From an optimization exercise on the open Yosys and OpenROAD flow, aimed at small area; shortcuts taken in it are not production practice. Where RTL was checked, it was by simulation tests only, not by an equivalence proof against the original. Not every run is shown, and edits may drop behaviour that the tests do not exercise. No functional check of the RTL was part of runs 7 and 8.

**design/flow/design.v**
```verilog
`timescale 1ns / 1ps
`default_nettype none
module counterModN #(
    parameter X = 5,   
    parameter N = 20   
) (
    input wire clk,       
    input wire ce,        
    input wire en,        
    input wire reset,     
    output reg [X-1:0] count  
);
    always @(posedge clk) begin
        if (reset) begin
            count <= 0;
        end else if (ce && en) begin
            if (count == N - 1) begin
                count <= 0;
            end else begin
                count <= count + 1;
            end
        end
    end
endmodule
`timescale 1ns / 1ps
`default_nettype none
module clockDivider #(
    parameter N = 500_000   
)(
    input wire clk,        
    input wire en,         
    input wire rst,        
    output reg clk_out,    
    output wire tick       
);
    wire [31:0] count;     
    counterModN #(.X(32), .N(N)) counterMod (
        .clk(clk),
        .ce(1'b1),
        .reset(rst),
        .en(en),
        .count(count)
    );
    assign tick = (count == N - 1) && !clk_out;
    always @(posedge clk) begin
        if (rst) begin
            clk_out <= 1'b0;
        end else if (count == N - 1) begin
            clk_out <= ~clk_out;
        end
    end
endmodule
`timescale 1ns / 1ps
`default_nettype none
module debouncer(
    input wire clk,        
    input wire ce,         
    input wire rst,        
    input wire in,         
    output wire out         
);
    reg q1, q2, q3;
    always @(posedge clk) begin
        if (rst) begin
            q1 <= 1'b0;
            q2 <= 1'b0;
            q3 <= 1'b0;
        end else if (ce) begin
            q1 <= in;
            q2 <= q1;
            q3 <= q2;
        end 
    end
    assign out = (rst == 1'b1) ? 1'b0 : (q1 & q2 & q3);
endmodule
`timescale 1ns / 1ps
`default_nettype none
module synchronizer(
    input wire clk,       
    input wire ce,        
    input wire rst,       
    input wire in,        
    output wire out       
);
    reg q1, q2;
    always @(posedge clk) begin
        if (rst) begin
            q1 <= 1'b0;
            q2 <= 1'b0;
        end else if (ce) begin
            q1 <= in;
            q2 <= q1;
        end
    end
    assign out = (rst) ? 1'b0 : q2;
endmodule
`timescale 1ns / 1ps
`default_nettype none
module shift_left_register(
    input wire        clk,     
    input wire        ce,      
    input wire        rst,     
    input wire        load,    
    input wire        en,      
    input wire [7:0]  Num,     
    output reg [15:0] Out      
);
    integer i;
    always @(posedge clk) begin
        if (rst) begin
            Out <= 16'b0;
        end else if (ce) begin
            if (load) begin
                Out <= {8'b0, Num};
            end else if (en) begin
                for (i = 15; i > 0; i = i - 1) begin
                    Out[i] <= Out[i - 1];
                end
                Out[0] <= 1'b0;
            end
        end
    end
endmodule
`timescale 1ns / 1ps
`default_nettype none
module shift_right_register(
    input wire clk,          
    input wire ce,           
    input wire rst,          
    input wire load,         
    input wire en,           
    input wire [7:0] Num,    
    output reg [7:0] Out     
);
    integer i;
    always @(posedge clk) begin
        if (rst) begin
            Out <= 8'b0;
        end else if (ce) begin
            if (load) begin
                Out <= Num;   
            end else if (en) begin
                for (i = 7; i > 0; i = i - 1) begin
                    Out[i - 1] <= Out[i];
                end
                Out[7] <= 1'b0;   
            end
        end
    end
endmodule
`timescale 1ns / 1ps
`default_nettype none
module CU(
    input wire b0,        
    input wire z,         
    input wire load,      
    output wire Psel,     
    output wire EP,       
    output wire EA,       
    output wire EB,       
    output wire LA,       
    output wire LB,       
    output wire RstP      
);
    assign Psel = b0;
    assign EP = (b0 & ~load);
    assign EA = (~z | load);
    assign EB = (~z | load);
    assign LA = load;
    assign LB = load;
    assign RstP = load;
endmodule
`timescale 1ns / 1ps
`default_nettype none
module BCD #(
    parameter W = 18   
)(
    input wire [W-1:0] bin,            
    output reg [W+(W-4)/3:0] bcd       
);
    integer i, j;
    always @(bin) begin
        for (i = 0; i <= W + (W-4)/3; i = i + 1) begin
            bcd[i] = 1'b0;
        end
        bcd[W-1:0] = bin;
        for (i = 0; i <= W - 4; i = i + 1) begin
            for (j = 0; j <= i / 3; j = j + 1) begin
                if (bcd[W - i + 4*j -: 4] > 4) begin                   
                    bcd[W - i + 4*j -: 4] = bcd[W - i + 4*j -: 4] + 4'd3;
                end
            end
        end
    end
endmodule
`timescale 1ns / 1ps
`default_nettype none
module seven_seg_decoder(
    input wire en,           
    input wire [3:0] num,    
    output reg [6:0] seg     
);
    always @ (num or en) begin
        if (en) begin
            case(num)
                4'd0: seg = 7'b1000000;   
                4'd1: seg = 7'b1111001;   
                4'd2: seg = 7'b0100100;   
                4'd3: seg = 7'b0110000;   
                4'd4: seg = 7'b0011001;   
                4'd5: seg = 7'b0010010;   
                4'd6: seg = 7'b0000010;   
                4'd7: seg = 7'b1111000;   
                4'd8: seg = 7'b0000000;   
                4'd9: seg = 7'b0010000;   
                default: seg = 7'b1111111;  
            endcase
        end else begin
            seg = 7'b1111111;   
        end
    end
endmodule
`timescale 1ns / 1ps
`default_nettype none
module seven_segment_scroller #(
    parameter DIV = 250000            
)(
    input wire clk,                   
    input wire reset,                 
    input wire button_left,           
    input wire button_right,          
    input wire [19:0] product,        
    input wire sign,                  
    output reg [6:0] seg,             
    output reg [3:0] an               
);
    wire slow_tick;                            
    wire slow_level;
    wire [1:0] switch_position;                
    wire debounced_button_left, debounced_button_right;
    wire final_button_left, final_button_right;
    wire [6:0] segment_internal[4:0];          
    reg [2:0] digit_selection;        
    clockDivider #(DIV) clk_divider (
        .clk(clk),
        .en(1'b1),
        .rst(reset),
        .clk_out(slow_level),
        .tick(slow_tick)
    );
    counterModN #(.X(2), .N(4)) position_counter (
        .clk(clk),
        .ce(slow_tick),
        .reset(reset),
        .en(1'b1),
        .count(switch_position)
    );
    debouncer btn_debouncer_left (
        .clk(clk),
        .ce(slow_tick),
        .rst(reset),
        .in(button_left),
        .out(debounced_button_left)
    );
    synchronizer btn_synchronizer_left (
        .clk(clk),
        .ce(slow_tick),
        .rst(reset),
        .in(debounced_button_left),
        .out(final_button_left)
    );
    debouncer btn_debouncer_right (
        .clk(clk),
        .ce(slow_tick),
        .rst(reset),
        .in(button_right),
        .out(debounced_button_right)
    );
    synchronizer btn_synchronizer_right (
        .clk(clk),
        .ce(slow_tick),
        .rst(reset),
        .in(debounced_button_right),
        .out(final_button_right)
    );
    reg button_right_old, button_left_old;
    reg button_right_raise, button_left_raise;  
    always @(posedge clk) begin
        if (reset) begin
            digit_selection <= 3'b000;
            button_right_old <= 0;
            button_left_old <= 0;
            button_right_raise <= 0;
            button_left_raise <= 0;
        end else if (slow_tick) begin
            button_right_raise <= (button_right_old != final_button_right && final_button_right == 1'b1);
            button_left_raise <= (button_left_old != final_button_left && final_button_left == 1'b1);
            button_right_old <= final_button_right;
            button_left_old <= final_button_left;
            if (button_right_raise) begin
                if (digit_selection > 0) begin
                    digit_selection <= digit_selection - 1;
                end
                button_right_raise <= 0;
            end
            if (button_left_raise) begin
                if (digit_selection < 2) begin
                    digit_selection <= digit_selection + 1;
                end
                button_left_raise <= 0;
            end
        end
    end
    seven_seg_decoder decoder_digit_0 (.en(1'b1), .num(product[3:0]), .seg(segment_internal[0]));
    seven_seg_decoder decoder_digit_1 (.en(1'b1), .num(product[7:4]), .seg(segment_internal[1]));
    seven_seg_decoder decoder_digit_2 (.en(1'b1), .num(product[11:8]), .seg(segment_internal[2]));
    seven_seg_decoder decoder_digit_3 (.en(1'b1), .num(product[15:12]), .seg(segment_internal[3]));
    seven_seg_decoder decoder_digit_4 (.en(1'b1), .num(product[19:16]), .seg(segment_internal[4]));
    always @(*) begin
        case (switch_position)
            2'b00: begin
                an = 4'b1110;
                seg = segment_internal[digit_selection];
            end
            2'b01: begin
                an = 4'b1101;
                seg = segment_internal[digit_selection + 1];
            end
            2'b10: begin
                an = 4'b1011;
                seg = segment_internal[digit_selection + 2];
            end
            2'b11: begin
                an = 4'b0111;
                if (sign == 1)
                    seg = 7'b0111111; 
                else
                    seg = 7'b1111111;
            end
            default: begin
                an = 4'b1111;
                seg = 7'b0000000;
            end
        endcase
    end
endmodule
`timescale 1ns / 1ps
`default_nettype none
module main #(
    parameter MAIN_DIV = 8,      
    parameter SCAN_DIV = 4       
)(
    input wire clk,
    input wire rst,    
    input wire btnC,   
    input wire btnL,   
    input wire btnR,   
    input wire [7:0] num1,   
    input wire [7:0] num2,   
    output wire [6:0] seg,            
    output wire [3:0] an,              
    output wire multiplicationFinished    
);
    wire dividedClock;   
    wire dividedTick;    
    clockDivider #(MAIN_DIV) clockDiv(
        .clk(clk),
        .rst(rst),
        .en(1'b1),
        .clk_out(dividedClock),
        .tick(dividedTick)
    );
    wire [7:0] num1Complement, num2Complement;
    wire [7:0] multiplier, multiplicand;
    wire [7:0] multiplicandShifted;
    wire [15:0] multiplierShifted;
    reg  [15:0] productReg;
    reg signReg;
    wire tempSign;
    wire [19:0] bcdOutput;
    wire [15:0] tempOutput;
    assign num1Complement = ~num1 + 1'b1;
    assign num2Complement = ~num2 + 1'b1;
    assign multiplier = (num1[7] == 1) ? num1Complement : num1;
    assign multiplicand = (num2[7] == 1) ? num2Complement : num2;
    wire enableDebounce, enableSync;
    debouncer debounceInst(
        .clk(clk),
        .ce(dividedTick),
        .rst(rst),
        .in(btnC),
        .out(enableDebounce)
    );
    synchronizer syncInst(
        .clk(clk),
        .ce(dividedTick),
        .rst(rst),
        .in(enableDebounce),
        .out(enableSync)
    );
    wire Psel, EP, EA, EB, LA, LB, RstP;
    shift_right_register shiftRightReg(
        .clk(clk),
        .ce(dividedTick),
        .rst(rst),
        .load(LB),
        .en(EB),
        .Num(multiplicand),
        .Out(multiplicandShifted)
    );
    shift_left_register shiftLeftReg(
        .clk(clk),
        .ce(dividedTick),
        .rst(rst),
        .load(LA),
        .en(EA),
        .Num(multiplier),
        .Out(multiplierShifted)
    );
    CU controlUnit(
        .b0(multiplicandShifted[0]),
        .z(multiplicationFinished),  
        .load(enableSync),
        .Psel(Psel),
        .EP(EP),
        .EA(EA),
        .EB(EB),
        .LA(LA),
        .LB(LB),
        .RstP(RstP)
    );
    assign multiplicationFinished = ~(multiplicandShifted[0] | multiplicandShifted[1] | multiplicandShifted[2] | multiplicandShifted[3] | multiplicandShifted[4] | multiplicandShifted[5] | multiplicandShifted[6] | multiplicandShifted[7]);
    always @(posedge clk) begin
        if (rst) begin
            productReg <= 16'b0;
            signReg <= 1'b0;
        end else if (!dividedTick) begin
            productReg <= productReg;
        end else if (RstP == 1) begin
            productReg <= 16'b0;
            signReg <= (num1[7] ^ num2[7]) && num1 != 0 && num2 != 0;
        end else if (EP == 1) begin
            productReg <= (Psel == 1) ? productReg + multiplierShifted : productReg;
        end else begin
            productReg <= productReg;
        end
    end
    assign tempOutput = productReg;
    assign tempSign = signReg;
    BCD #(16) bcdConverter(
        .bin(tempOutput),
        .bcd(bcdOutput)
    );
    seven_segment_scroller #(SCAN_DIV) sevenSegScroller(
        .clk(clk),
        .reset(rst | RstP),
        .button_left(btnL),
        .button_right(btnR),
        .product(bcdOutput),
        .sign(tempSign),
        .seg(seg),
        .an(an)
    );
endmodule
```
**design/flow/constraint.sdc**
```tcl
create_clock -name core_clock -period 20.0 [get_ports {clk}]
set_input_delay 4.0000 -clock core_clock [delete_from_list [all_inputs] [get_ports {clk}]]
set_output_delay 4.0000 -clock core_clock [all_outputs]
set_load 0.01 [all_outputs]
```
**design/flow/run.sh**
```bash
#!/bin/bash
# synth_recipe.tcl (not shown) runs the flow's synth.tcl, then flattens the netlist and writes it again
# the make line also repeats each setting of config.mk as NAME=value (left out here)
make -C /OpenROAD-flow-scripts/flow DESIGN_CONFIG=/design/flow/config.mk WORK_HOME=/design/flow/orfs CLKGATE_MAP_FILE= SYNTH_SCRIPT=/design/flow/synth_recipe.tcl finish
```
**design/flow/config.mk**
```make
export PLATFORM = sky130hd
export DESIGN_NAME = main
export DESIGN_NICKNAME = main
export VERILOG_FILES = /design/flow/design.v
export SDC_FILE = /design/flow/constraint.sdc
export NUM_CORES = 4
export LEC_CHECK = 0
export ABC_AREA = 1
export CAP_MARGIN = 20
export CORE_MARGIN = 2
export CORE_UTILIZATION = 40
export PLACE_DENSITY = 0.6
export SLEW_MARGIN = 20
```
**Run 1: the routed nets**

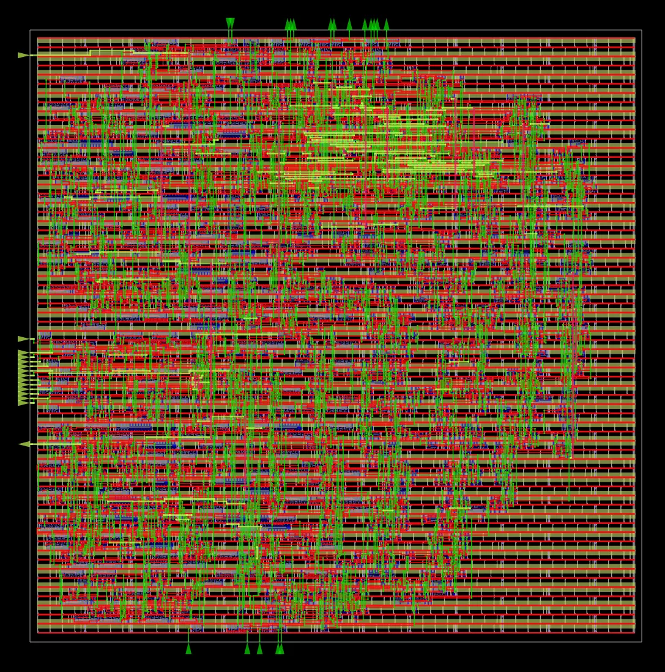
final routed wire length divided by cell count: 11.8 um
Routed met2 length: 13400 um
detailed-routing wirelength on met1: 14700 um

**Run 1: cell density map**

18 x 18 tiles, from dark purple (low) to yellow (high), 0 to 100% covered.
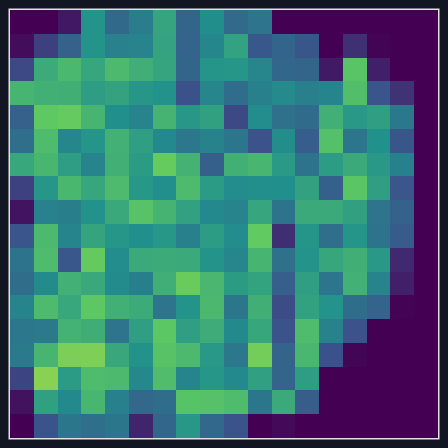
tiles over 75% full: 2.8%
emptiest ninth of the die: south-east
mean over tiles: 41%
nearly empty tiles: 16%
fullest tile: 82%

**Run 1: floorplan with the power grid**

Pins as bars on the die edge. Tap cells in grey.
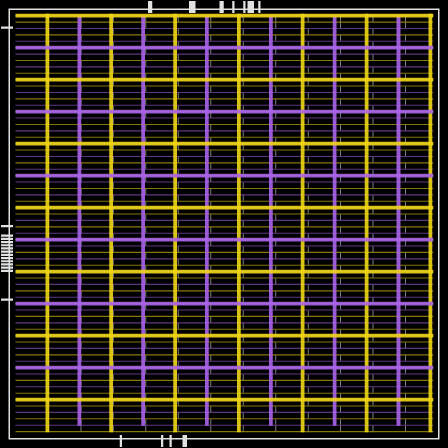
legend:
  VDD:
    colour: purple
  VSS:
    colour: yellow
rows: 65
met4 straps: 13
tap cells: 402
DIE WIDTH: 182 um
placeable core area: 31400 um2
Die Ht: 182 um

==> summary.txt, run 1 <==
Status - finished clean
Layout clock area frac - 4.53%
Signal buf overhead - 2.55%
Number of pins exceeding their max-slew limit in the final report - 0
Largest registers - clockDiv.counterMod.count: 32 flops, sevenSegScroller.clk_divider.counterMod.count: 32 flops
Sequential share of the synthesized area - 20.7%
Post-synthesis average cell area - 6.02 um2
Warning count from the yosys run - 14
Register-to-register setup slack - 15.88 ns
Worst-path fanout max - 6
Non-filler cells in the finished layout - 2547
Starting Density - 40.3%
Combined buffer and inverter count along the critical path - 13
Most instantiated library cell after synthesis - sky130_fd_sc_hd__nand2_1
Min Tclk post-route - 13.67 ns
CTS Sinks - 131
Arrival time at the worst endpoint - 9.67 ns
Setup repair after global routing missed its margin - false
Post-route DRC violation count - 0
Timing startpoint of the critical path - productReg[14]
Sequential cell count of the final layout - 131
Post-synthesis share of cell area spent on xor and xnor gates - 2.11%
R2r endpoint - sevenSegScroller.clk_divider.counterMod.count[30]
Max-slew headroom at the worst pin - 29.7%
RD Place Congestion - 0.904
Worst-case clock buffer depth - 2
Most common cell after layout, fill and taps aside - sky130_fd_sc_hd__nand2_1
Highest routed metal layer - met4
Beginning of the worst hold path - sevenSegScroller.clk_divider.counterMod.count[0]
Clock latency at the later pin of the worst-skew pair - 0.42 ns
Ratio of routed vias to standard cells - 5.03
Number of stages on the worst hold path - 1
GR Util met1 - 24.0%
Slowest cell on crit path - sky130_fd_sc_hd__clkdlybuf4s50_1
Post-CTS Hold Fix Bufs - 0
Final Hold Fails - 0
Tightest hold margin - 0.448 ns
Pin count of the biggest net entering global routing - 30
Final layout net count - 2252
Final Worst Setup Slack - 6.33 ns
Count of multi-input combinational gates - 1594
Path length in cells of the critical path - 70
Flip-flop cell with the highest count after synthesis - sky130_fd_sc_hd__dfxtp_1
Total of buffers placed on input and output ports - 32
Post-CTS Setup Bufs - 0
Main combinational cell family by area after synthesis - simple AND/OR/NAND/NOR gates
Critical Path Sink - seg[0]
Boundary Pins - 33
Endpoint class of the critical path - output port
Area of placed instances - 13400 um2
Signal buffers - 37
Fraction of registers with async set or reset after synthesis - 0%
**Run 1: finished layout with every layer on**

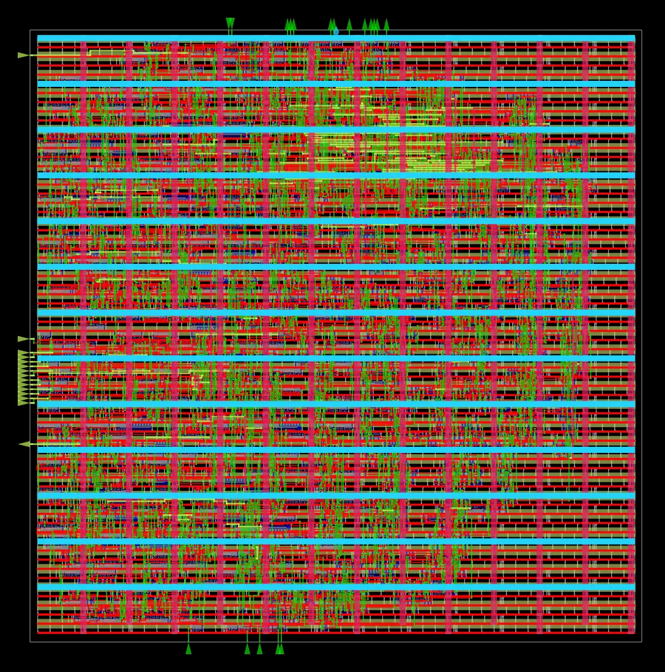

--- run 2 (changed files replaced; the others as in run 1) ---
==> design/flow/design.v <==
`timescale 1ns / 1ps
`default_nettype none
module counterModN #(
    parameter X = 5,   
    parameter N = 20   
) (
    input wire clk,       
    input wire ce,        
    input wire en,        
    input wire reset,     
    output reg [X-1:0] count  
);
    always @(posedge clk) begin
        if (reset) begin
            count <= 0;
        end else if (ce && en) begin
            if (count == N - 1) begin
                count <= 0;
            end else begin
                count <= count + 1;
            end
        end
    end
endmodule
`timescale 1ns / 1ps
`default_nettype none
module clockDivider #(
    parameter N = 500_000   
)(
    input wire clk,        
    input wire en,         
    input wire rst,        
    output reg clk_out,    
    output wire tick       
);
    wire [31:0] count;     
    counterModN #(.X(32), .N(N)) counterMod (
        .clk(clk),
        .ce(1'b1),
        .reset(rst),
        .en(en),
        .count(count)
    );
    assign tick = (count == N - 1) && !clk_out;
    always @(posedge clk) begin
        if (rst) begin
            clk_out <= 1'b0;
        end else if (count == N - 1) begin
            clk_out <= ~clk_out;
        end
    end
endmodule
`timescale 1ns / 1ps
`default_nettype none
module debouncer(
    input wire clk,        
    input wire ce,         
    input wire rst,        
    input wire in,         
    output wire out         
);
    reg q1, q2, q3;
    always @(posedge clk) begin
        if (rst) begin
            q1 <= 1'b0;
            q2 <= 1'b0;
            q3 <= 1'b0;
        end else if (ce) begin
            q1 <= in;
            q2 <= q1;
            q3 <= q2;
        end 
    end
    assign out = (rst == 1'b1) ? 1'b0 : (q1 & q2 & q3);
endmodule
`timescale 1ns / 1ps
`default_nettype none
module synchronizer(
    input wire clk,       
    input wire ce,        
    input wire rst,       
    input wire in,        
    output wire out       
);
    reg q1, q2;
    always @(posedge clk) begin
        if (rst) begin
            q1 <= 1'b0;
            q2 <= 1'b0;
        end else if (ce) begin
            q1 <= in;
            q2 <= q1;
        end
    end
    assign out = (rst) ? 1'b0 : q2;
endmodule
`timescale 1ns / 1ps
`default_nettype none
module shift_left_register(
    input wire        clk,     
    input wire        ce,      
    input wire        rst,     
    input wire        load,    
    input wire        en,      
    input wire [7:0]  Num,     
    output reg [15:0] Out      
);
    integer i;
    always @(posedge clk) begin
        if (rst) begin
            Out <= 16'b0;
        end else if (ce) begin
            if (load) begin
                Out <= {8'b0, Num};
            end else if (en) begin
                for (i = 15; i > 0; i = i - 1) begin
                    Out[i] <= Out[i - 1];
                end
                Out[0] <= 1'b0;
            end
        end
    end
endmodule
`timescale 1ns / 1ps
`default_nettype none
module shift_right_register(
    input wire clk,          
    input wire ce,           
    input wire rst,          
    input wire load,         
    input wire en,           
    input wire [7:0] Num,    
    output reg [7:0] Out     
);
    integer i;
    always @(posedge clk) begin
        if (rst) begin
            Out <= 8'b0;
        end else if (ce) begin
            if (load) begin
                Out <= Num;   
            end else if (en) begin
                for (i = 7; i > 0; i = i - 1) begin
                    Out[i - 1] <= Out[i];
                end
                Out[7] <= 1'b0;   
            end
        end
    end
endmodule
`timescale 1ns / 1ps
`default_nettype none
module CU(
    input wire b0,        
    input wire z,         
    input wire load,      
    output wire Psel,     
    output wire EP,       
    output wire EA,       
    output wire EB,       
    output wire LA,       
    output wire LB,       
    output wire RstP      
);
    assign Psel = b0;
    assign EP = (b0 & ~load);
    assign EA = (~z | load);
    assign EB = (~z | load);
    assign LA = load;
    assign LB = load;
    assign RstP = load;
endmodule
`timescale 1ns / 1ps
`default_nettype none
module BCD #(
    parameter W = 18   
)(
    input wire [W-1:0] bin,            
    output reg [W+(W-4)/3:0] bcd       
);
    integer i, j;
    always @(bin) begin
        for (i = 0; i <= W + (W-4)/3; i = i + 1) begin
            bcd[i] = 1'b0;
        end
        bcd[W-1:0] = bin;
        for (i = 0; i <= W - 4; i = i + 1) begin
            for (j = 0; j <= i / 3; j = j + 1) begin
                if (bcd[W - i + 4*j -: 4] > 4) begin                   
                    bcd[W - i + 4*j -: 4] = bcd[W - i + 4*j -: 4] + 4'd3;
                end
            end
        end
    end
endmodule
`timescale 1ns / 1ps
`default_nettype none
module seven_seg_decoder(
    input wire en,           
    input wire [3:0] num,    
    output reg [6:0] seg     
);
    always @ (num or en) begin
        if (en) begin
            case(num)
                4'd0: seg = 7'b1000000;   
                4'd1: seg = 7'b1111001;   
                4'd2: seg = 7'b0100100;   
                4'd3: seg = 7'b0110000;   
                4'd4: seg = 7'b0011001;   
                4'd5: seg = 7'b0010010;   
                4'd6: seg = 7'b0000010;   
                4'd7: seg = 7'b1111000;   
                4'd8: seg = 7'b0000000;   
                4'd9: seg = 7'b0010000;   
                default: seg = 7'b1111111;  
            endcase
        end else begin
            seg = 7'b1111111;   
        end
    end
endmodule
`timescale 1ns / 1ps
`default_nettype none
module seven_segment_scroller #(
    parameter DIV = 250000            
)(
    input wire clk,                   
    input wire reset,                 
    input wire button_left,           
    input wire button_right,          
    input wire [19:0] product,        
    input wire sign,                  
    output reg [6:0] seg,             
    output reg [3:0] an               
);
    wire slow_tick;                            
    wire slow_level;
    wire [1:0] switch_position;                
    wire debounced_button_left, debounced_button_right;
    wire final_button_left, final_button_right;
    wire [6:0] segment_internal[4:0];          
    reg [2:0] digit_selection;        
    clockDivider #(DIV) clk_divider (
        .clk(clk),
        .en(1'b1),
        .rst(reset),
        .clk_out(slow_level),
        .tick(slow_tick)
    );
    counterModN #(.X(2), .N(4)) position_counter (
        .clk(clk),
        .ce(slow_tick),
        .reset(reset),
        .en(1'b1),
        .count(switch_position)
    );
    debouncer btn_debouncer_left (
        .clk(clk),
        .ce(slow_tick),
        .rst(reset),
        .in(button_left),
        .out(debounced_button_left)
    );
    synchronizer btn_synchronizer_left (
        .clk(clk),
        .ce(slow_tick),
        .rst(reset),
        .in(debounced_button_left),
        .out(final_button_left)
    );
    debouncer btn_debouncer_right (
        .clk(clk),
        .ce(slow_tick),
        .rst(reset),
        .in(button_right),
        .out(debounced_button_right)
    );
    synchronizer btn_synchronizer_right (
        .clk(clk),
        .ce(slow_tick),
        .rst(reset),
        .in(debounced_button_right),
        .out(final_button_right)
    );
    reg button_right_old, button_left_old;
    reg button_right_raise, button_left_raise;  
    always @(posedge clk) begin
        if (reset) begin
            digit_selection <= 3'b000;
            button_right_old <= 0;
            button_left_old <= 0;
            button_right_raise <= 0;
            button_left_raise <= 0;
        end else if (slow_tick) begin
            button_right_raise <= (button_right_old != final_button_right && final_button_right == 1'b1);
            button_left_raise <= (button_left_old != final_button_left && final_button_left == 1'b1);
            button_right_old <= final_button_right;
            button_left_old <= final_button_left;
            if (button_right_raise) begin
                if (digit_selection > 0) begin
                    digit_selection <= digit_selection - 1;
                end
                button_right_raise <= 0;
            end
            if (button_left_raise) begin
                if (digit_selection < 2) begin
                    digit_selection <= digit_selection + 1;
                end
                button_left_raise <= 0;
            end
        end
    end
    seven_seg_decoder decoder_digit_0 (.en(1'b1), .num(product[3:0]), .seg(segment_internal[0]));
    seven_seg_decoder decoder_digit_1 (.en(1'b1), .num(product[7:4]), .seg(segment_internal[1]));
    seven_seg_decoder decoder_digit_2 (.en(1'b1), .num(product[11:8]), .seg(segment_internal[2]));
    seven_seg_decoder decoder_digit_3 (.en(1'b1), .num(product[15:12]), .seg(segment_internal[3]));
    seven_seg_decoder decoder_digit_4 (.en(1'b1), .num(product[19:16]), .seg(segment_internal[4]));
    always @(*) begin
        case (switch_position)
            2'b00: begin
                an = 4'b1110;
                seg = segment_internal[digit_selection];
            end
            2'b01: begin
                an = 4'b1101;
                seg = segment_internal[digit_selection + 1];
            end
            2'b10: begin
                an = 4'b1011;
                seg = segment_internal[digit_selection + 2];
            end
            2'b11: begin
                an = 4'b0111;
                if (sign == 1)
                    seg = 7'b0111111; 
                else
                    seg = 7'b1111111;
            end
            default: begin
                an = 4'b1111;
                seg = 7'b0000000;
            end
        endcase
    end
endmodule
`timescale 1ns / 1ps
`default_nettype none
module main #(
    parameter MAIN_DIV = 8,      
    parameter SCAN_DIV = 4       
)(
    input wire clk,
    input wire rst,    
    input wire btnC,   
    input wire btnL,   
    input wire btnR,   
    input wire [7:0] num1,   
    input wire [7:0] num2,   
    output reg [6:0] seg,            
    output reg [3:0] an,              
    output wire multiplicationFinished    
);
    function [3:0] inc4(input [3:0] q);
        inc4 = {q[3] ^ (q[2] & q[1] & q[0]), q[2] ^ (q[1] & q[0]), q[1] ^ q[0], ~q[0]};
    endfunction
    function [4:0] inc5(input [4:0] q);
        inc5 = {q[4] ^ (q[3] & q[2] & q[1] & q[0]), inc4(q[3:0])};
    endfunction
    function [1:0] sat3(input [1:0] q);
        sat3 = {q[1] | q[0], q[1] | ~q[0]};
    endfunction
    reg [3:0] mdiv;
    wire mtick = &mdiv;
    always @(posedge clk) begin
        if (rst) mdiv <= 4'd8;
        else     mdiv <= inc4(mdiv);
    end
    reg [1:0] crun;
    reg cs1, cs2;
    wire load = cs2;
    always @(posedge clk) begin
        if (rst) begin
            crun <= 2'd0;
            cs1 <= 1'b0;
            cs2 <= 1'b0;
        end else if (mtick) begin
            crun <= btnC ? sat3(crun) : 2'd0;
            cs1 <= (crun == 2'd3);
            cs2 <= cs1;
        end
    end
    function [7:0] absval(input [7:0] x);
        integer k;
        reg seen;
        begin
            seen = 1'b0;
            for (k = 0; k < 8; k = k + 1) begin
                absval[k] = x[k] ^ (x[7] & seen);
                seen = seen | x[k];
            end
        end
    endfunction
    wire [7:0] mag1 = absval(num1);
    wire [7:0] mag2 = absval(num2);
    function [3:0] add3(input [3:0] d);
        case (d)
            4'd5: add3 = 4'd8;
            4'd6: add3 = 4'd9;
            4'd7: add3 = 4'd10;
            4'd8: add3 = 4'd11;
            4'd9: add3 = 4'd12;
            default: add3 = d;
        endcase
    endfunction
    reg [8:0] mag1_bcd;
    reg [11:0] dd;
    integer i;
    always @(*) begin
        dd = 12'd0;
        for (i = 7; i >= 0; i = i - 1) begin
            dd[3:0] = add3(dd[3:0]);
            dd[7:4] = add3(dd[7:4]);
            dd = {dd[10:0], mag1[i]};
        end
        mag1_bcd = dd[8:0];
    end
    reg [7:0] mcand;         
    reg [16:0] mplier;       
    reg [16:0] prod;         
    reg sign;
    assign multiplicationFinished = (mcand == 8'd0);
    function ge5(input [3:0] d);
        ge5 = d[3] | (d[2] & (d[1] | d[0]));
    endfunction
    function [3:0] dbl_digit(input [3:0] d, input cin);
        dbl_digit = {(d[2] & ~d[1] & ~d[0]) | (d[3] & d[0]),
                     (d[1] & (~d[2] | d[0])) | (d[3] & ~d[0]),
                     (~d[3] & ~d[2] & d[0]) | (d[2] & d[1] & ~d[0]) | (d[3] & ~d[0]),
                     cin};
    endfunction
    wire [16:0] mplier_dbl;
    assign mplier_dbl[3:0]   = dbl_digit(mplier[3:0], 1'b0);
    assign mplier_dbl[7:4]   = dbl_digit(mplier[7:4], ge5(mplier[3:0]));
    assign mplier_dbl[11:8]  = dbl_digit(mplier[11:8], ge5(mplier[7:4]));
    assign mplier_dbl[15:12] = dbl_digit(mplier[15:12], ge5(mplier[11:8]));
    assign mplier_dbl[16]    = ge5(mplier[15:12]);
    function [4:0] add_digit(input [3:0] a, input [3:0] b, input cin);
        reg [4:0] s;
        reg c, k;
        integer n;
        begin
            c = cin;
            for (n = 0; n < 4; n = n + 1) begin
                s[n] = a[n] ^ b[n] ^ c;
                c = (a[n] & b[n]) | (c & (a[n] ^ b[n]));
            end
            s[4] = c;
            k = s[4] | (s[3] & (s[2] | s[1]));
            add_digit = {k, s[3] ^ (k & (s[2] | s[1])), s[2] ^ (k & ~s[1]), s[1] ^ k, s[0]};
        end
    endfunction
    wire add_en = mtick & ~load & mcand[0];
    wire [16:0] addend = mplier & {17{add_en}};
    wire [4:0] s0 = add_digit(prod[3:0],   addend[3:0],   1'b0);
    wire [4:0] s1 = add_digit(prod[7:4],   addend[7:4],   s0[4]);
    wire [4:0] s2 = add_digit(prod[11:8],  addend[11:8],  s1[4]);
    wire [4:0] s3 = add_digit(prod[15:12], addend[15:12], s2[4]);
    wire [16:0] sum = {prod[16] ^ addend[16] ^ s3[4], s3[3:0], s2[3:0], s1[3:0], s0[3:0]};
    always @(posedge clk) begin
        if (rst) begin
            mcand <= 8'd0;
            sign <= 1'b0;
        end else if (mtick) begin
            if (load) begin
                mcand <= mag2;
                sign <= (num1[7] ^ num2[7]) && num1 != 8'd0 && num2 != 8'd0;
            end else begin
                mcand <= {1'b0, mcand[7:1]};
            end
        end
    end
    always @(posedge clk) begin
        if (rst || (mtick && load)) prod <= 17'd0;
        else                        prod <= sum;
    end
    always @(posedge clk) begin
        if (mtick) begin
            if (load) mplier <= {8'd0, mag1_bcd};
            else      mplier <= mplier_dbl;
        end
    end
    wire dreset = rst | load;
    reg [1:0] pos;
    wire stick = (mdiv[2:0] == 3'd3);
    always @(posedge clk) begin
        if (dreset)     pos <= 2'd0;
        else if (stick) pos <= {pos[1] ^ pos[0], ~pos[0]};
    end
    reg [1:0] lrun, rrun;
    reg [2:0] lpend, rpend;
    wire lraise = (lpend == 3'd1);
    wire rraise = (rpend == 3'd1);
    reg [1:0] wsel;
    function [2:0] dec3(input [2:0] q);
        case (q)
            3'd4: dec3 = 3'd3;
            3'd3: dec3 = 3'd2;
            3'd2: dec3 = 3'd1;
            default: dec3 = 3'd0;
        endcase
    endfunction
    always @(posedge clk) begin
        if (dreset) begin
            lrun <= 2'd0;
            rrun <= 2'd0;
            lpend <= 3'd0;
            rpend <= 3'd0;
            wsel <= 2'd0;
        end else if (stick) begin
            lrun <= btnL ? sat3(lrun) : 2'd0;
            rrun <= btnR ? sat3(rrun) : 2'd0;
            lpend <= (btnL && lrun == 2'd2) ? 3'd4 : dec3(lpend);
            rpend <= (btnR && rrun == 2'd2) ? 3'd4 : dec3(rpend);
            if (lraise && wsel != 2'd2)
                wsel <= {wsel[0], ~wsel[0]};
            else if (rraise && wsel != 2'd0)
                wsel <= {1'b0, wsel[1]};
        end
    end
    reg [2:0] idx;
    always @(*) begin
        case ({wsel, pos})
            4'b0000: idx = 3'd0;
            4'b0001: idx = 3'd1;
            4'b0010: idx = 3'd2;
            4'b0100: idx = 3'd1;
            4'b0101: idx = 3'd2;
            4'b0110: idx = 3'd3;
            4'b1000: idx = 3'd2;
            4'b1001: idx = 3'd3;
            4'b1010: idx = 3'd4;
            default: idx = 3'd0;
        endcase
    end
    reg [3:0] digit;
    always @(*) begin
        case (idx)
            3'd0: digit = prod[3:0];
            3'd1: digit = prod[7:4];
            3'd2: digit = prod[11:8];
            3'd3: digit = prod[15:12];
            default: digit = {3'd0, prod[16]};
        endcase
    end
    always @(*) begin
        case (pos)
            2'd0: an = 4'b1110;
            2'd1: an = 4'b1101;
            2'd2: an = 4'b1011;
            default: an = 4'b0111;
        endcase
        if (pos == 2'd3) begin
            seg = sign ? 7'b0111111 : 7'b1111111;
        end else begin
            case (digit)
                4'd0: seg = 7'b1000000;
                4'd1: seg = 7'b1111001;
                4'd2: seg = 7'b0100100;
                4'd3: seg = 7'b0110000;
                4'd4: seg = 7'b0011001;
                4'd5: seg = 7'b0010010;
                4'd6: seg = 7'b0000010;
                4'd7: seg = 7'b1111000;
                4'd8: seg = 7'b0000000;
                default: seg = 7'b0010000;
            endcase
        end
    end
endmodule
**Run 2: finished layout with every layer on**

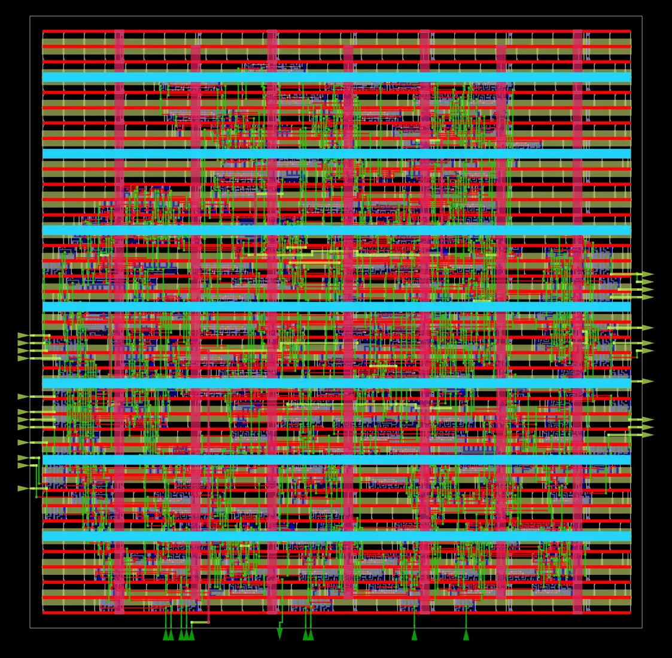
non-filler cells in the finished layout: 769
die footprint: 11800 um2
final core utilization: 46.6%
total detailed-routing wirelength: 8930 um
Boundary Pins: 33

**Run 2: cell density map**

11 x 11 tiles, from dark purple (low) to yellow (high), 0 to 100% covered.
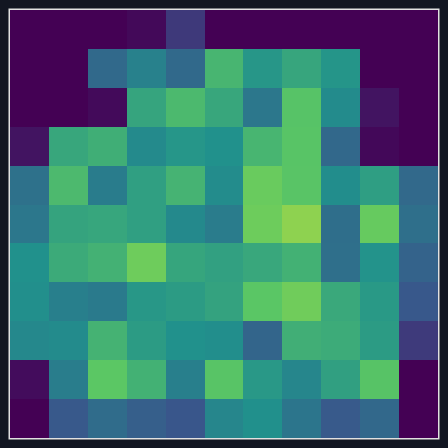
Starting Density: 40.7%
placeable core area: 10800 um2

==> run 2 against run 1 <==
Against the previous run:
- still clean on timing, DRC and antenna
- hold slack better by 0.0053 ns
- register-to-register slack worse by 5.9 ns
- cell count is 70% lower
- highest routed layer unchanged
==> summary.txt, run 2 <==
Status - finished clean
Post-synthesis average cell area - 7.42 um2
Post-synthesis share of cell area spent on xor and xnor gates - 2.96%
Max-slew headroom at the worst pin - 54.7%
Die Ht - 109 um
Layout clock area frac - 3.98%
Pin count of the biggest net entering global routing - 21
Final layout net count - 678
Min Tclk post-route - 9.99 ns
Count of multi-input combinational gates - 415
R2r endpoint - prod[14]
Setup repair after global routing missed its margin - false
Main combinational cell family by area after synthesis - simple AND/OR/NAND/NOR gates
Most instantiated library cell after synthesis - sky130_fd_sc_hd__nand2_1
Sequential cell count of the final layout - 65
RD Place Congestion - 0.805
Routed met2 length - 4330 um
Beginning of the worst hold path - mdiv[0]
Area of placed instances - 4830 um2
Ratio of routed vias to standard cells - 4.89
Fraction of registers with async set or reset after synthesis - 0%
Endpoint class of the critical path - flop
Timing startpoint of the critical path - mdiv[0]
Signal buf overhead - 6.36%
Clock latency at the later pin of the worst-skew pair - 0.36 ns
Signal buffers - 32
Tightest hold margin - 0.453 ns
Critical Path Sink - prod[14]
Arrival time at the worst endpoint - 10.21 ns
**Run 2: layout detail**

The bar under the picture is 10 um long. Region (34, 34) to (74, 74) um. Cells in grey, sequential cells in the stronger grey; small squares are vias.
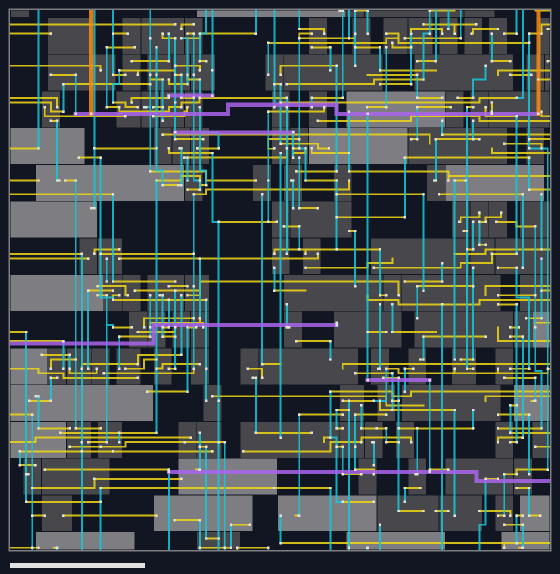
legend:
  metal 1:
    colour: yellow
  metal 4:
    colour: orange
  metal 2:
    colour: cyan
  metal 3:
    colour: purple
netlist names of flops here include: prod (5), mplier (3)
cells with their middle in the window: 122
sequential cells in the window: 13
most frequent: nor2_1 (27), inv_1 (24), nand2_1 (15)

**Run 2: routed metal per tile**

The bar under the picture is 20 um long. 22 x 22 tiles, from dark purple (low) to yellow (high), scaled to the fullest tile. Values are wire area over tile area, all layers added.
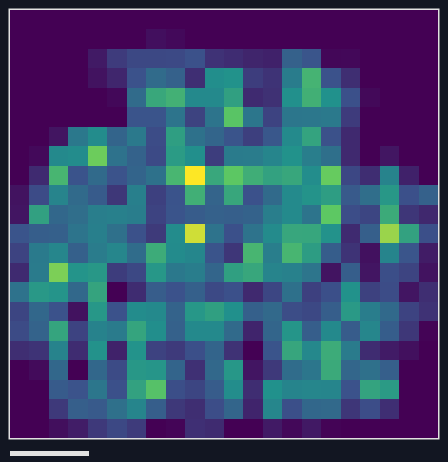
emptiest ninth of the die: north-west
tiles over half the peak: 14%
fullest tile: 0.46
number of vias in the routed layout: 3761
overall routing resource usage: 16.7%
final routed wire length divided by cell count: 11.6 um

**Run 2: floorplan with the power grid**

Pins as bars on the die edge. Tap cells in grey.
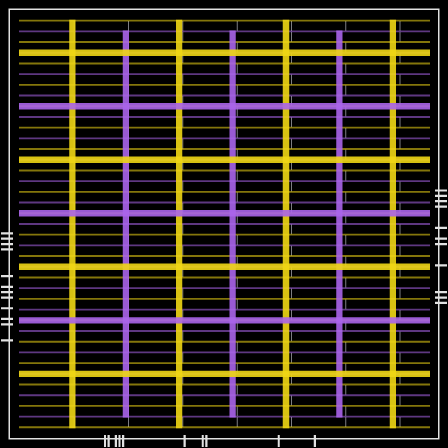

==> run 3: a larger rewrite; changed files in full <==
removed: design/flow/run.sh
==> design/flow/design.v <==
`timescale 1ns / 1ps
`default_nettype none
module counterModN #(
    parameter X = 5,   
    parameter N = 20   
) (
    input wire clk,       
    input wire ce,        
    input wire en,        
    input wire reset,     
    output reg [X-1:0] count  
);
    always @(posedge clk) begin
        if (reset) begin
            count <= 0;
        end else if (ce && en) begin
            if (count == N - 1) begin
                count <= 0;
            end else begin
                count <= count + 1;
            end
        end
    end
endmodule
`timescale 1ns / 1ps
`default_nettype none
module clockDivider #(
    parameter N = 500_000   
)(
    input wire clk,        
    input wire en,         
    input wire rst,        
    output reg clk_out,    
    output wire tick       
);
    wire [31:0] count;     
    counterModN #(.X(32), .N(N)) counterMod (
        .clk(clk),
        .ce(1'b1),
        .reset(rst),
        .en(en),
        .count(count)
    );
    assign tick = (count == N - 1) && !clk_out;
    always @(posedge clk) begin
        if (rst) begin
            clk_out <= 1'b0;
        end else if (count == N - 1) begin
            clk_out <= ~clk_out;
        end
    end
endmodule
`timescale 1ns / 1ps
`default_nettype none
module debouncer(
    input wire clk,        
    input wire ce,         
    input wire rst,        
    input wire in,         
    output wire out         
);
    reg q1, q2, q3;
    always @(posedge clk) begin
        if (rst) begin
            q1 <= 1'b0;
            q2 <= 1'b0;
            q3 <= 1'b0;
        end else if (ce) begin
            q1 <= in;
            q2 <= q1;
            q3 <= q2;
        end 
    end
    assign out = (rst == 1'b1) ? 1'b0 : (q1 & q2 & q3);
endmodule
`timescale 1ns / 1ps
`default_nettype none
module synchronizer(
    input wire clk,       
    input wire ce,        
    input wire rst,       
    input wire in,        
    output wire out       
);
    reg q1, q2;
    always @(posedge clk) begin
        if (rst) begin
            q1 <= 1'b0;
            q2 <= 1'b0;
        end else if (ce) begin
            q1 <= in;
            q2 <= q1;
        end
    end
    assign out = (rst) ? 1'b0 : q2;
endmodule
`timescale 1ns / 1ps
`default_nettype none
module shift_left_register(
    input wire        clk,     
    input wire        ce,      
    input wire        rst,     
    input wire        load,    
    input wire        en,      
    input wire [7:0]  Num,     
    output reg [15:0] Out      
);
    integer i;
    always @(posedge clk) begin
        if (rst) begin
            Out <= 16'b0;
        end else if (ce) begin
            if (load) begin
                Out <= {8'b0, Num};
            end else if (en) begin
                for (i = 15; i > 0; i = i - 1) begin
                    Out[i] <= Out[i - 1];
                end
                Out[0] <= 1'b0;
            end
        end
    end
endmodule
`timescale 1ns / 1ps
`default_nettype none
module shift_right_register(
    input wire clk,          
    input wire ce,           
    input wire rst,          
    input wire load,         
    input wire en,           
    input wire [7:0] Num,    
    output reg [7:0] Out     
);
    integer i;
    always @(posedge clk) begin
        if (rst) begin
            Out <= 8'b0;
        end else if (ce) begin
            if (load) begin
                Out <= Num;   
            end else if (en) begin
                for (i = 7; i > 0; i = i - 1) begin
                    Out[i - 1] <= Out[i];
                end
                Out[7] <= 1'b0;   
            end
        end
    end
endmodule
`timescale 1ns / 1ps
`default_nettype none
module CU(
    input wire b0,        
    input wire z,         
    input wire load,      
    output wire Psel,     
    output wire EP,       
    output wire EA,       
    output wire EB,       
    output wire LA,       
    output wire LB,       
    output wire RstP      
);
    assign Psel = b0;
    assign EP = (b0 & ~load);
    assign EA = (~z | load);
    assign EB = (~z | load);
    assign LA = load;
    assign LB = load;
    assign RstP = load;
endmodule
`timescale 1ns / 1ps
`default_nettype none
module BCD #(
    parameter W = 18   
)(
    input wire [W-1:0] bin,            
    output reg [W+(W-4)/3:0] bcd       
);
    integer i, j;
    always @(bin) begin
        for (i = 0; i <= W + (W-4)/3; i = i + 1) begin
            bcd[i] = 1'b0;
        end
        bcd[W-1:0] = bin;
        for (i = 0; i <= W - 4; i = i + 1) begin
            for (j = 0; j <= i / 3; j = j + 1) begin
                if (bcd[W - i + 4*j -: 4] > 4) begin                   
                    bcd[W - i + 4*j -: 4] = bcd[W - i + 4*j -: 4] + 4'd3;
                end
            end
        end
    end
endmodule
`timescale 1ns / 1ps
`default_nettype none
module seven_seg_decoder(
    input wire en,           
    input wire [3:0] num,    
    output reg [6:0] seg     
);
    always @ (num or en) begin
        if (en) begin
            case(num)
                4'd0: seg = 7'b1000000;   
                4'd1: seg = 7'b1111001;   
                4'd2: seg = 7'b0100100;   
                4'd3: seg = 7'b0110000;   
                4'd4: seg = 7'b0011001;   
                4'd5: seg = 7'b0010010;   
                4'd6: seg = 7'b0000010;   
                4'd7: seg = 7'b1111000;   
                4'd8: seg = 7'b0000000;   
                4'd9: seg = 7'b0010000;   
                default: seg = 7'b1111111;  
            endcase
        end else begin
            seg = 7'b1111111;   
        end
    end
endmodule
`timescale 1ns / 1ps
`default_nettype none
module seven_segment_scroller #(
    parameter DIV = 250000            
)(
    input wire clk,                   
    input wire reset,                 
    input wire button_left,           
    input wire button_right,          
    input wire [19:0] product,        
    input wire sign,                  
    output reg [6:0] seg,             
    output reg [3:0] an               
);
    wire slow_tick;                            
    wire slow_level;
    wire [1:0] switch_position;                
    wire debounced_button_left, debounced_button_right;
    wire final_button_left, final_button_right;
    wire [6:0] segment_internal[4:0];          
    reg [2:0] digit_selection;        
    clockDivider #(DIV) clk_divider (
        .clk(clk),
        .en(1'b1),
        .rst(reset),
        .clk_out(slow_level),
        .tick(slow_tick)
    );
    counterModN #(.X(2), .N(4)) position_counter (
        .clk(clk),
        .ce(slow_tick),
        .reset(reset),
        .en(1'b1),
        .count(switch_position)
    );
    debouncer btn_debouncer_left (
        .clk(clk),
        .ce(slow_tick),
        .rst(reset),
        .in(button_left),
        .out(debounced_button_left)
    );
    synchronizer btn_synchronizer_left (
        .clk(clk),
        .ce(slow_tick),
        .rst(reset),
        .in(debounced_button_left),
        .out(final_button_left)
    );
    debouncer btn_debouncer_right (
        .clk(clk),
        .ce(slow_tick),
        .rst(reset),
        .in(button_right),
        .out(debounced_button_right)
    );
    synchronizer btn_synchronizer_right (
        .clk(clk),
        .ce(slow_tick),
        .rst(reset),
        .in(debounced_button_right),
        .out(final_button_right)
    );
    reg button_right_old, button_left_old;
    reg button_right_raise, button_left_raise;  
    always @(posedge clk) begin
        if (reset) begin
            digit_selection <= 3'b000;
            button_right_old <= 0;
            button_left_old <= 0;
            button_right_raise <= 0;
            button_left_raise <= 0;
        end else if (slow_tick) begin
            button_right_raise <= (button_right_old != final_button_right && final_button_right == 1'b1);
            button_left_raise <= (button_left_old != final_button_left && final_button_left == 1'b1);
            button_right_old <= final_button_right;
            button_left_old <= final_button_left;
            if (button_right_raise) begin
                if (digit_selection > 0) begin
                    digit_selection <= digit_selection - 1;
                end
                button_right_raise <= 0;
            end
            if (button_left_raise) begin
                if (digit_selection < 2) begin
                    digit_selection <= digit_selection + 1;
                end
                button_left_raise <= 0;
            end
        end
    end
    seven_seg_decoder decoder_digit_0 (.en(1'b1), .num(product[3:0]), .seg(segment_internal[0]));
    seven_seg_decoder decoder_digit_1 (.en(1'b1), .num(product[7:4]), .seg(segment_internal[1]));
    seven_seg_decoder decoder_digit_2 (.en(1'b1), .num(product[11:8]), .seg(segment_internal[2]));
    seven_seg_decoder decoder_digit_3 (.en(1'b1), .num(product[15:12]), .seg(segment_internal[3]));
    seven_seg_decoder decoder_digit_4 (.en(1'b1), .num(product[19:16]), .seg(segment_internal[4]));
    always @(*) begin
        case (switch_position)
            2'b00: begin
                an = 4'b1110;
                seg = segment_internal[digit_selection];
            end
            2'b01: begin
                an = 4'b1101;
                seg = segment_internal[digit_selection + 1];
            end
            2'b10: begin
                an = 4'b1011;
                seg = segment_internal[digit_selection + 2];
            end
            2'b11: begin
                an = 4'b0111;
                if (sign == 1)
                    seg = 7'b0111111; 
                else
                    seg = 7'b1111111;
            end
            default: begin
                an = 4'b1111;
                seg = 7'b0000000;
            end
        endcase
    end
endmodule
`timescale 1ns / 1ps
`default_nettype none
module abs8(input wire [7:0] x, output reg [7:0] y);
    integer k;
    reg seen;
    always @(*) begin
        seen = 1'b0;
        for (k = 0; k < 8; k = k + 1) begin
            y[k] = x[k] ^ (x[7] & seen);
            seen = seen | x[k];
        end
    end
endmodule
module bin2bcd8(input wire [7:0] bin, output wire [8:0] bcd);
    function [3:0] add3(input [3:0] d);
        case (d)
            4'd5: add3 = 4'd8;
            4'd6: add3 = 4'd9;
            4'd7: add3 = 4'd10;
            4'd8: add3 = 4'd11;
            4'd9: add3 = 4'd12;
            default: add3 = d;
        endcase
    endfunction
    reg [11:0] dd;
    integer i;
    always @(*) begin
        dd = 12'd0;
        for (i = 7; i >= 0; i = i - 1) begin
            dd[3:0] = add3(dd[3:0]);
            dd[7:4] = add3(dd[7:4]);
            dd = {dd[10:0], bin[i]};
        end
    end
    assign bcd = dd[8:0];
endmodule
module bcd_dbl(input wire [16:0] x, output wire [16:0] y);
    function ge5(input [3:0] d);
        ge5 = d[3] | (d[2] & (d[1] | d[0]));
    endfunction
    function [3:0] dbl_digit(input [3:0] d, input cin);
        dbl_digit = {(d[2] & ~d[1] & ~d[0]) | (d[3] & d[0]),
                     (d[1] & (~d[2] | d[0])) | (d[3] & ~d[0]),
                     (~d[3] & ~d[2] & d[0]) | (d[2] & d[1] & ~d[0]) | (d[3] & ~d[0]),
                     cin};
    endfunction
    assign y[3:0]   = dbl_digit(x[3:0], 1'b0);
    assign y[7:4]   = dbl_digit(x[7:4], ge5(x[3:0]));
    assign y[11:8]  = dbl_digit(x[11:8], ge5(x[7:4]));
    assign y[15:12] = dbl_digit(x[15:12], ge5(x[11:8]));
    assign y[16]    = ge5(x[15:12]);
endmodule
module bcd_add(input wire [16:0] a, input wire [16:0] b, output wire [16:0] y);
    function [4:0] add_digit(input [3:0] a, input [3:0] b, input cin);
        reg [4:0] s;
        reg c, k;
        integer n;
        begin
            c = cin;
            for (n = 0; n < 4; n = n + 1) begin
                s[n] = a[n] ^ b[n] ^ c;
                c = (a[n] & b[n]) | (c & (a[n] ^ b[n]));
            end
            s[4] = c;
            k = s[4] | (s[3] & (s[2] | s[1]));
            add_digit = {k, s[3] ^ (k & (s[2] | s[1])), s[2] ^ (k & ~s[1]), s[1] ^ k, s[0]};
        end
    endfunction
    wire [4:0] s0 = add_digit(a[3:0],   b[3:0],   1'b0);
    wire [4:0] s1 = add_digit(a[7:4],   b[7:4],   s0[4]);
    wire [4:0] s2 = add_digit(a[11:8],  b[11:8],  s1[4]);
    wire [4:0] s3 = add_digit(a[15:12], b[15:12], s2[4]);
    assign y = {a[16] ^ b[16] ^ s3[4], s3[3:0], s2[3:0], s1[3:0], s0[3:0]};
endmodule
module step_ctrl(
    input wire clk, input wire rst, input wire btnC,
    output wire mtick, output wire stick, output wire load
);
    reg [3:0] mdiv;
    assign mtick = &mdiv;
    assign stick = (mdiv[2:0] == 3'd3);
    always @(posedge clk) begin
        if (rst) mdiv <= 4'd8;
        else     mdiv <= {mdiv[3] ^ (&mdiv[2:0]), mdiv[2] ^ (&mdiv[1:0]), mdiv[1] ^ mdiv[0], ~mdiv[0]};
    end
    reg [1:0] crun;
    reg cs1, cs2;
    assign load = cs2;
    always @(posedge clk) begin
        if (rst) begin
            crun <= 2'd0;
            cs1 <= 1'b0;
            cs2 <= 1'b0;
        end else if (mtick) begin
            crun <= btnC ? {crun[1] | crun[0], crun[1] | ~crun[0]} : 2'd0;
            cs1 <= &crun;
            cs2 <= cs1;
        end
    end
endmodule
module scroll_btn(
    input wire clk, input wire rst, input wire ce, input wire btn,
    output wire raise
);
    reg [1:0] run;
    reg [2:0] pend;
    assign raise = (pend == 3'd1);
    always @(posedge clk) begin
        if (rst) begin
            run <= 2'd0;
            pend <= 3'd0;
        end else if (ce) begin
            run <= btn ? {run[1] | run[0], run[1] | ~run[0]} : 2'd0;
            if (btn && run == 2'd2) pend <= 3'd4;
            else case (pend)
                3'd4: pend <= 3'd3;
                3'd3: pend <= 3'd2;
                3'd2: pend <= 3'd1;
                default: pend <= 3'd0;
            endcase
        end
    end
endmodule
module scroller(
    input wire clk, input wire rst, input wire stick,
    input wire btnL, input wire btnR,
    output reg [1:0] pos, output reg [1:0] wsel
);
    wire lraise, rraise;
    scroll_btn left(.clk(clk), .rst(rst), .ce(stick), .btn(btnL), .raise(lraise));
    scroll_btn right(.clk(clk), .rst(rst), .ce(stick), .btn(btnR), .raise(rraise));
    always @(posedge clk) begin
        if (rst) begin
            pos <= 2'd0;
            wsel <= 2'd0;
        end else if (stick) begin
            pos <= {pos[1] ^ pos[0], ~pos[0]};
            if (lraise && wsel != 2'd2)
                wsel <= {wsel[0], ~wsel[0]};
            else if (rraise && wsel != 2'd0)
                wsel <= {1'b0, wsel[1]};
        end
    end
endmodule
module display(
    input wire [1:0] pos, input wire [1:0] wsel,
    input wire [16:0] prod, input wire sign,
    output reg [6:0] seg, output reg [3:0] an
);
    reg [2:0] idx;
    always @(*) begin
        case ({wsel, pos})
            4'b0000: idx = 3'd0;
            4'b0001: idx = 3'd1;
            4'b0010: idx = 3'd2;
            4'b0100: idx = 3'd1;
            4'b0101: idx = 3'd2;
            4'b0110: idx = 3'd3;
            4'b1000: idx = 3'd2;
            4'b1001: idx = 3'd3;
            4'b1010: idx = 3'd4;
            default: idx = 3'd0;
        endcase
    end
    reg [3:0] digit;
    always @(*) begin
        case (idx)
            3'd0: digit = prod[3:0];
            3'd1: digit = prod[7:4];
            3'd2: digit = prod[11:8];
            3'd3: digit = prod[15:12];
            default: digit = {3'd0, prod[16]};
        endcase
    end
    always @(*) begin
        case (pos)
            2'd0: an = 4'b1110;
            2'd1: an = 4'b1101;
            2'd2: an = 4'b1011;
            default: an = 4'b0111;
        endcase
        if (pos == 2'd3) begin
            seg = sign ? 7'b0111111 : 7'b1111111;
        end else begin
            case (digit)
                4'd0: seg = 7'b1000000;
                4'd1: seg = 7'b1111001;
                4'd2: seg = 7'b0100100;
                4'd3: seg = 7'b0110000;
                4'd4: seg = 7'b0011001;
                4'd5: seg = 7'b0010010;
                4'd6: seg = 7'b0000010;
                4'd7: seg = 7'b1111000;
                4'd8: seg = 7'b0000000;
                default: seg = 7'b0010000;
            endcase
        end
    end
endmodule
module main #(
    parameter MAIN_DIV = 8,      
    parameter SCAN_DIV = 4       
)(
    input wire clk,
    input wire rst,    
    input wire btnC,   
    input wire btnL,   
    input wire btnR,   
    input wire [7:0] num1,   
    input wire [7:0] num2,   
    output wire [6:0] seg,            
    output wire [3:0] an,              
    output wire multiplicationFinished    
);
    wire mtick, stick, load;
    step_ctrl ctrl(.clk(clk), .rst(rst), .btnC(btnC), .mtick(mtick), .stick(stick), .load(load));
    wire [7:0] mag1, mag2;
    wire [8:0] mag1_bcd;
    abs8 abs1(.x(num1), .y(mag1));
    abs8 abs2(.x(num2), .y(mag2));
    bin2bcd8 conv(.bin(mag1), .bcd(mag1_bcd));
    reg [7:0] mcand;         
    reg [16:0] mplier;       
    reg [16:0] prod;         
    reg sign;
    assign multiplicationFinished = (mcand == 8'd0);
    wire [16:0] mplier_dbl;
    bcd_dbl dbl(.x(mplier), .y(mplier_dbl));
    wire add_en = mtick & ~load & mcand[0];
    wire [16:0] sum;
    bcd_add adder(.a(prod), .b(mplier & {17{add_en}}), .y(sum));
    always @(posedge clk) begin
        if (rst) begin
            mcand <= 8'd0;
            sign <= 1'b0;
        end else if (mtick) begin
            if (load) begin
                mcand <= mag2;
                sign <= (num1[7] ^ num2[7]) && num1 != 8'd0 && num2 != 8'd0;
            end else begin
                mcand <= {1'b0, mcand[7:1]};
            end
        end
    end
    always @(posedge clk) begin
        if (rst || (mtick && load)) prod <= 17'd0;
        else                        prod <= sum;
    end
    always @(posedge clk) begin
        if (mtick) begin
            if (load) mplier <= {8'd0, mag1_bcd};
            else      mplier <= mplier_dbl;
        end
    end
    wire [1:0] pos, wsel;
    scroller scr(.clk(clk), .rst(rst | load), .stick(stick), .btnL(btnL), .btnR(btnR),
                 .pos(pos), .wsel(wsel));
    display disp(.pos(pos), .wsel(wsel), .prod(prod), .sign(sign), .seg(seg), .an(an));
endmodule
==> design/flow/flow/run.sh <==
#!/bin/bash
# Own layout flow: the standard synthesis, then the combinational logic
# between the registers re-mapped by ABC for area (registers, their names
# and cell types untouched), then the standard layout with small port
# buffers and small clock buffers.
set -euo pipefail
WORK=$(pwd)
FLOW=$WORK/flow
R=$WORK/orfs/results/${FLOW_PLATFORM}/main/base
LIB=$FLOW_HOME/platforms/${FLOW_PLATFORM}/lib/sky130_fd_sc_hd__tt_025C_1v80.lib

# 1. standard synthesis
bash standard.sh synth > $WORK/flow_synth.log 2>&1

# 2. re-map the logic
cp $R/1_2_yosys.v $WORK/std_netlist.v
python3 $FLOW/genmodels.py $LIB > $WORK/cell_models.v 2> $WORK/flow_genmodels.log
DU=$(sed -n '/DONT_USE_CELLS +=/,/^#/p' $FLOW_HOME/platforms/${FLOW_PLATFORM}/config.mk \
     | grep -o "sky130_fd_sc_hd__[a-z0-9_]*" | sed 's/^/-dont_use /' | tr '\n' ' ')
yosys -l $WORK/flow_resynth.log -p "
read_verilog $WORK/cell_models.v
read_verilog $WORK/std_netlist.v
hierarchy -top $FLOW_TOP
flatten
opt -purge
techmap
opt -fast -purge
abc -liberty $LIB $DU -script $FLOW/resynth.abc
opt_clean -purge
hilomap -singleton -hicell sky130_fd_sc_hd__conb_1 HI -locell sky130_fd_sc_hd__conb_1 LO
insbuf -buf sky130_fd_sc_hd__buf_1 A X
splitnets
opt_clean -purge
stat -liberty $LIB
write_verilog -noattr -nohex -nodec $WORK/resynth_netlist.v
" > /dev/null

# keep the registers: same instance names and cell types as the standard synthesis
regs() { grep -oE "sky130_fd_sc_hd__[a-z0-9]*df[a-z0-9_]* +[^ (]+" "$1" | sort; }
if [[ "$(regs $WORK/std_netlist.v)" != "$(regs $WORK/resynth_netlist.v)" ]]; then
  echo "register mismatch after resynthesis; using the standard netlist" >> $WORK/flow_resynth.log
else
  cp $WORK/resynth_netlist.v $R/1_2_yosys.v
  touch $R/1_2_yosys.v
fi

# 3. layout
bash standard.sh \
  "BUFFER_PORTS_ARGS=-buffer_cell sky130_fd_sc_hd__buf_1" \
  "CTS_ARGS=${FLOW_CTS_ARGS:--sink_clustering_enable -repair_clock_nets -dont_use_dummy_load -buf_list {sky130_fd_sc_hd__clkbuf_4 sky130_fd_sc_hd__clkbuf_8}}" \
  finish > $WORK/flow_layout.log 2>&1
==> design/flow/flow/genmodels.py <==
# Generate Verilog models of sky130hd cells from the liberty: combinational
# cells as assigns, sequential cells as blackboxes (or behavioural with -sim).
import re, sys
lib = sys.argv[1]; sim = len(sys.argv) > 2 and sys.argv[2] == '-sim'
txt = open(lib).read()
out = []
# split into cells
for m in re.finditer(r'\n\s*cell\s*\(\s*"?([\w]+)"?\s*\)\s*\{', txt):
    name = m.group(1); start = m.end()
    depth = 1; i = start
    while depth:
        c = txt[i]
        if c == '{': depth += 1
        elif c == '}': depth -= 1
        i += 1
    body = txt[start:i]
    pins = []
    for pm in re.finditer(r'\n\s*pin\s*\(\s*"?(\w+)"?\s*\)\s*\{', body):
        ps = pm.end(); d = 1; j = ps
        while d:
            c = body[j]
            if c == '{': d += 1
            elif c == '}': d -= 1
            j += 1
        pb = body[ps:j]
        dm = re.search(r'direction\s*:\s*"?(\w+)"?', pb)
        fm = re.search(r'\bfunction\s*:\s*"([^"]*)"', pb)
        pins.append((pm.group(1), dm.group(1) if dm else None, fm.group(1) if fm else None))
    seq = re.search(r'\n\s*(ff|latch|statetable)\s*\(', body) is not None
    seen=set(); pins=[p for p in pins if not (p[0] in seen or seen.add(p[0]))]
    if not pins: continue
    ins = [p for p in pins if p[1] == 'input']
    outs = [p for p in pins if p[1] == 'output']
    if not outs: continue
    ports = [p[0] for p in ins + outs]
    if seq:
        if not sim:
            out.append(f"(* blackbox *)\nmodule {name}(" + ", ".join(ports) + ");")
            for p in ins: out.append(f"  input {p[0]};")
            for p in outs: out.append(f"  output {p[0]};")
            out.append("endmodule")
        continue
    if any(p[2] is None for p in outs): continue
    out.append(f"module {name}(" + ", ".join(ports) + ");")
    for p in ins: out.append(f"  input {p[0]};")
    for p in outs:
        f = p[2].replace('!', '~').replace('+', '|').replace('*', '&')
        f = re.sub(r'(\w)\s+(?=[\w(~])', r'\1 & ', f)  # implicit AND by space
        out.append(f"  output {p[0]};\n  assign {p[0]} = {f};")
    out.append("endmodule")
if sim:
    out.append("""module sky130_fd_sc_hd__dfxtp_1(CLK, D, Q); input CLK, D; output reg Q; always @(posedge CLK) Q <= D; endmodule
module sky130_fd_sc_hd__dfxtp_2(CLK, D, Q); input CLK, D; output reg Q; always @(posedge CLK) Q <= D; endmodule
module sky130_fd_sc_hd__dfxtp_4(CLK, D, Q); input CLK, D; output reg Q; always @(posedge CLK) Q <= D; endmodule
module sky130_fd_sc_hd__edfxtp_1(CLK, D, DE, Q); input CLK, D, DE; output reg Q; always @(posedge CLK) if (DE) Q <= D; endmodule""")
print("\n".join(out))
==> design/flow/flow/resynth.abc <==
strash
dc2
balance; rewrite; refactor; balance; rewrite; rewrite -z; balance; refactor -z; rewrite -z; balance
dch -f
amap
topo
==> design/flow/standard.sh <==
#!/bin/bash
# synth_recipe.tcl (not shown) runs the flow's synth.tcl, then flattens the netlist and writes it again
# the make line also repeats each setting of config.mk as NAME=value (left out here)
make -C /OpenROAD-flow-scripts/flow DESIGN_CONFIG=/design/flow/config.mk WORK_HOME=/design/flow/orfs CLKGATE_MAP_FILE= SYNTH_SCRIPT=/design/flow/synth_recipe.tcl "${@:-finish}"
**Run 3: floorplan with the power grid**

Pins as bars on the die edge. Tap cells in grey.
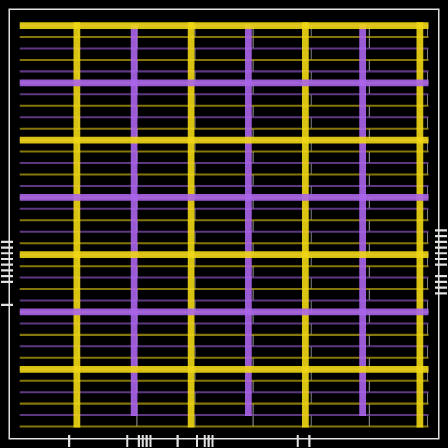
legend:
  VDD:
    colour: purple
  VSS:
    colour: yellow
met5 straps: 7
met1 rails: 36
signal pins: 33
tap cells: 129

**Run 3: cell density map**

10 x 10 tiles, from dark purple (low) to yellow (high), 0 to 100% covered.
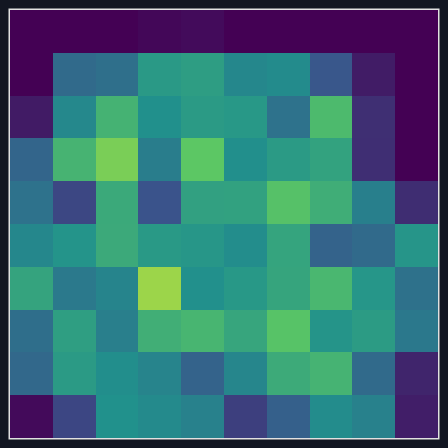
fullest tile: 85%
mean over tiles: 40%
emptiest ninth of the die: north-east
tiles over 75% full: 2.0%

==> run 3 against run 2 <==
Against the previous run:
- area after synthesis shrank 13%
- sequential share of layout area grew 5.5 points
- critical endpoint is now prod[13]
- largest cell class unchanged
- highest routed layer unchanged
==> summary.txt, run 3 <==
Total detailed-routing wirelength - 8930 um
Final Hold Fails - 0
Path length in cells of the critical path - 56
Post-CTS Hold Fix Bufs - 0
R2r endpoint - prod[13]
Die footprint - 10300 um2
Tightest hold margin - 0.428 ns
Worst-path fanout max - 18
Beginning of the worst hold path - ctrl.mdiv[0]
Critical Path Sink - prod[13]
GR Util met1 - 24.8%
Post-route DRC violation count - 0
Total of buffers placed on input and output ports - 32
Max-slew headroom at the worst pin - 55.6%
Final Worst Setup Slack - 10.72 ns
Slowest cell on crit path - sky130_fd_sc_hd__nand2_1
Min Tclk post-route - 9.28 ns
Final layout net count - 602
Signal buffers - 35
Die Ht - 102 um
Non-filler cells in the finished layout - 708
Register-to-register setup slack - 10.72 ns
Timing startpoint of the critical path - ctrl.mdiv[0]
Count of multi-input combinational gates - 415
Largest registers - prod: 17 flops, mplier: 15 flops, mcand: 8 flops
Ratio of routed vias to standard cells - 5.38
Number of pins exceeding their max-slew limit in the final report - 0
Status - finished clean
Starting Density - 41.2%
Endpoint class of the critical path - flop
Boundary Pins - 33
Warning count from the yosys run - 9
Placeable core area - 9240 um2
Layout clock area frac - 2.92%
Sequential cell count of the final layout - 65
Arrival time at the worst endpoint - 9.51 ns
Clock latency at the later pin of the worst-skew pair - 0.35 ns
Worst-case clock buffer depth - 2
**Run 3: routed metal per tile**

The bar under the picture is 20 um long. 20 x 20 tiles, from dark purple (low) to yellow (high), scaled to the fullest tile. Values are wire area over tile area, all layers added.
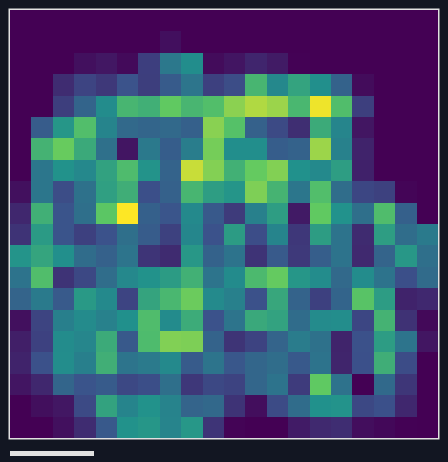
mean over tiles: 0.14
densest ninth of the die: centre
tiles over half the peak: 22%
nearly empty tiles: 22%
number of vias in the routed layout: 3812
final routed wire length divided by cell count: 12.6 um
overall routing resource usage: 18.6%

**Run 3: the routed nets**

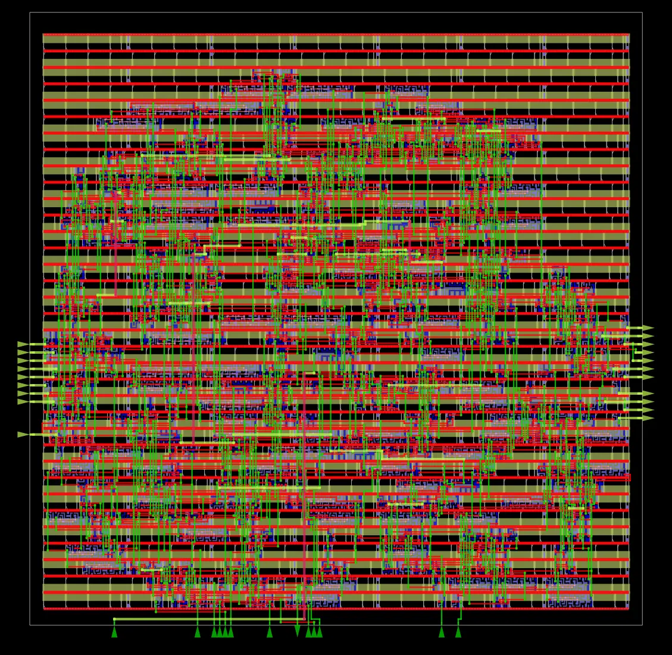
Routed met2 length: 4160 um
highest routed metal layer: met4
detailed-routing wirelength on met1: 4360 um

**Run 3: layout detail**

The bar under the picture is 10 um long. Region (31, 31) to (71, 71) um. Cells in grey, sequential cells in the stronger grey; small squares are vias.
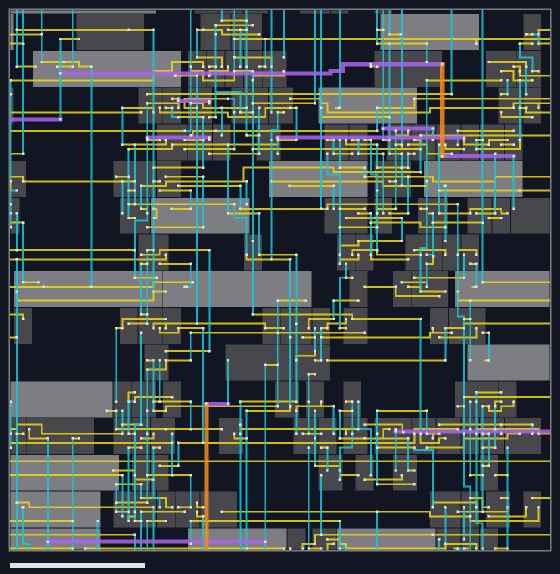

--- run 4 (diff from run 3) ---
--- a/design/flow/flow/run.sh
+++ b/design/flow/flow/run.sh
@@ -47,5 +47,5 @@
 # 3. layout
 bash standard.sh \
   "BUFFER_PORTS_ARGS=-buffer_cell sky130_fd_sc_hd__buf_1" \
-  "CTS_ARGS=${FLOW_CTS_ARGS:--sink_clustering_enable -repair_clock_nets -dont_use_dummy_load -buf_list {sky130_fd_sc_hd__clkbuf_4 sky130_fd_sc_hd__clkbuf_8}}" \
+  "CTS_ARGS=${FLOW_CTS_ARGS:--sink_clustering_enable -repair_clock_nets -dont_use_dummy_load -sink_clustering_size 33 -sink_clustering_max_diameter 150 -buf_list {sky130_fd_sc_hd__clkbuf_16}}" \
   finish > $WORK/flow_layout.log 2>&1
**Run 4: layout detail**

The bar under the picture is 10 um long. Region (31, 31) to (71, 71) um. Cells in grey, sequential cells in the stronger grey; small squares are vias.
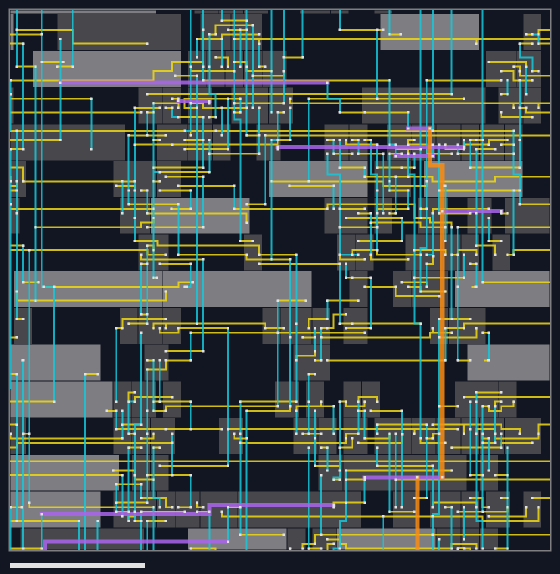
legend:
  metal 3:
    colour: purple
  metal 4:
    colour: orange
  metal 1:
    colour: yellow
  metal 2:
    colour: cyan
cells with their middle in the window: 124
netlist names of flops here include: prod (7), mplier (5), mcand (3)
sequential cells in the window: 15
most frequent: nor2_1 (26), nand2_1 (14), o21ai_0 (13)

**Run 4: the routed nets**

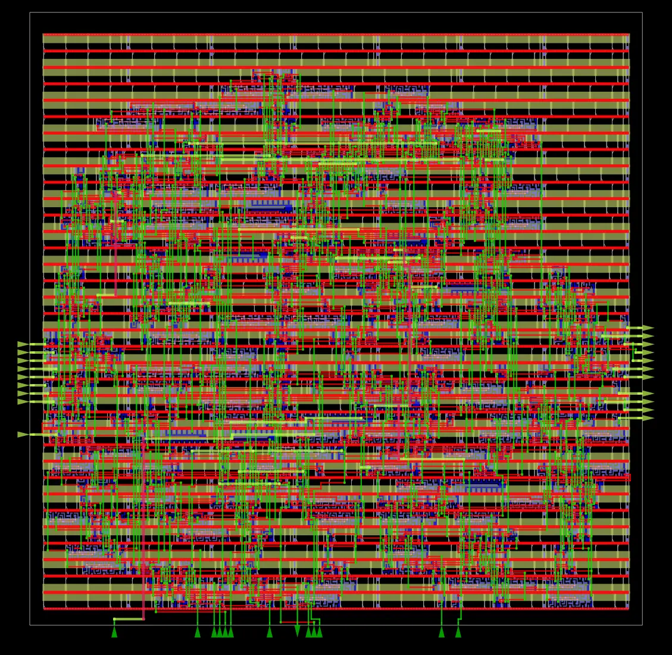
Routed met2 length: 4240 um
final routed wire length divided by cell count: 12.7 um

==> run 4 against run 3 <==
Against the previous run:
- area after synthesis unchanged
- cell count unchanged
- register-to-register slack about the same
- final area increased by 2.4%
- setup slack got worse by 0.0042 ns
- maximum frequency about the same
- utilization increased by 1.1 points
- flip-flop and latch count unchanged
==> summary.txt, run 4 <==
Status - finished clean
Post-synthesis average cell area - 7.12 um2
Layout clock area frac - 5.19%
Placeable core area - 9240 um2
Signal buf overhead - 3.29%
Total detailed-routing wirelength - 8980 um
Post-route DRC violation count - 0
Number of stages on the worst hold path - 1
Ratio of routed vias to standard cells - 5.40
Setup repair after global routing missed its margin - false
Beginning of the worst hold path - ctrl.mdiv[0]
Final core utilization - 47.0%
Final Worst Setup Slack - 10.71 ns
Most common cell after layout, fill and taps aside - sky130_fd_sc_hd__nor2_1
Total of buffers placed on input and output ports - 32
Max-slew headroom at the worst pin - 55.5%
Slowest cell on crit path - sky130_fd_sc_hd__nand2_1
GR Util met1 - 24.8%
Sequential cell count of the final layout - 65
Combined buffer and inverter count along the critical path - 4
CTS Sinks - 65
Pin count of the biggest net entering global routing - 20
Path length in cells of the critical path - 56
**Run 4: cell density map**

10 x 10 tiles, from dark purple (low) to yellow (high), 0 to 100% covered.
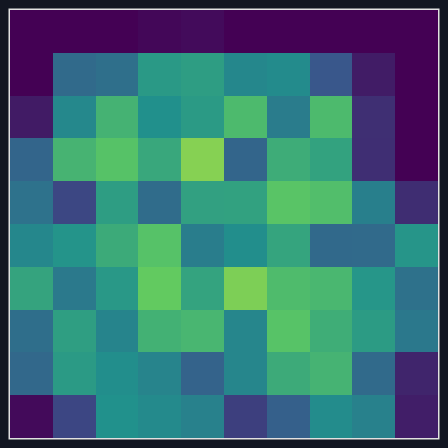
densest ninth of the die: centre
fullest tile: 81%
emptiest ninth of the die: north-east
nearly empty tiles: 12%
mean over tiles: 41%

**Run 4: routed metal per tile**

The bar under the picture is 20 um long. 20 x 20 tiles, from dark purple (low) to yellow (high), scaled to the fullest tile. Values are wire area over tile area, all layers added.
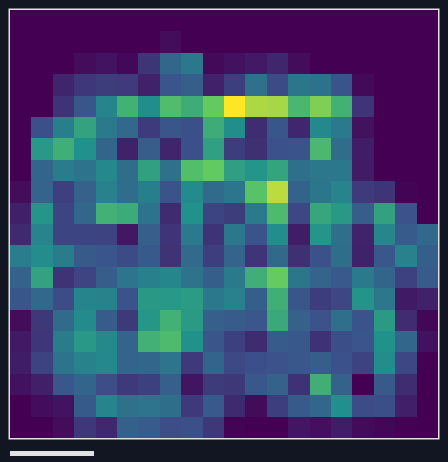
fullest tile: 0.54
nearly empty tiles: 22%
tiles over half the peak: 13%
densest ninth of the die: centre

**Run 4: finished layout with every layer on**

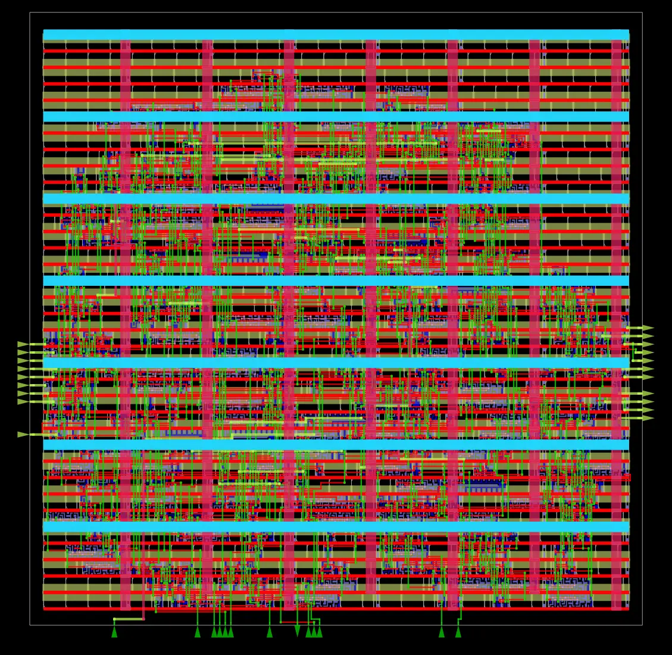

--- run 5 (diff from run 4) ---
--- a/design/flow/flow/run.sh
+++ b/design/flow/flow/run.sh
@@ -47,5 +47,5 @@
 # 3. layout
 bash standard.sh \
   "BUFFER_PORTS_ARGS=-buffer_cell sky130_fd_sc_hd__buf_1" \
-  "CTS_ARGS=${FLOW_CTS_ARGS:--sink_clustering_enable -repair_clock_nets -dont_use_dummy_load -sink_clustering_size 33 -sink_clustering_max_diameter 150 -buf_list {sky130_fd_sc_hd__clkbuf_16}}" \
+  "CTS_ARGS=${FLOW_CTS_ARGS:--sink_clustering_enable -repair_clock_nets -dont_use_dummy_load -sink_clustering_size 22 -sink_clustering_max_diameter 100 -buf_list {sky130_fd_sc_hd__clkbuf_8}}" \
   finish > $WORK/flow_layout.log 2>&1
**Run 5: finished layout with every layer on**

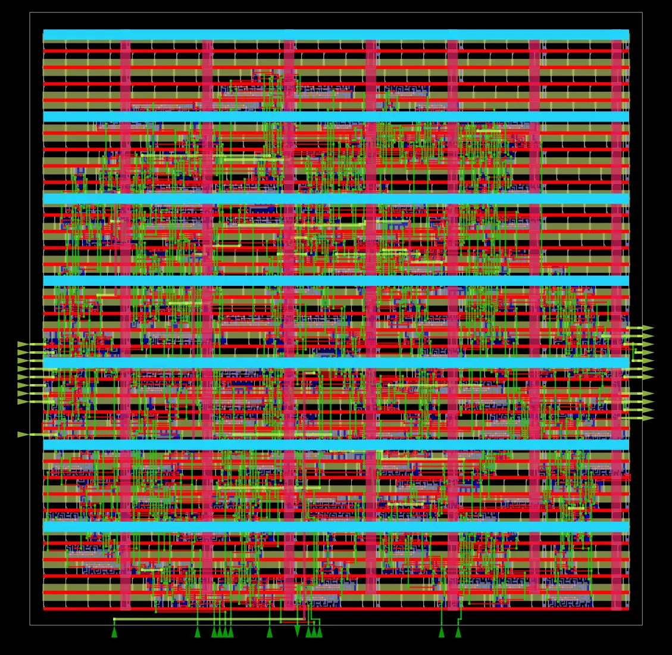
DIE WIDTH: 102 um
die footprint: 10300 um2

==> run 5 against run 4 <==
Against the previous run:
- critical path type unchanged
- via count fell by 0.21%
- non-clock buffer count did not move
- routed wire length fell by 0.55%
- critical endpoint unchanged
- final area fell by 2.3%
- hold slack improved by 0.0022 ns
- count of clock-buffer cells in the layout did not move
- flip-flop and latch count did not move
- still clean
- cell count did not move
==> summary.txt, run 5 <==
Status - finished clean
Signal buffers - 35
Number of pins exceeding their max-slew limit in the final report - 0
Number of stages on the worst hold path - 1
Critical Path Sink - prod[13]
Post-CTS Setup Bufs - 0
Register-to-register setup slack - 10.72 ns
Timing startpoint of the critical path - ctrl.mdiv[0]
Area of placed instances - 4120 um2
Arrival time at the worst endpoint - 9.51 ns
Routed met2 length - 4160 um
Starting Density - 41.2%
GR Util met1 - 24.8%
Path length in cells of the critical path - 56
Total detailed-routing wirelength - 8930 um
Worst-case clock buffer depth - 2
Sequential cell count of the final layout - 65
Slowest cell on crit path - sky130_fd_sc_hd__nand2_1
Pin count of the biggest net entering global routing - 20
Warning count from the yosys run - 9
Overall routing resource usage - 18.6%
Most common cell after layout, fill and taps aside - sky130_fd_sc_hd__nor2_1
Tightest hold margin - 0.428 ns
Highest routed metal layer - met4
Total of buffers placed on input and output ports - 32
Post-route DRC violation count - 0
R2r endpoint - prod[13]
Min Tclk post-route - 9.28 ns
F_max - 108 MHz
Boundary Pins - 33
Final layout net count - 602
Beginning of the worst hold path - ctrl.mdiv[0]
CTS Sinks - 65
RD Place Congestion - 0.820
Max-slew headroom at the worst pin - 55.6%
Final Hold Fails - 0
Post-CTS Hold Fix Bufs - 0
Detailed-routing wirelength on met1 - 4360 um
Final Worst Setup Slack - 10.72 ns
Final core utilization - 45.9%
Setup TNS - 0 ns
Setup repair after global routing missed its margin - false
Layout clock area frac - 2.92%
Non-filler cells in the finished layout - 708
Number of vias in the routed layout - 3812
Clock latency at the later pin of the worst-skew pair - 0.35 ns
Placeable core area - 9240 um2
Count of multi-input combinational gates - 415
Post-synthesis average cell area - 7.12 um2
--- run 6 (diff from run 5) ---
--- a/design/flow/design.v
+++ b/design/flow/design.v
@@ -357,30 +357,7 @@
         end
     end
 endmodule
-module bin2bcd8(input wire [7:0] bin, output wire [8:0] bcd);
-    function [3:0] add3(input [3:0] d);
-        case (d)
-            4'd5: add3 = 4'd8;
-            4'd6: add3 = 4'd9;
-            4'd7: add3 = 4'd10;
-            4'd8: add3 = 4'd11;
-            4'd9: add3 = 4'd12;
-            default: add3 = d;
-        endcase
-    endfunction
-    reg [11:0] dd;
-    integer i;
-    always @(*) begin
-        dd = 12'd0;
-        for (i = 7; i >= 0; i = i - 1) begin
-            dd[3:0] = add3(dd[3:0]);
-            dd[7:4] = add3(dd[7:4]);
-            dd = {dd[10:0], bin[i]};
-        end
-    end
-    assign bcd = dd[8:0];
-endmodule
-module bcd_dbl(input wire [16:0] x, output wire [16:0] y);
+module bcd_dbl(input wire [16:0] x, input wire cin, output wire [16:0] y);
     function ge5(input [3:0] d);
         ge5 = d[3] | (d[2] & (d[1] | d[0]));
     endfunction
@@ -390,7 +367,7 @@
                      (~d[3] & ~d[2] & d[0]) | (d[2] & d[1] & ~d[0]) | (d[3] & ~d[0]),
                      cin};
     endfunction
-    assign y[3:0]   = dbl_digit(x[3:0], 1'b0);
+    assign y[3:0]   = dbl_digit(x[3:0], cin);
     assign y[7:4]   = dbl_digit(x[7:4], ge5(x[3:0]));
     assign y[11:8]  = dbl_digit(x[11:8], ge5(x[7:4]));
     assign y[15:12] = dbl_digit(x[15:12], ge5(x[11:8]));
@@ -420,10 +397,11 @@
 endmodule
 module step_ctrl(
     input wire clk, input wire rst, input wire btnC,
-    output wire mtick, output wire stick, output wire load
+    output wire mtick, output wire stick, output wire load, output wire mdiv3
 );
     reg [3:0] mdiv;
     assign mtick = &mdiv;
+    assign mdiv3 = mdiv[3];
     assign stick = (mdiv[2:0] == 3'd3);
     always @(posedge clk) begin
         if (rst) mdiv <= 4'd8;
@@ -448,22 +426,23 @@
     input wire clk, input wire rst, input wire ce, input wire btn,
     output wire raise
 );
-    reg [1:0] run;
-    reg [2:0] pend;
-    assign raise = (pend == 3'd1);
+    reg [1:0] r, p;
+    assign raise = (p == 2'd1);
+    wire r2 = (r == 2'd2);
     always @(posedge clk) begin
         if (rst) begin
-            run <= 2'd0;
-            pend <= 3'd0;
+            r <= 2'd0;
+            p <= 2'd0;
         end else if (ce) begin
-            run <= btn ? {run[1] | run[0], run[1] | ~run[0]} : 2'd0;
-            if (btn && run == 2'd2) pend <= 3'd4;
-            else case (pend)
-                3'd4: pend <= 3'd3;
-                3'd3: pend <= 3'd2;
-                3'd2: pend <= 3'd1;
-                default: pend <= 3'd0;
+            if (!btn) r <= 2'd0;
+            else case (r)
+                2'd0: r <= 2'd1;
+                2'd1: r <= 2'd2;
+                2'd2: r <= (p == 2'd3) ? 2'd3 : 2'd2;
+                default: r <= 2'd3;
             endcase
+            if (r2 && (btn || p == 2'd3)) p <= 2'd3;
+            else p <= {p[1] & p[0], p[1] & ~p[0]};
         end
     end
 endmodule
@@ -558,20 +537,20 @@
     output wire [3:0] an,              
     output wire multiplicationFinished    
 );
-    wire mtick, stick, load;
-    step_ctrl ctrl(.clk(clk), .rst(rst), .btnC(btnC), .mtick(mtick), .stick(stick), .load(load));
+    wire mtick, stick, load, mdiv3;
+    step_ctrl ctrl(.clk(clk), .rst(rst), .btnC(btnC), .mtick(mtick), .stick(stick), .load(load), .mdiv3(mdiv3));
     wire [7:0] mag1, mag2;
-    wire [8:0] mag1_bcd;
     abs8 abs1(.x(num1), .y(mag1));
     abs8 abs2(.x(num2), .y(mag2));
-    bin2bcd8 conv(.bin(mag1), .bcd(mag1_bcd));
     reg [7:0] mcand;         
     reg [16:0] mplier;       
     reg [16:0] prod;         
     reg sign;
     assign multiplicationFinished = (mcand == 8'd0);
+    reg cvt;                 
+    wire cvt_step = cvt & ~mdiv3;
     wire [16:0] mplier_dbl;
-    bcd_dbl dbl(.x(mplier), .y(mplier_dbl));
+    bcd_dbl dbl(.x(mplier), .cin(cvt_step & mplier[16]), .y(mplier_dbl));
     wire add_en = mtick & ~load & mcand[0];
     wire [16:0] sum;
     bcd_add adder(.a(prod), .b(mplier & {17{add_en}}), .y(sum));
@@ -593,9 +572,14 @@
         else                        prod <= sum;
     end
     always @(posedge clk) begin
+        if (mtick) cvt <= load;
+    end
+    always @(posedge clk) begin
         if (mtick) begin
-            if (load) mplier <= {8'd0, mag1_bcd};
+            if (load) mplier <= {mag1, 9'd0};
             else      mplier <= mplier_dbl;
+        end else if (cvt_step) begin
+            mplier <= {mplier[15:9], 1'b0, mplier_dbl[8:0]};
         end
     end
     wire [1:0] pos, wsel;
--- a/design/flow/flow/run.sh
+++ b/design/flow/flow/run.sh
@@ -47,5 +47,5 @@
 # 3. layout
 bash standard.sh \
   "BUFFER_PORTS_ARGS=-buffer_cell sky130_fd_sc_hd__buf_1" \
-  "CTS_ARGS=${FLOW_CTS_ARGS:--sink_clustering_enable -repair_clock_nets -dont_use_dummy_load -sink_clustering_size 22 -sink_clustering_max_diameter 100 -buf_list {sky130_fd_sc_hd__clkbuf_8}}" \
+  "CTS_ARGS=${FLOW_CTS_ARGS:--sink_clustering_enable -repair_clock_nets -dont_use_dummy_load -buf_list {sky130_fd_sc_hd__clkbuf_4 sky130_fd_sc_hd__clkbuf_8}}" \
   finish > $WORK/flow_layout.log 2>&1
**Run 6: floorplan with the power grid**

Pins as bars on the die edge. Tap cells in grey.
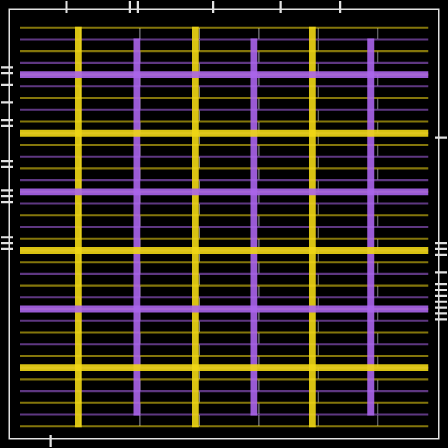
legend:
  VDD:
    colour: purple
  VSS:
    colour: yellow
met4 straps: 6
met5 straps: 6
rows: 34
signal pins: 33
met1 rails: 35

**Run 6: cell density map**

10 x 10 tiles, from dark purple (low) to yellow (high), 0 to 100% covered.
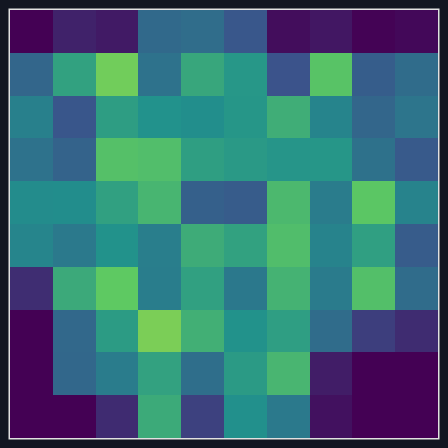
final core utilization: 46.0%
placeable core area: 8760 um2
Starting Density: 41.5%

==> run 6 against run 5 <==
Against the previous run:
- flip-flop and latch count down 1
- critical path type unchanged
- register-to-register slack got worse by 0.12 ns
- sequential share of layout area up 1.6 points
- setup slack got worse by 0.12 ns
- area after synthesis fell by 4.7%
- largest cell class unchanged
- utilization increased by 0.083 points
- first-iteration DRC count down 4.0%
- non-clock buffer count down 1
- clock skew down 0.0036 ns
- count of clock-buffer cells in the layout did not move
==> summary.txt, run 6 <==
Status - finished clean
Post-CTS Hold Fix Bufs - 0
Most common cell after layout, fill and taps aside - sky130_fd_sc_hd__nor2_1
Area of placed instances - 3900 um2
F_max - 106 MHz
Largest registers - prod: 17 flops, mplier: 15 flops, mcand: 8 flops
Signal buffers - 34
Final Hold Fails - 0
Number of pins exceeding their max-slew limit in the final report - 0
Arrival time at the worst endpoint - 9.60 ns
Highest routed metal layer - met4
Slowest cell on crit path - sky130_fd_sc_hd__nand2_1
Sequential cell count of the final layout - 64
RD Place Congestion - 0.830
Number of vias in the routed layout - 3577
Ratio of routed vias to standard cells - 5.45
Clock latency at the later pin of the worst-skew pair - 0.34 ns
Endpoint class of the critical path - flop
Layout clock area frac - 3.08%
Number of stages on the worst hold path - 1
Non-filler cells in the finished layout - 656
Register-to-register setup slack - 10.60 ns
Max-slew headroom at the worst pin - 47.5%
Post-synthesis average cell area - 7.20 um2
Timing startpoint of the critical path - ctrl.mdiv[0]
Combined buffer and inverter count along the critical path - 4
Final routed wire length divided by cell count - 13.0 um
Signal buf overhead - 3.36%
Final layout net count - 571
Final Worst Setup Slack - 10.60 ns
Count of multi-input combinational gates - 386
Min Tclk post-route - 9.40 ns
Warning count from the yosys run - 8
Post-CTS Setup Bufs - 0
Met3 WL - 322 um
Routed met2 length - 3760 um
CTS Sinks - 64
Overall routing resource usage - 18.3%
Setup TNS - 0 ns
Tightest hold margin - 0.442 ns
Path length in cells of the critical path - 59
Critical Path Sink - prod[13]
Boundary Pins - 33
Post-route DRC violation count - 0
Beginning of the worst hold path - ctrl.mdiv[0]
GR Util met1 - 25.7%
Detailed-routing wirelength on met1 - 4380 um
**Run 6: finished layout with every layer on**

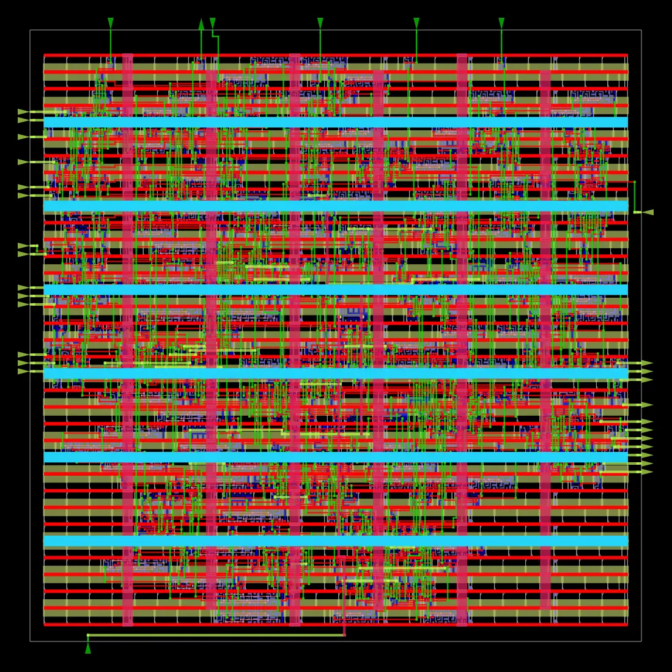
DIE WIDTH: 99.3 um
total detailed-routing wirelength: 8560 um
Die Ht: 99.3 um
die footprint: 9860 um2

**Run 6: layout detail**

The bar under the picture is 10 um long. Region (30, 30) to (70, 70) um. Cells in grey, sequential cells in the stronger grey; small squares are vias.
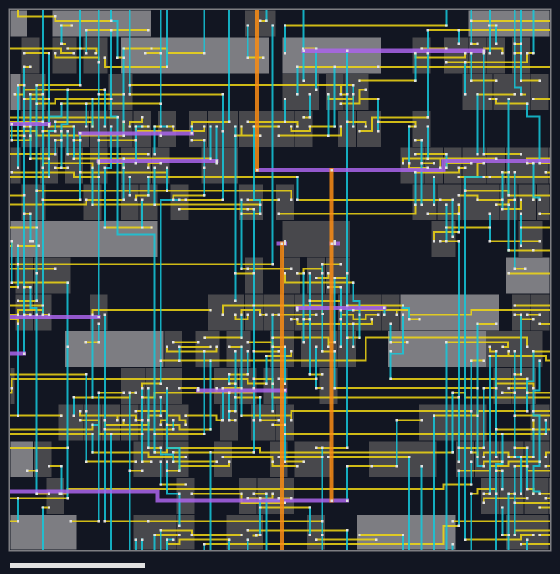
legend:
  metal 1:
    colour: yellow
  metal 2:
    colour: cyan
  metal 3:
    colour: purple
  metal 4:
    colour: orange
most frequent: nor2_1 (33), o21ai_0 (16), nand2_1 (16)
cells with their middle in the window: 133
netlist names of flops here include: prod (6)
sequential cells in the window: 9

**Run 6: the routed nets**

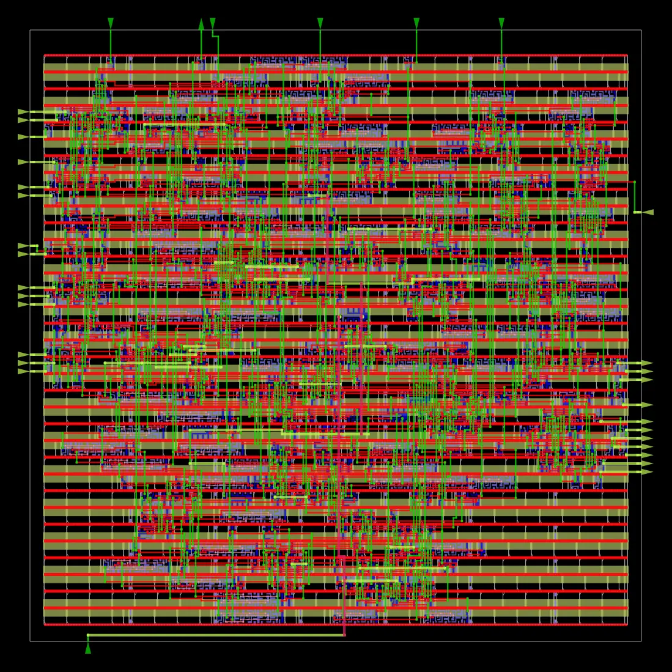

--- run 7 (diff from run 6) ---
--- a/design/flow/design.v
+++ b/design/flow/design.v
@@ -507,18 +507,13 @@
         if (pos == 2'd3) begin
             seg = sign ? 7'b0111111 : 7'b1111111;
         end else begin
-            case (digit)
-                4'd0: seg = 7'b1000000;
-                4'd1: seg = 7'b1111001;
-                4'd2: seg = 7'b0100100;
-                4'd3: seg = 7'b0110000;
-                4'd4: seg = 7'b0011001;
-                4'd5: seg = 7'b0010010;
-                4'd6: seg = 7'b0000010;
-                4'd7: seg = 7'b1111000;
-                4'd8: seg = 7'b0000000;
-                default: seg = 7'b0010000;
-            endcase
+            seg[0] = (digit[0] & ~digit[1] & ~digit[2] & ~digit[3]) | (~digit[0] & ~digit[1] & digit[2]);
+            seg[1] = (digit[0] & ~digit[1] & digit[2]) | (~digit[0] & digit[1] & digit[2]);
+            seg[2] = (~digit[0] & digit[1] & ~digit[2]);
+            seg[3] = (digit[0] & ~digit[1] & ~digit[2] & ~digit[3]) | (~digit[0] & ~digit[1] & digit[2]) | (digit[0] & digit[1] & digit[2]);
+            seg[4] = (digit[0]) | (~digit[1] & digit[2]);
+            seg[5] = (digit[0] & ~digit[2] & ~digit[3]) | (digit[1] & ~digit[2]) | (digit[0] & digit[1]);
+            seg[6] = (~digit[1] & ~digit[2] & ~digit[3]) | (digit[0] & digit[1] & digit[2]);
         end
     end
 endmodule
==> design/flow/flow/run.sh (replaced) <==
#!/bin/bash
# Own layout flow: the standard synthesis; then the combinational logic
# between the registers re-mapped by ABC for area with a few scripts, keeping
# the smallest netlist (registers, their names and cell types untouched);
# then the standard layout with small port buffers and no CTS dummy loads.
set -euo pipefail
WORK=$(pwd)
FLOW=$WORK/flow
R=$WORK/orfs/results/${FLOW_PLATFORM}/main/base
LIB=$FLOW_HOME/platforms/${FLOW_PLATFORM}/lib/sky130_fd_sc_hd__tt_025C_1v80.lib

# 1. standard synthesis
bash standard.sh synth > $WORK/flow_synth.log 2>&1

# 2. re-map the logic
cp $R/1_2_yosys.v $WORK/std_netlist.v
python3 $FLOW/genmodels.py $LIB > $WORK/cell_models.v 2> $WORK/flow_genmodels.log
DU=$(sed -n '/DONT_USE_CELLS +=/,/^#/p' $FLOW_HOME/platforms/${FLOW_PLATFORM}/config.mk \
     | grep -o "sky130_fd_sc_hd__[a-z0-9_]*" | sed 's/^/-dont_use /' | tr '\n' ' ')
regs() { grep -oE "sky130_fd_sc_hd__[a-z0-9]*df[a-z0-9_]* +[^ (]+" "$1" | sort; }
best=""; best_area=""
for S in $FLOW/resynth_*.abc; do
  n=$(basename $S .abc)
  yosys -l $WORK/flow_$n.log -p "
read_verilog $WORK/cell_models.v
read_verilog $WORK/std_netlist.v
hierarchy -top $FLOW_TOP
flatten
opt -purge
techmap
opt -fast -purge
abc -liberty $LIB $DU -script $S
opt_clean -purge
hilomap -singleton -hicell sky130_fd_sc_hd__conb_1 HI -locell sky130_fd_sc_hd__conb_1 LO
insbuf -buf sky130_fd_sc_hd__buf_1 A X
splitnets
opt_clean -purge
tee -o $WORK/$n.stat stat -liberty $LIB
write_verilog -noattr -nohex -nodec $WORK/$n.v
" > /dev/null 2>&1 || continue
  area=$(grep "Chip area" $WORK/$n.stat | grep -oE "[0-9.]+$" || true)
  [[ -n "$area" ]] || continue
  # keep the registers: same instance names and cell types as the standard synthesis
  [[ "$(regs $WORK/std_netlist.v)" == "$(regs $WORK/$n.v)" ]] || { echo "$n: register mismatch" >> $WORK/flow_pick.log; continue; }
  echo "$n: $area" >> $WORK/flow_pick.log
  if [[ -z "$best" ]] || awk "BEGIN{exit !($area < $best_area)}"; then best=$n; best_area=$area; fi
done
echo "picked: ${best:-standard}" >> $WORK/flow_pick.log
if [[ -n "$best" ]]; then
  cp $WORK/$best.v $R/1_2_yosys.v
  touch $R/1_2_yosys.v
fi

# 3. layout
bash standard.sh \
  "BUFFER_PORTS_ARGS=-buffer_cell sky130_fd_sc_hd__buf_1" \
  "CTS_ARGS=-sink_clustering_enable -repair_clock_nets -dont_use_dummy_load -buf_list {sky130_fd_sc_hd__clkbuf_4}" \
  finish > $WORK/flow_layout.log 2>&1
==> design/flow/flow/resynth_a1.abc (new file) <==
strash
dc2
balance; rewrite; refactor; balance; rewrite; rewrite -z; balance; refactor -z; rewrite -z; balance
dch -f
amap
topo
==> design/flow/flow/resynth_a4.abc (new file) <==
strash
&get -n
&deepsyn -T 20
&put
dch -f
amap
topo
==> design/flow/flow/resynth_a5.abc (new file) <==
strash
dc2
balance; rewrite; refactor; balance; rewrite; rewrite -z; balance; refactor -z; rewrite -z; balance
dch -f
amap
mfs2
strash
dch -f
amap
topo
==> design/flow/flow/resynth_a7.abc (new file) <==
strash
ifraig
scorr
dc2
balance; rewrite; refactor; balance; rewrite; rewrite -z; balance; refactor -z; rewrite -z; balance
dch -f
amap
topo
removed: design/flow/flow/resynth.abc
**Run 7: the routed nets**

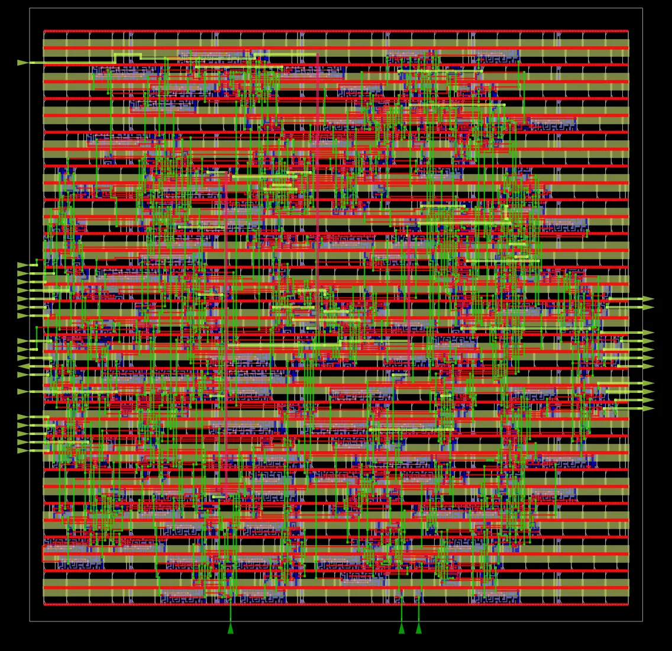
number of vias in the routed layout: 3596
total detailed-routing wirelength: 8650 um
final routed wire length divided by cell count: 13.4 um
Routed met2 length: 3830 um
overall routing resource usage: 18.3%

**Run 7: cell density map**

10 x 10 tiles, from dark purple (low) to yellow (high), 0 to 100% covered.
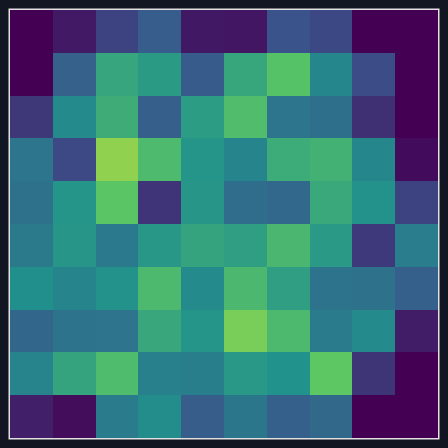
tiles over 75% full: 2.0%
fullest tile: 83%
mean over tiles: 39%
emptiest ninth of the die: north-east
nearly empty tiles: 9.0%
final core utilization: 45.3%
Starting Density: 41.3%

**Run 7: floorplan with the power grid**

Pins as bars on the die edge. Tap cells in grey.
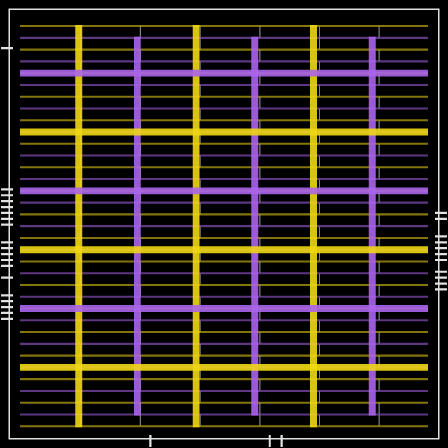
legend:
  VSS:
    colour: yellow
  VDD:
    colour: purple
signal pins: 33
met4 straps: 6
tap cells: 108
rows: 34

**Run 7: finished layout with every layer on**

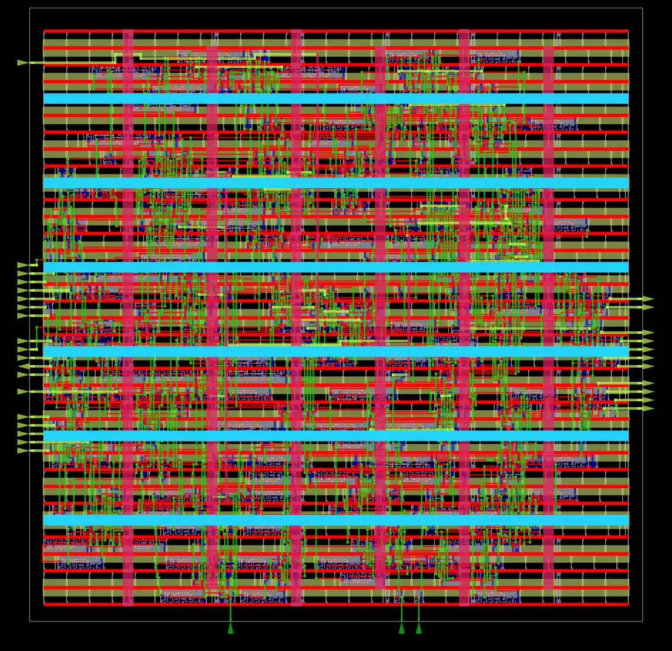
DIE WIDTH: 98.9 um
cell row count: 34
non-filler cells in the finished layout: 647
final standard cell area without fillers: 3950 um2

==> run 7 against run 6 <==
Against the previous run:
- sequential share of layout area grew 0.72 points
- final area shrank 2.0%
- critical path depth shrank 4
- maximum frequency shrank 5.9%
- cell count shrank 1.4%
- first-iteration DRC count grew 9.4%
- routed wire length grew 1.0%
- register-to-register slack lost 0.59 ns
==> summary.txt, run 7 <==
Setup repair after global routing missed its margin - false
Tightest hold margin - 0.438 ns
Placeable core area - 8720 um2
Status - finished clean
Boundary Pins - 33
Largest registers - prod: 17 flops, mplier: 15 flops, mcand: 8 flops
F_max - 100 MHz
Most common cell after layout, fill and taps aside - sky130_fd_sc_hd__nor2_1
Beginning of the worst hold path - ctrl.mdiv[0]
Final Hold Fails - 0
Total of buffers placed on input and output ports - 32
Highest routed metal layer - met4
Ratio of routed vias to standard cells - 5.56
Sequential cell count of the final layout - 64
Arrival time at the worst endpoint - 10.26 ns
Critical Path Sink - prod[14]
Post-synthesis average cell area - 7.28 um2
Area of placed instances - 3880 um2
Post-CTS Hold Fix Bufs - 0
Setup TNS - 0 ns
Met3 WL - 388 um
Die footprint - 9780 um2
Final layout net count - 562
Endpoint class of the critical path - flop
Count of multi-input combinational gates - 375
Worst-case clock buffer depth - 2
Number of stages on the worst hold path - 1
Final Worst Setup Slack - 10.01 ns
Warning count from the yosys run - 8
RD Place Congestion - 0.843
**Run 7: routed metal per tile**

The bar under the picture is 20 um long. 20 x 20 tiles, from dark purple (low) to yellow (high), scaled to the fullest tile. Values are wire area over tile area, all layers added.
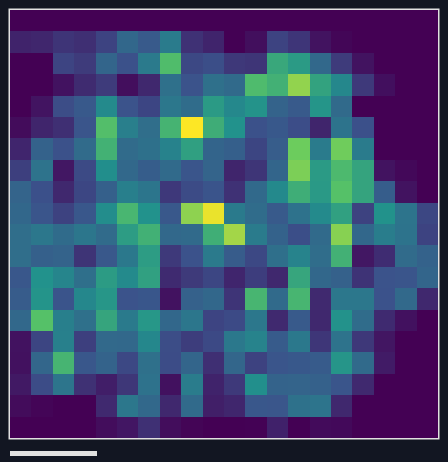

--- run 8 (diff from run 7) ---
--- a/design/flow/flow/run.sh
+++ b/design/flow/flow/run.sh
@@ -54,5 +54,5 @@
 # 3. layout
 bash standard.sh \
   "BUFFER_PORTS_ARGS=-buffer_cell sky130_fd_sc_hd__buf_1" \
-  "CTS_ARGS=-sink_clustering_enable -repair_clock_nets -dont_use_dummy_load -buf_list {sky130_fd_sc_hd__clkbuf_4}" \
+  "CTS_ARGS=-sink_clustering_enable -repair_clock_nets -dont_use_dummy_load -buf_list {sky130_fd_sc_hd__clkbuf_4 sky130_fd_sc_hd__clkbuf_8}" \
   finish > $WORK/flow_layout.log 2>&1
**Run 8: routed metal per tile**

The bar under the picture is 20 um long. 20 x 20 tiles, from dark purple (low) to yellow (high), scaled to the fullest tile. Values are wire area over tile area, all layers added.
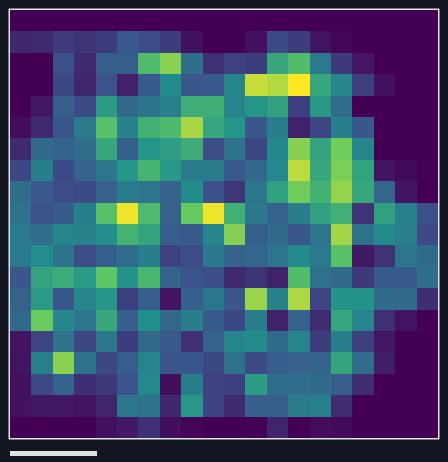
fullest tile: 0.48
nearly empty tiles: 19%
mean over tiles: 0.14
tiles over half the peak: 18%

**Run 8: cell density map**

10 x 10 tiles, from dark purple (low) to yellow (high), 0 to 100% covered.
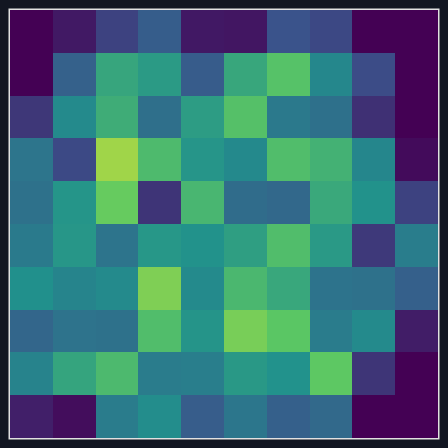
tiles over 75% full: 4.0%
emptiest ninth of the die: north-east
fullest tile: 85%
mean over tiles: 40%
nearly empty tiles: 9.0%
placeable core area: 8720 um2
final core utilization: 45.9%

**Run 8: finished layout with every layer on**

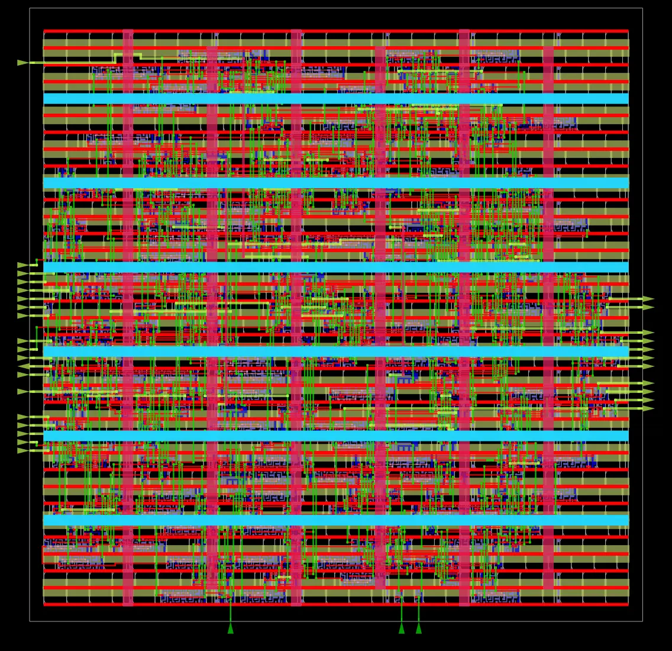
final standard cell area without fillers: 4010 um2
Die Ht: 98.9 um
die footprint: 9780 um2
total detailed-routing wirelength: 8710 um

**Run 8: the routed nets**

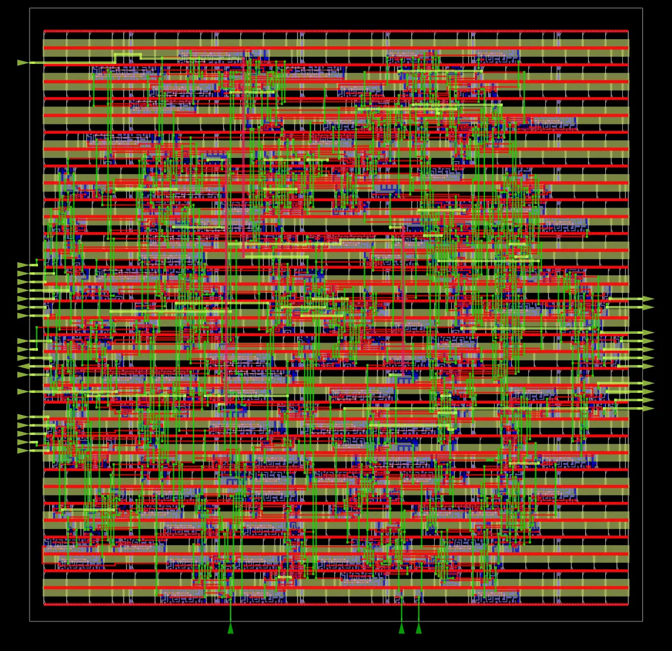
number of vias in the routed layout: 3607
met3 WL: 485 um
Routed met2 length: 3920 um

==> run 8 against run 7 <==
Against the previous run:
- global-route usage down 0.059 points
- die area did not move
- maximum frequency is 0.23% higher
- sequential share of layout area down 0.52 points
- utilization rose by 0.65 points
- clock skew down 0.021 ns
- cell count stayed put
- flip-flop and latch count is the same
==> summary.txt, run 8 <==
Beginning of the worst hold path - ctrl.mdiv[0]
Endpoint class of the critical path - flop
Warning count from the yosys run - 8
Sequential cell count of the final layout - 64
Starting Density - 41.3%
Post-CTS Hold Fix Bufs - 0
Signal buffers - 35
Final Hold Fails - 0
Status - finished clean
R2r endpoint - prod[14]
Number of pins exceeding their max-slew limit in the final report - 0
Register-to-register setup slack - 10.03 ns
Post-route DRC violation count - 0
Number of stages on the worst hold path - 1
Detailed-routing wirelength on met1 - 4210 um
Critical Path Sink - prod[14]
Area of placed instances - 3880 um2
RD Place Congestion - 0.843
Most common cell after layout, fill and taps aside - sky130_fd_sc_hd__nor2_1
Worst-path fanout max - 22
Arrival time at the worst endpoint - 10.17 ns
Post-synthesis average cell area - 7.28 um2
Slowest cell on crit path - sky130_fd_sc_hd__nand2_1
GR Util met1 - 25.0%
Cell row count - 34
F_max - 100 MHz
Setup repair after global routing missed its margin - false
Post-CTS Setup Bufs - 0
**Run 8: layout detail**

The bar under the picture is 10 um long. Region (29, 29) to (69, 69) um. Cells in grey, sequential cells in the stronger grey; small squares are vias.
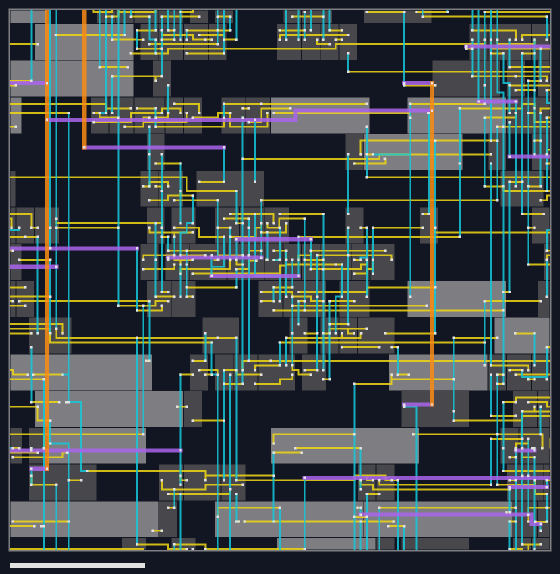

--- run 9 (diff from run 8) ---
--- a/design/flow/design.v
+++ b/design/flow/design.v
@@ -385,7 +385,7 @@
                 c = (a[n] & b[n]) | (c & (a[n] ^ b[n]));
             end
             s[4] = c;
-            k = s[4] | (s[3] & (s[2] | s[1]));
+            k = s[4];
             add_digit = {k, s[3] ^ (k & (s[2] | s[1])), s[2] ^ (k & ~s[1]), s[1] ^ k, s[0]};
         end
     endfunction
@@ -494,7 +494,7 @@
             3'd1: digit = prod[7:4];
             3'd2: digit = prod[11:8];
             3'd3: digit = prod[15:12];
-            default: digit = {3'd0, prod[16]};
+            default: digit = {3'b011, prod[16]};
         endcase
     end
     always @(*) begin
@@ -507,13 +507,13 @@
         if (pos == 2'd3) begin
             seg = sign ? 7'b0111111 : 7'b1111111;
         end else begin
-            seg[0] = (digit[0] & ~digit[1] & ~digit[2] & ~digit[3]) | (~digit[0] & ~digit[1] & digit[2]);
-            seg[1] = (digit[0] & ~digit[1] & digit[2]) | (~digit[0] & digit[1] & digit[2]);
-            seg[2] = (~digit[0] & digit[1] & ~digit[2]);
-            seg[3] = (digit[0] & ~digit[1] & ~digit[2] & ~digit[3]) | (~digit[0] & ~digit[1] & digit[2]) | (digit[0] & digit[1] & digit[2]);
-            seg[4] = (digit[0]) | (~digit[1] & digit[2]);
-            seg[5] = (digit[0] & ~digit[2] & ~digit[3]) | (digit[1] & ~digit[2]) | (digit[0] & digit[1]);
-            seg[6] = (~digit[1] & ~digit[2] & ~digit[3]) | (digit[0] & digit[1] & digit[2]);
+            seg[0] = (~digit[0] & digit[1] & ~digit[2]) | (digit[0] & ~digit[3]);
+            seg[1] = (digit[0] & digit[1] & ~digit[2]) | (~digit[0] & ~digit[1] & digit[2]);
+            seg[2] = (~digit[0] & ~digit[1] & ~digit[2]);
+            seg[3] = (~digit[0] & digit[1] & ~digit[2]) | (digit[0] & ~digit[1] & digit[2]) | (digit[0] & ~digit[3]);
+            seg[4] = (digit[0]) | (digit[1] & ~digit[2]);
+            seg[5] = (~digit[1] & ~digit[2]) | (digit[0] & ~digit[3]) | (digit[0] & ~digit[1]);
+            seg[6] = (digit[0] & ~digit[1] & digit[2]) | (~digit[3]);
         end
     end
 endmodule
@@ -563,7 +563,7 @@
         end
     end
     always @(posedge clk) begin
-        if (rst || (mtick && load)) prod <= 17'd0;
+        if (rst || (mtick && load)) prod <= 17'h06666;
         else                        prod <= sum;
     end
     always @(posedge clk) begin
--- a/design/flow/flow/run.sh
+++ b/design/flow/flow/run.sh
@@ -21,7 +21,7 @@
 best=""; best_area=""
 for S in $FLOW/resynth_*.abc; do
   n=$(basename $S .abc)
-  yosys -l $WORK/flow_$n.log -p "
+  timeout 600 yosys -l $WORK/flow_$n.log -p "
 read_verilog $WORK/cell_models.v
 read_verilog $WORK/std_netlist.v
 hierarchy -top $FLOW_TOP
@@ -54,5 +54,5 @@
 # 3. layout
 bash standard.sh \
   "BUFFER_PORTS_ARGS=-buffer_cell sky130_fd_sc_hd__buf_1" \
-  "CTS_ARGS=-sink_clustering_enable -repair_clock_nets -dont_use_dummy_load -buf_list {sky130_fd_sc_hd__clkbuf_4 sky130_fd_sc_hd__clkbuf_8}" \
+  "CTS_ARGS=-sink_clustering_enable -repair_clock_nets -dont_use_dummy_load -buf_list {sky130_fd_sc_hd__clkbuf_4}" \
   finish > $WORK/flow_layout.log 2>&1
==> design/flow/flow/resynth_b1.abc (new file) <==
strash
dc2
balance; rewrite; refactor; balance; rewrite; rewrite -z; balance; refactor -z; rewrite -z; balance
&get -n
&deepsyn -T 60
&put
dch -f
amap
mfs2
strash
dch -f
amap
topo
**Run 9: layout detail**

The bar under the picture is 10 um long. Region (29, 29) to (69, 69) um. Cells in grey, sequential cells in the stronger grey; small squares are vias.
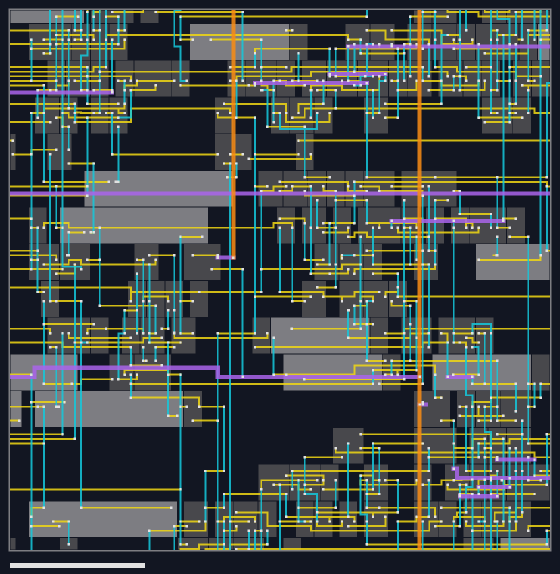
legend:
  metal 2:
    colour: cyan
  metal 1:
    colour: yellow
  metal 4:
    colour: orange
  metal 3:
    colour: purple
cells with their middle in the window: 133
netlist names of flops here include: prod (5), mplier (3)
most frequent: nor2_1 (34), o21ai_0 (21), clkinv_1 (17)
sequential cells in the window: 9

**Run 9: cell density map**

10 x 10 tiles, from dark purple (low) to yellow (high), 0 to 100% covered.
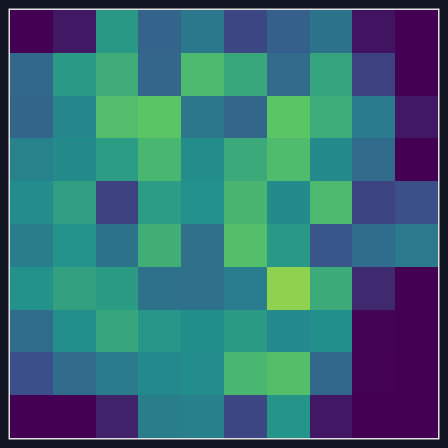
emptiest ninth of the die: south-east
fullest tile: 83%
densest ninth of the die: centre
nearly empty tiles: 13%
mean over tiles: 39%

==> run 9 against run 8 <==
Against the previous run:
- critical path depth shrank 11
- sequential share of layout area increased by 1.0 points
- first-iteration DRC count down 28%
- register-to-register slack gained 1.5 ns
- synthesized cell count decreased by 0.61%
- maximum frequency is 18% higher
==> summary.txt, run 9 <==
Slowest cell on crit path - sky130_fd_sc_hd__nand2_1
Signal buf overhead - 3.47%
Register-to-register setup slack - 11.55 ns
Placeable core area - 8680 um2
RD Place Congestion - 0.841
F_max - 118 MHz
Signal buffers - 34
Status - finished clean
Worst-case clock buffer depth - 2
Cell row count - 34
Total detailed-routing wirelength - 8310 um
Beginning of the worst hold path - ctrl.mdiv[0]
Arrival time at the worst endpoint - 8.72 ns
Setup TNS - 0 ns
Number of stages on the worst hold path - 1
Highest routed metal layer - met4
Path length in cells of the critical path - 44
Max-slew headroom at the worst pin - 43.1%
Setup repair after global routing missed its margin - false
Final Hold Fails - 0
Final Worst Setup Slack - 11.55 ns
Post-CTS Hold Fix Bufs - 0
Detailed-routing wirelength on met1 - 4240 um
Final standard cell area without fillers - 3900 um2
Pin count of the biggest net entering global routing - 24
Timing startpoint of the critical path - ctrl.mdiv[0]
Boundary Pins - 33
**Run 9: the routed nets**

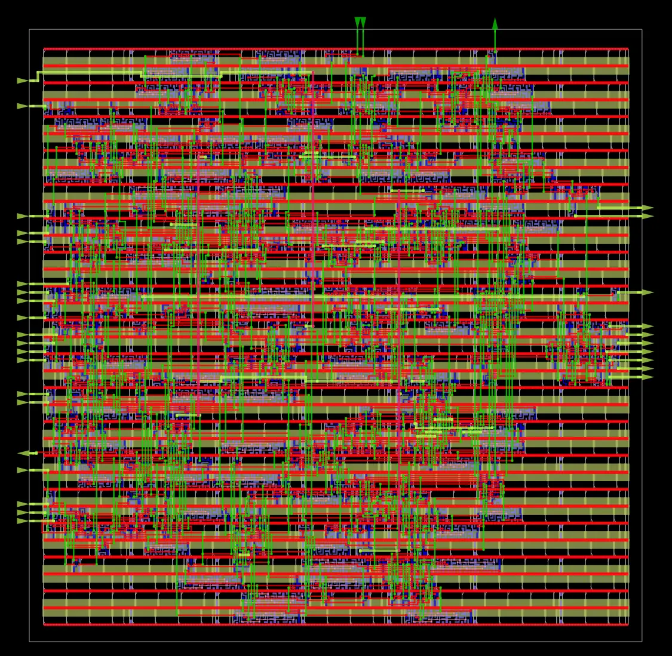
final routed wire length divided by cell count: 12.9 um
number of vias in the routed layout: 3447
met3 WL: 368 um
overall routing resource usage: 17.8%
Routed met2 length: 3560 um

**Run 9: floorplan with the power grid**

Pins as bars on the die edge. Tap cells in grey.
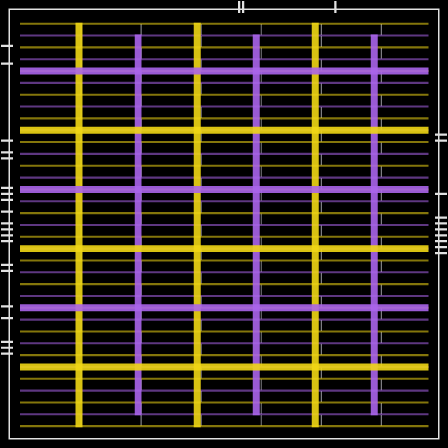
legend:
  VSS:
    colour: yellow
  VDD:
    colour: purple
signal pins: 33
tap cells: 108
met1 rails: 35
rows: 34
met5 straps: 6

**Run 9: routed metal per tile**

The bar under the picture is 20 um long. 20 x 20 tiles, from dark purple (low) to yellow (high), scaled to the fullest tile. Values are wire area over tile area, all layers added.
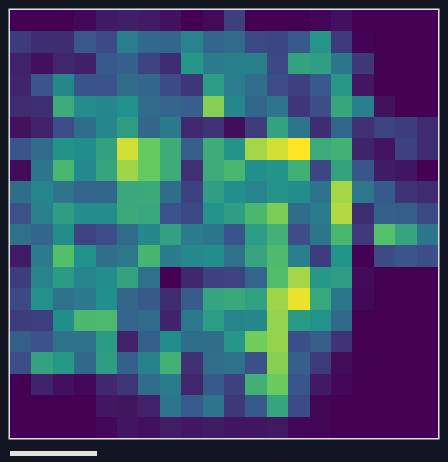

--- run 10 (diff from run 9) ---
--- a/design/flow/design.v
+++ b/design/flow/design.v
@@ -386,7 +386,7 @@
             end
             s[4] = c;
             k = s[4];
-            add_digit = {k, s[3] ^ (k & (s[2] | s[1])), s[2] ^ (k & ~s[1]), s[1] ^ k, s[0]};
+            add_digit = {k, s[3] | (k & (s[2] | s[1])), s[2] ^ (k & ~s[1]), s[1] ^ k, s[0]};
         end
     endfunction
     wire [4:0] s0 = add_digit(a[3:0],   b[3:0],   1'b0);
@@ -428,21 +428,15 @@
 );
     reg [1:0] r, p;
     assign raise = (p == 2'd1);
-    wire r2 = (r == 2'd2);
     always @(posedge clk) begin
         if (rst) begin
             r <= 2'd0;
             p <= 2'd0;
         end else if (ce) begin
-            if (!btn) r <= 2'd0;
-            else case (r)
-                2'd0: r <= 2'd1;
-                2'd1: r <= 2'd2;
-                2'd2: r <= (p == 2'd3) ? 2'd3 : 2'd2;
-                default: r <= 2'd3;
-            endcase
-            if (r2 && (btn || p == 2'd3)) p <= 2'd3;
-            else p <= {p[1] & p[0], p[1] & ~p[0]};
+            p[0] <= (~p[0] & p[1]) | (btn & ~r[0] & r[1]) | (p[1] & ~r[0] & r[1]);
+            p[1] <= (p[0] & p[1]) | (btn & ~r[0] & r[1]);
+            r[0] <= (btn & ~r[0] & ~r[1]) | (btn & r[0] & r[1]) | (btn & p[1] & r[1]);
+            r[1] <= btn & (r[0] | r[1]);
         end
     end
 endmodule
@@ -460,10 +454,8 @@
             wsel <= 2'd0;
         end else if (stick) begin
             pos <= {pos[1] ^ pos[0], ~pos[0]};
-            if (lraise && wsel != 2'd2)
-                wsel <= {wsel[0], ~wsel[0]};
-            else if (rraise && wsel != 2'd0)
-                wsel <= {1'b0, wsel[1]};
+            wsel[0] <= (lraise & ~wsel[0] & ~wsel[1]) | (~lraise & ~rraise & wsel[0]) | (rraise & wsel[1]);
+            wsel[1] <= (~rraise & wsel[1]) | (lraise & wsel[0]);
         end
     end
 endmodule
@@ -472,21 +464,10 @@
     input wire [16:0] prod, input wire sign,
     output reg [6:0] seg, output reg [3:0] an
 );
-    reg [2:0] idx;
-    always @(*) begin
-        case ({wsel, pos})
-            4'b0000: idx = 3'd0;
-            4'b0001: idx = 3'd1;
-            4'b0010: idx = 3'd2;
-            4'b0100: idx = 3'd1;
-            4'b0101: idx = 3'd2;
-            4'b0110: idx = 3'd3;
-            4'b1000: idx = 3'd2;
-            4'b1001: idx = 3'd3;
-            4'b1010: idx = 3'd4;
-            default: idx = 3'd0;
-        endcase
-    end
+    wire [2:0] idx;
+    assign idx[0] = pos[0] ^ wsel[0];
+    assign idx[1] = (pos[1] & ~wsel[1]) | (pos[0] & wsel[0]) | (~pos[1] & wsel[1]);
+    assign idx[2] = pos[1] & wsel[1];
     reg [3:0] digit;
     always @(*) begin
         case (idx)
--- a/design/flow/flow/run.sh
+++ b/design/flow/flow/run.sh
@@ -54,5 +54,5 @@
 # 3. layout
 bash standard.sh \
   "BUFFER_PORTS_ARGS=-buffer_cell sky130_fd_sc_hd__buf_1" \
-  "CTS_ARGS=-sink_clustering_enable -repair_clock_nets -dont_use_dummy_load -buf_list {sky130_fd_sc_hd__clkbuf_4}" \
+  "CTS_ARGS=-sink_clustering_enable -repair_clock_nets -dont_use_dummy_load -sink_clustering_size 16 -sink_clustering_max_diameter 300 -buf_list {sky130_fd_sc_hd__clkbuf_4}" \
   finish > $WORK/flow_layout.log 2>&1
**Run 10: routed metal per tile**

The bar under the picture is 20 um long. 20 x 20 tiles, from dark purple (low) to yellow (high), scaled to the fullest tile. Values are wire area over tile area, all layers added.
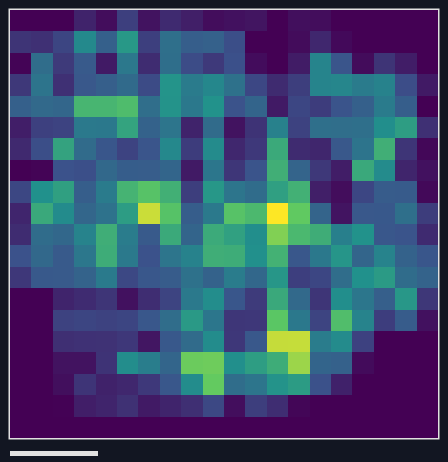
mean over tiles: 0.14
emptiest ninth of the die: south-west
tiles over half the peak: 15%
nearly empty tiles: 18%
fullest tile: 0.53

**Run 10: layout detail**

The bar under the picture is 10 um long. Region (29, 29) to (69, 69) um. Cells in grey, sequential cells in the stronger grey; small squares are vias.
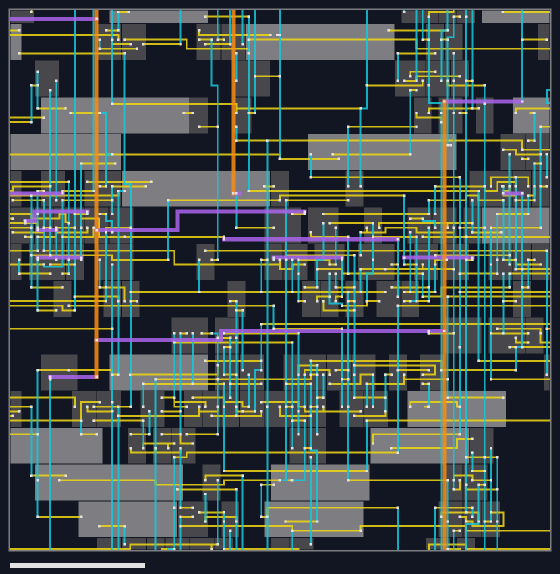
legend:
  metal 4:
    colour: orange
  metal 3:
    colour: purple
  metal 1:
    colour: yellow
  metal 2:
    colour: cyan
sequential cells in the window: 14
cells with their middle in the window: 111
netlist names of flops here include: prod (7), mplier (5)
most frequent: nor2_1 (23), o21ai_0 (14)

**Run 10: floorplan with the power grid**

Pins as bars on the die edge. Tap cells in grey.
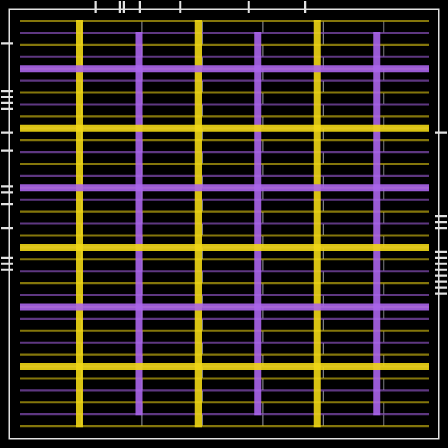
legend:
  VSS:
    colour: yellow
  VDD:
    colour: purple
signal pins: 33
met4 straps: 6
tap cells: 108
DIE WIDTH: 97.7 um
placeable core area: 8640 um2
Die Ht: 97.7 um

**Run 10: the routed nets**

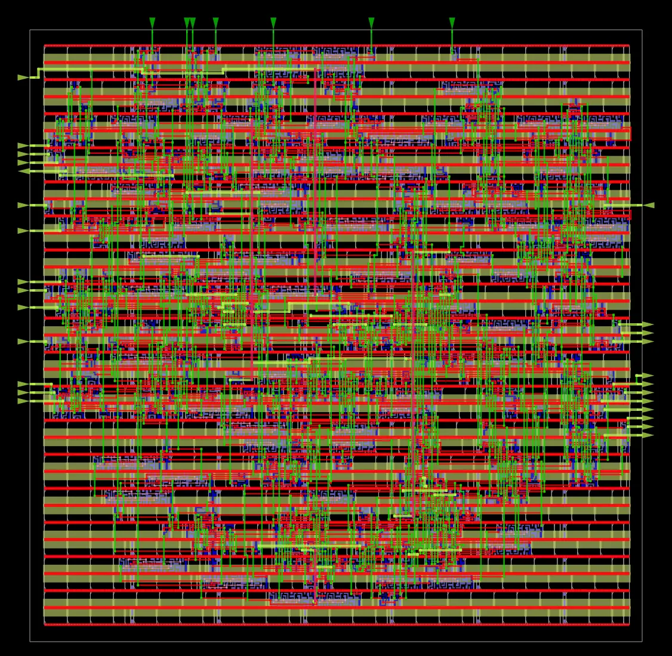
final routed wire length divided by cell count: 13.6 um
number of vias in the routed layout: 3474

==> run 10 against run 9 <==
Against the previous run:
- setup slack lost 0.28 ns
- first-iteration DRC count increased by 73%
- routed wire length is 3.0% higher
- cell count shrank 2.5%
- final area fell by 1.0%
- register-to-register slack lost 0.28 ns
- flip-flop and latch count unchanged
- utilization down 0.24 points
- global-route usage up 0.56 points
- non-clock buffer count increased by 1
==> summary.txt, run 10 <==
Routed met2 length - 4020 um
GR Util met1 - 23.7%
Ratio of routed vias to standard cells - 5.54
Register-to-register setup slack - 11.27 ns
Warning count from the yosys run - 8
Largest registers - prod: 17 flops, mplier: 15 flops, mcand: 8 flops
Count of multi-input combinational gates - 347
Boundary Pins - 33
Die footprint - 9550 um2
R2r endpoint - prod[14]
Final layout net count - 542
Met3 WL - 315 um
Total detailed-routing wirelength - 8550 um
Setup TNS - 0 ns
Min Tclk post-route - 8.73 ns
Worst-case clock buffer depth - 2
Critical Path Sink - prod[14]
Number of pins exceeding their max-slew limit in the final report - 0
Area of placed instances - 3790 um2
Total of buffers placed on input and output ports - 32
Status - finished clean
Number of stages on the worst hold path - 1
Post-synthesis average cell area - 7.40 um2
Worst-path fanout max - 25
Max-slew headroom at the worst pin - 50.7%
Clock latency at the later pin of the worst-skew pair - 0.43 ns
Final core utilization - 44.7%
Highest routed metal layer - met4

==> re-timing with driven ports <==
The results above use ideal ports. As a check the final layouts listed here were re-extracted and re-timed, cells and wires unchanged. Step 1 sets driving cells, clkbuf_16 on the clock port and buf_2 on the other inputs (assumed; they add their load-dependent delay and slew). Step 2, shift: input delay + t, output delay - t, t = (earliest + latest rising clock arrival at the registers) / 2. This alone moves slack from input paths to output paths. a / b / c = ideal ports / drivers / drivers and shift; a / b = the first two.
run | t (ns) | slack for setup (ns) | worst setup path at the end | worst register clock-pin slew, ns | worst data-port slew with drivers (ns)
run 1 | 0.464 | 6.332 / 6.287 / 6.750 | register to output | 0.06 / 0.06 | 0.04
run 2 | 0.378 | 10.009 / 10.009 / 10.009 | register to register | 0.09 / 0.09 | 0.03
run 3 | 0.369 | 10.716 / 10.716 / 10.716 | register to register | 0.08 / 0.08 | 0.03
run 4 | 0.351 | 10.712 / 10.712 / 10.712 | register to register | 0.06 / 0.06 | 0.03
run 5 | 0.369 | 10.716 / 10.716 / 10.716 | register to register | 0.08 / 0.08 | 0.03
run 6 | 0.354 | 10.598 / 10.598 / 10.598 | register to register | 0.07 / 0.07 | 0.03
run 7 | 0.412 | 10.011 / 10.011 / 10.011 | register to register | 0.12 / 0.12 | 0.03
run 8 | 0.352 | 10.034 / 10.034 / 10.034 | register to register | 0.07 / 0.07 | 0.04
run 9 | 0.436 | 11.551 / 11.551 / 11.551 | register to register | 0.11 / 0.11 | 0.03
run 10 | 0.442 | 11.271 / 11.271 / 11.271 | register to register | 0.12 / 0.12 | 0.03
After both steps every run listed still meets setup and hold.
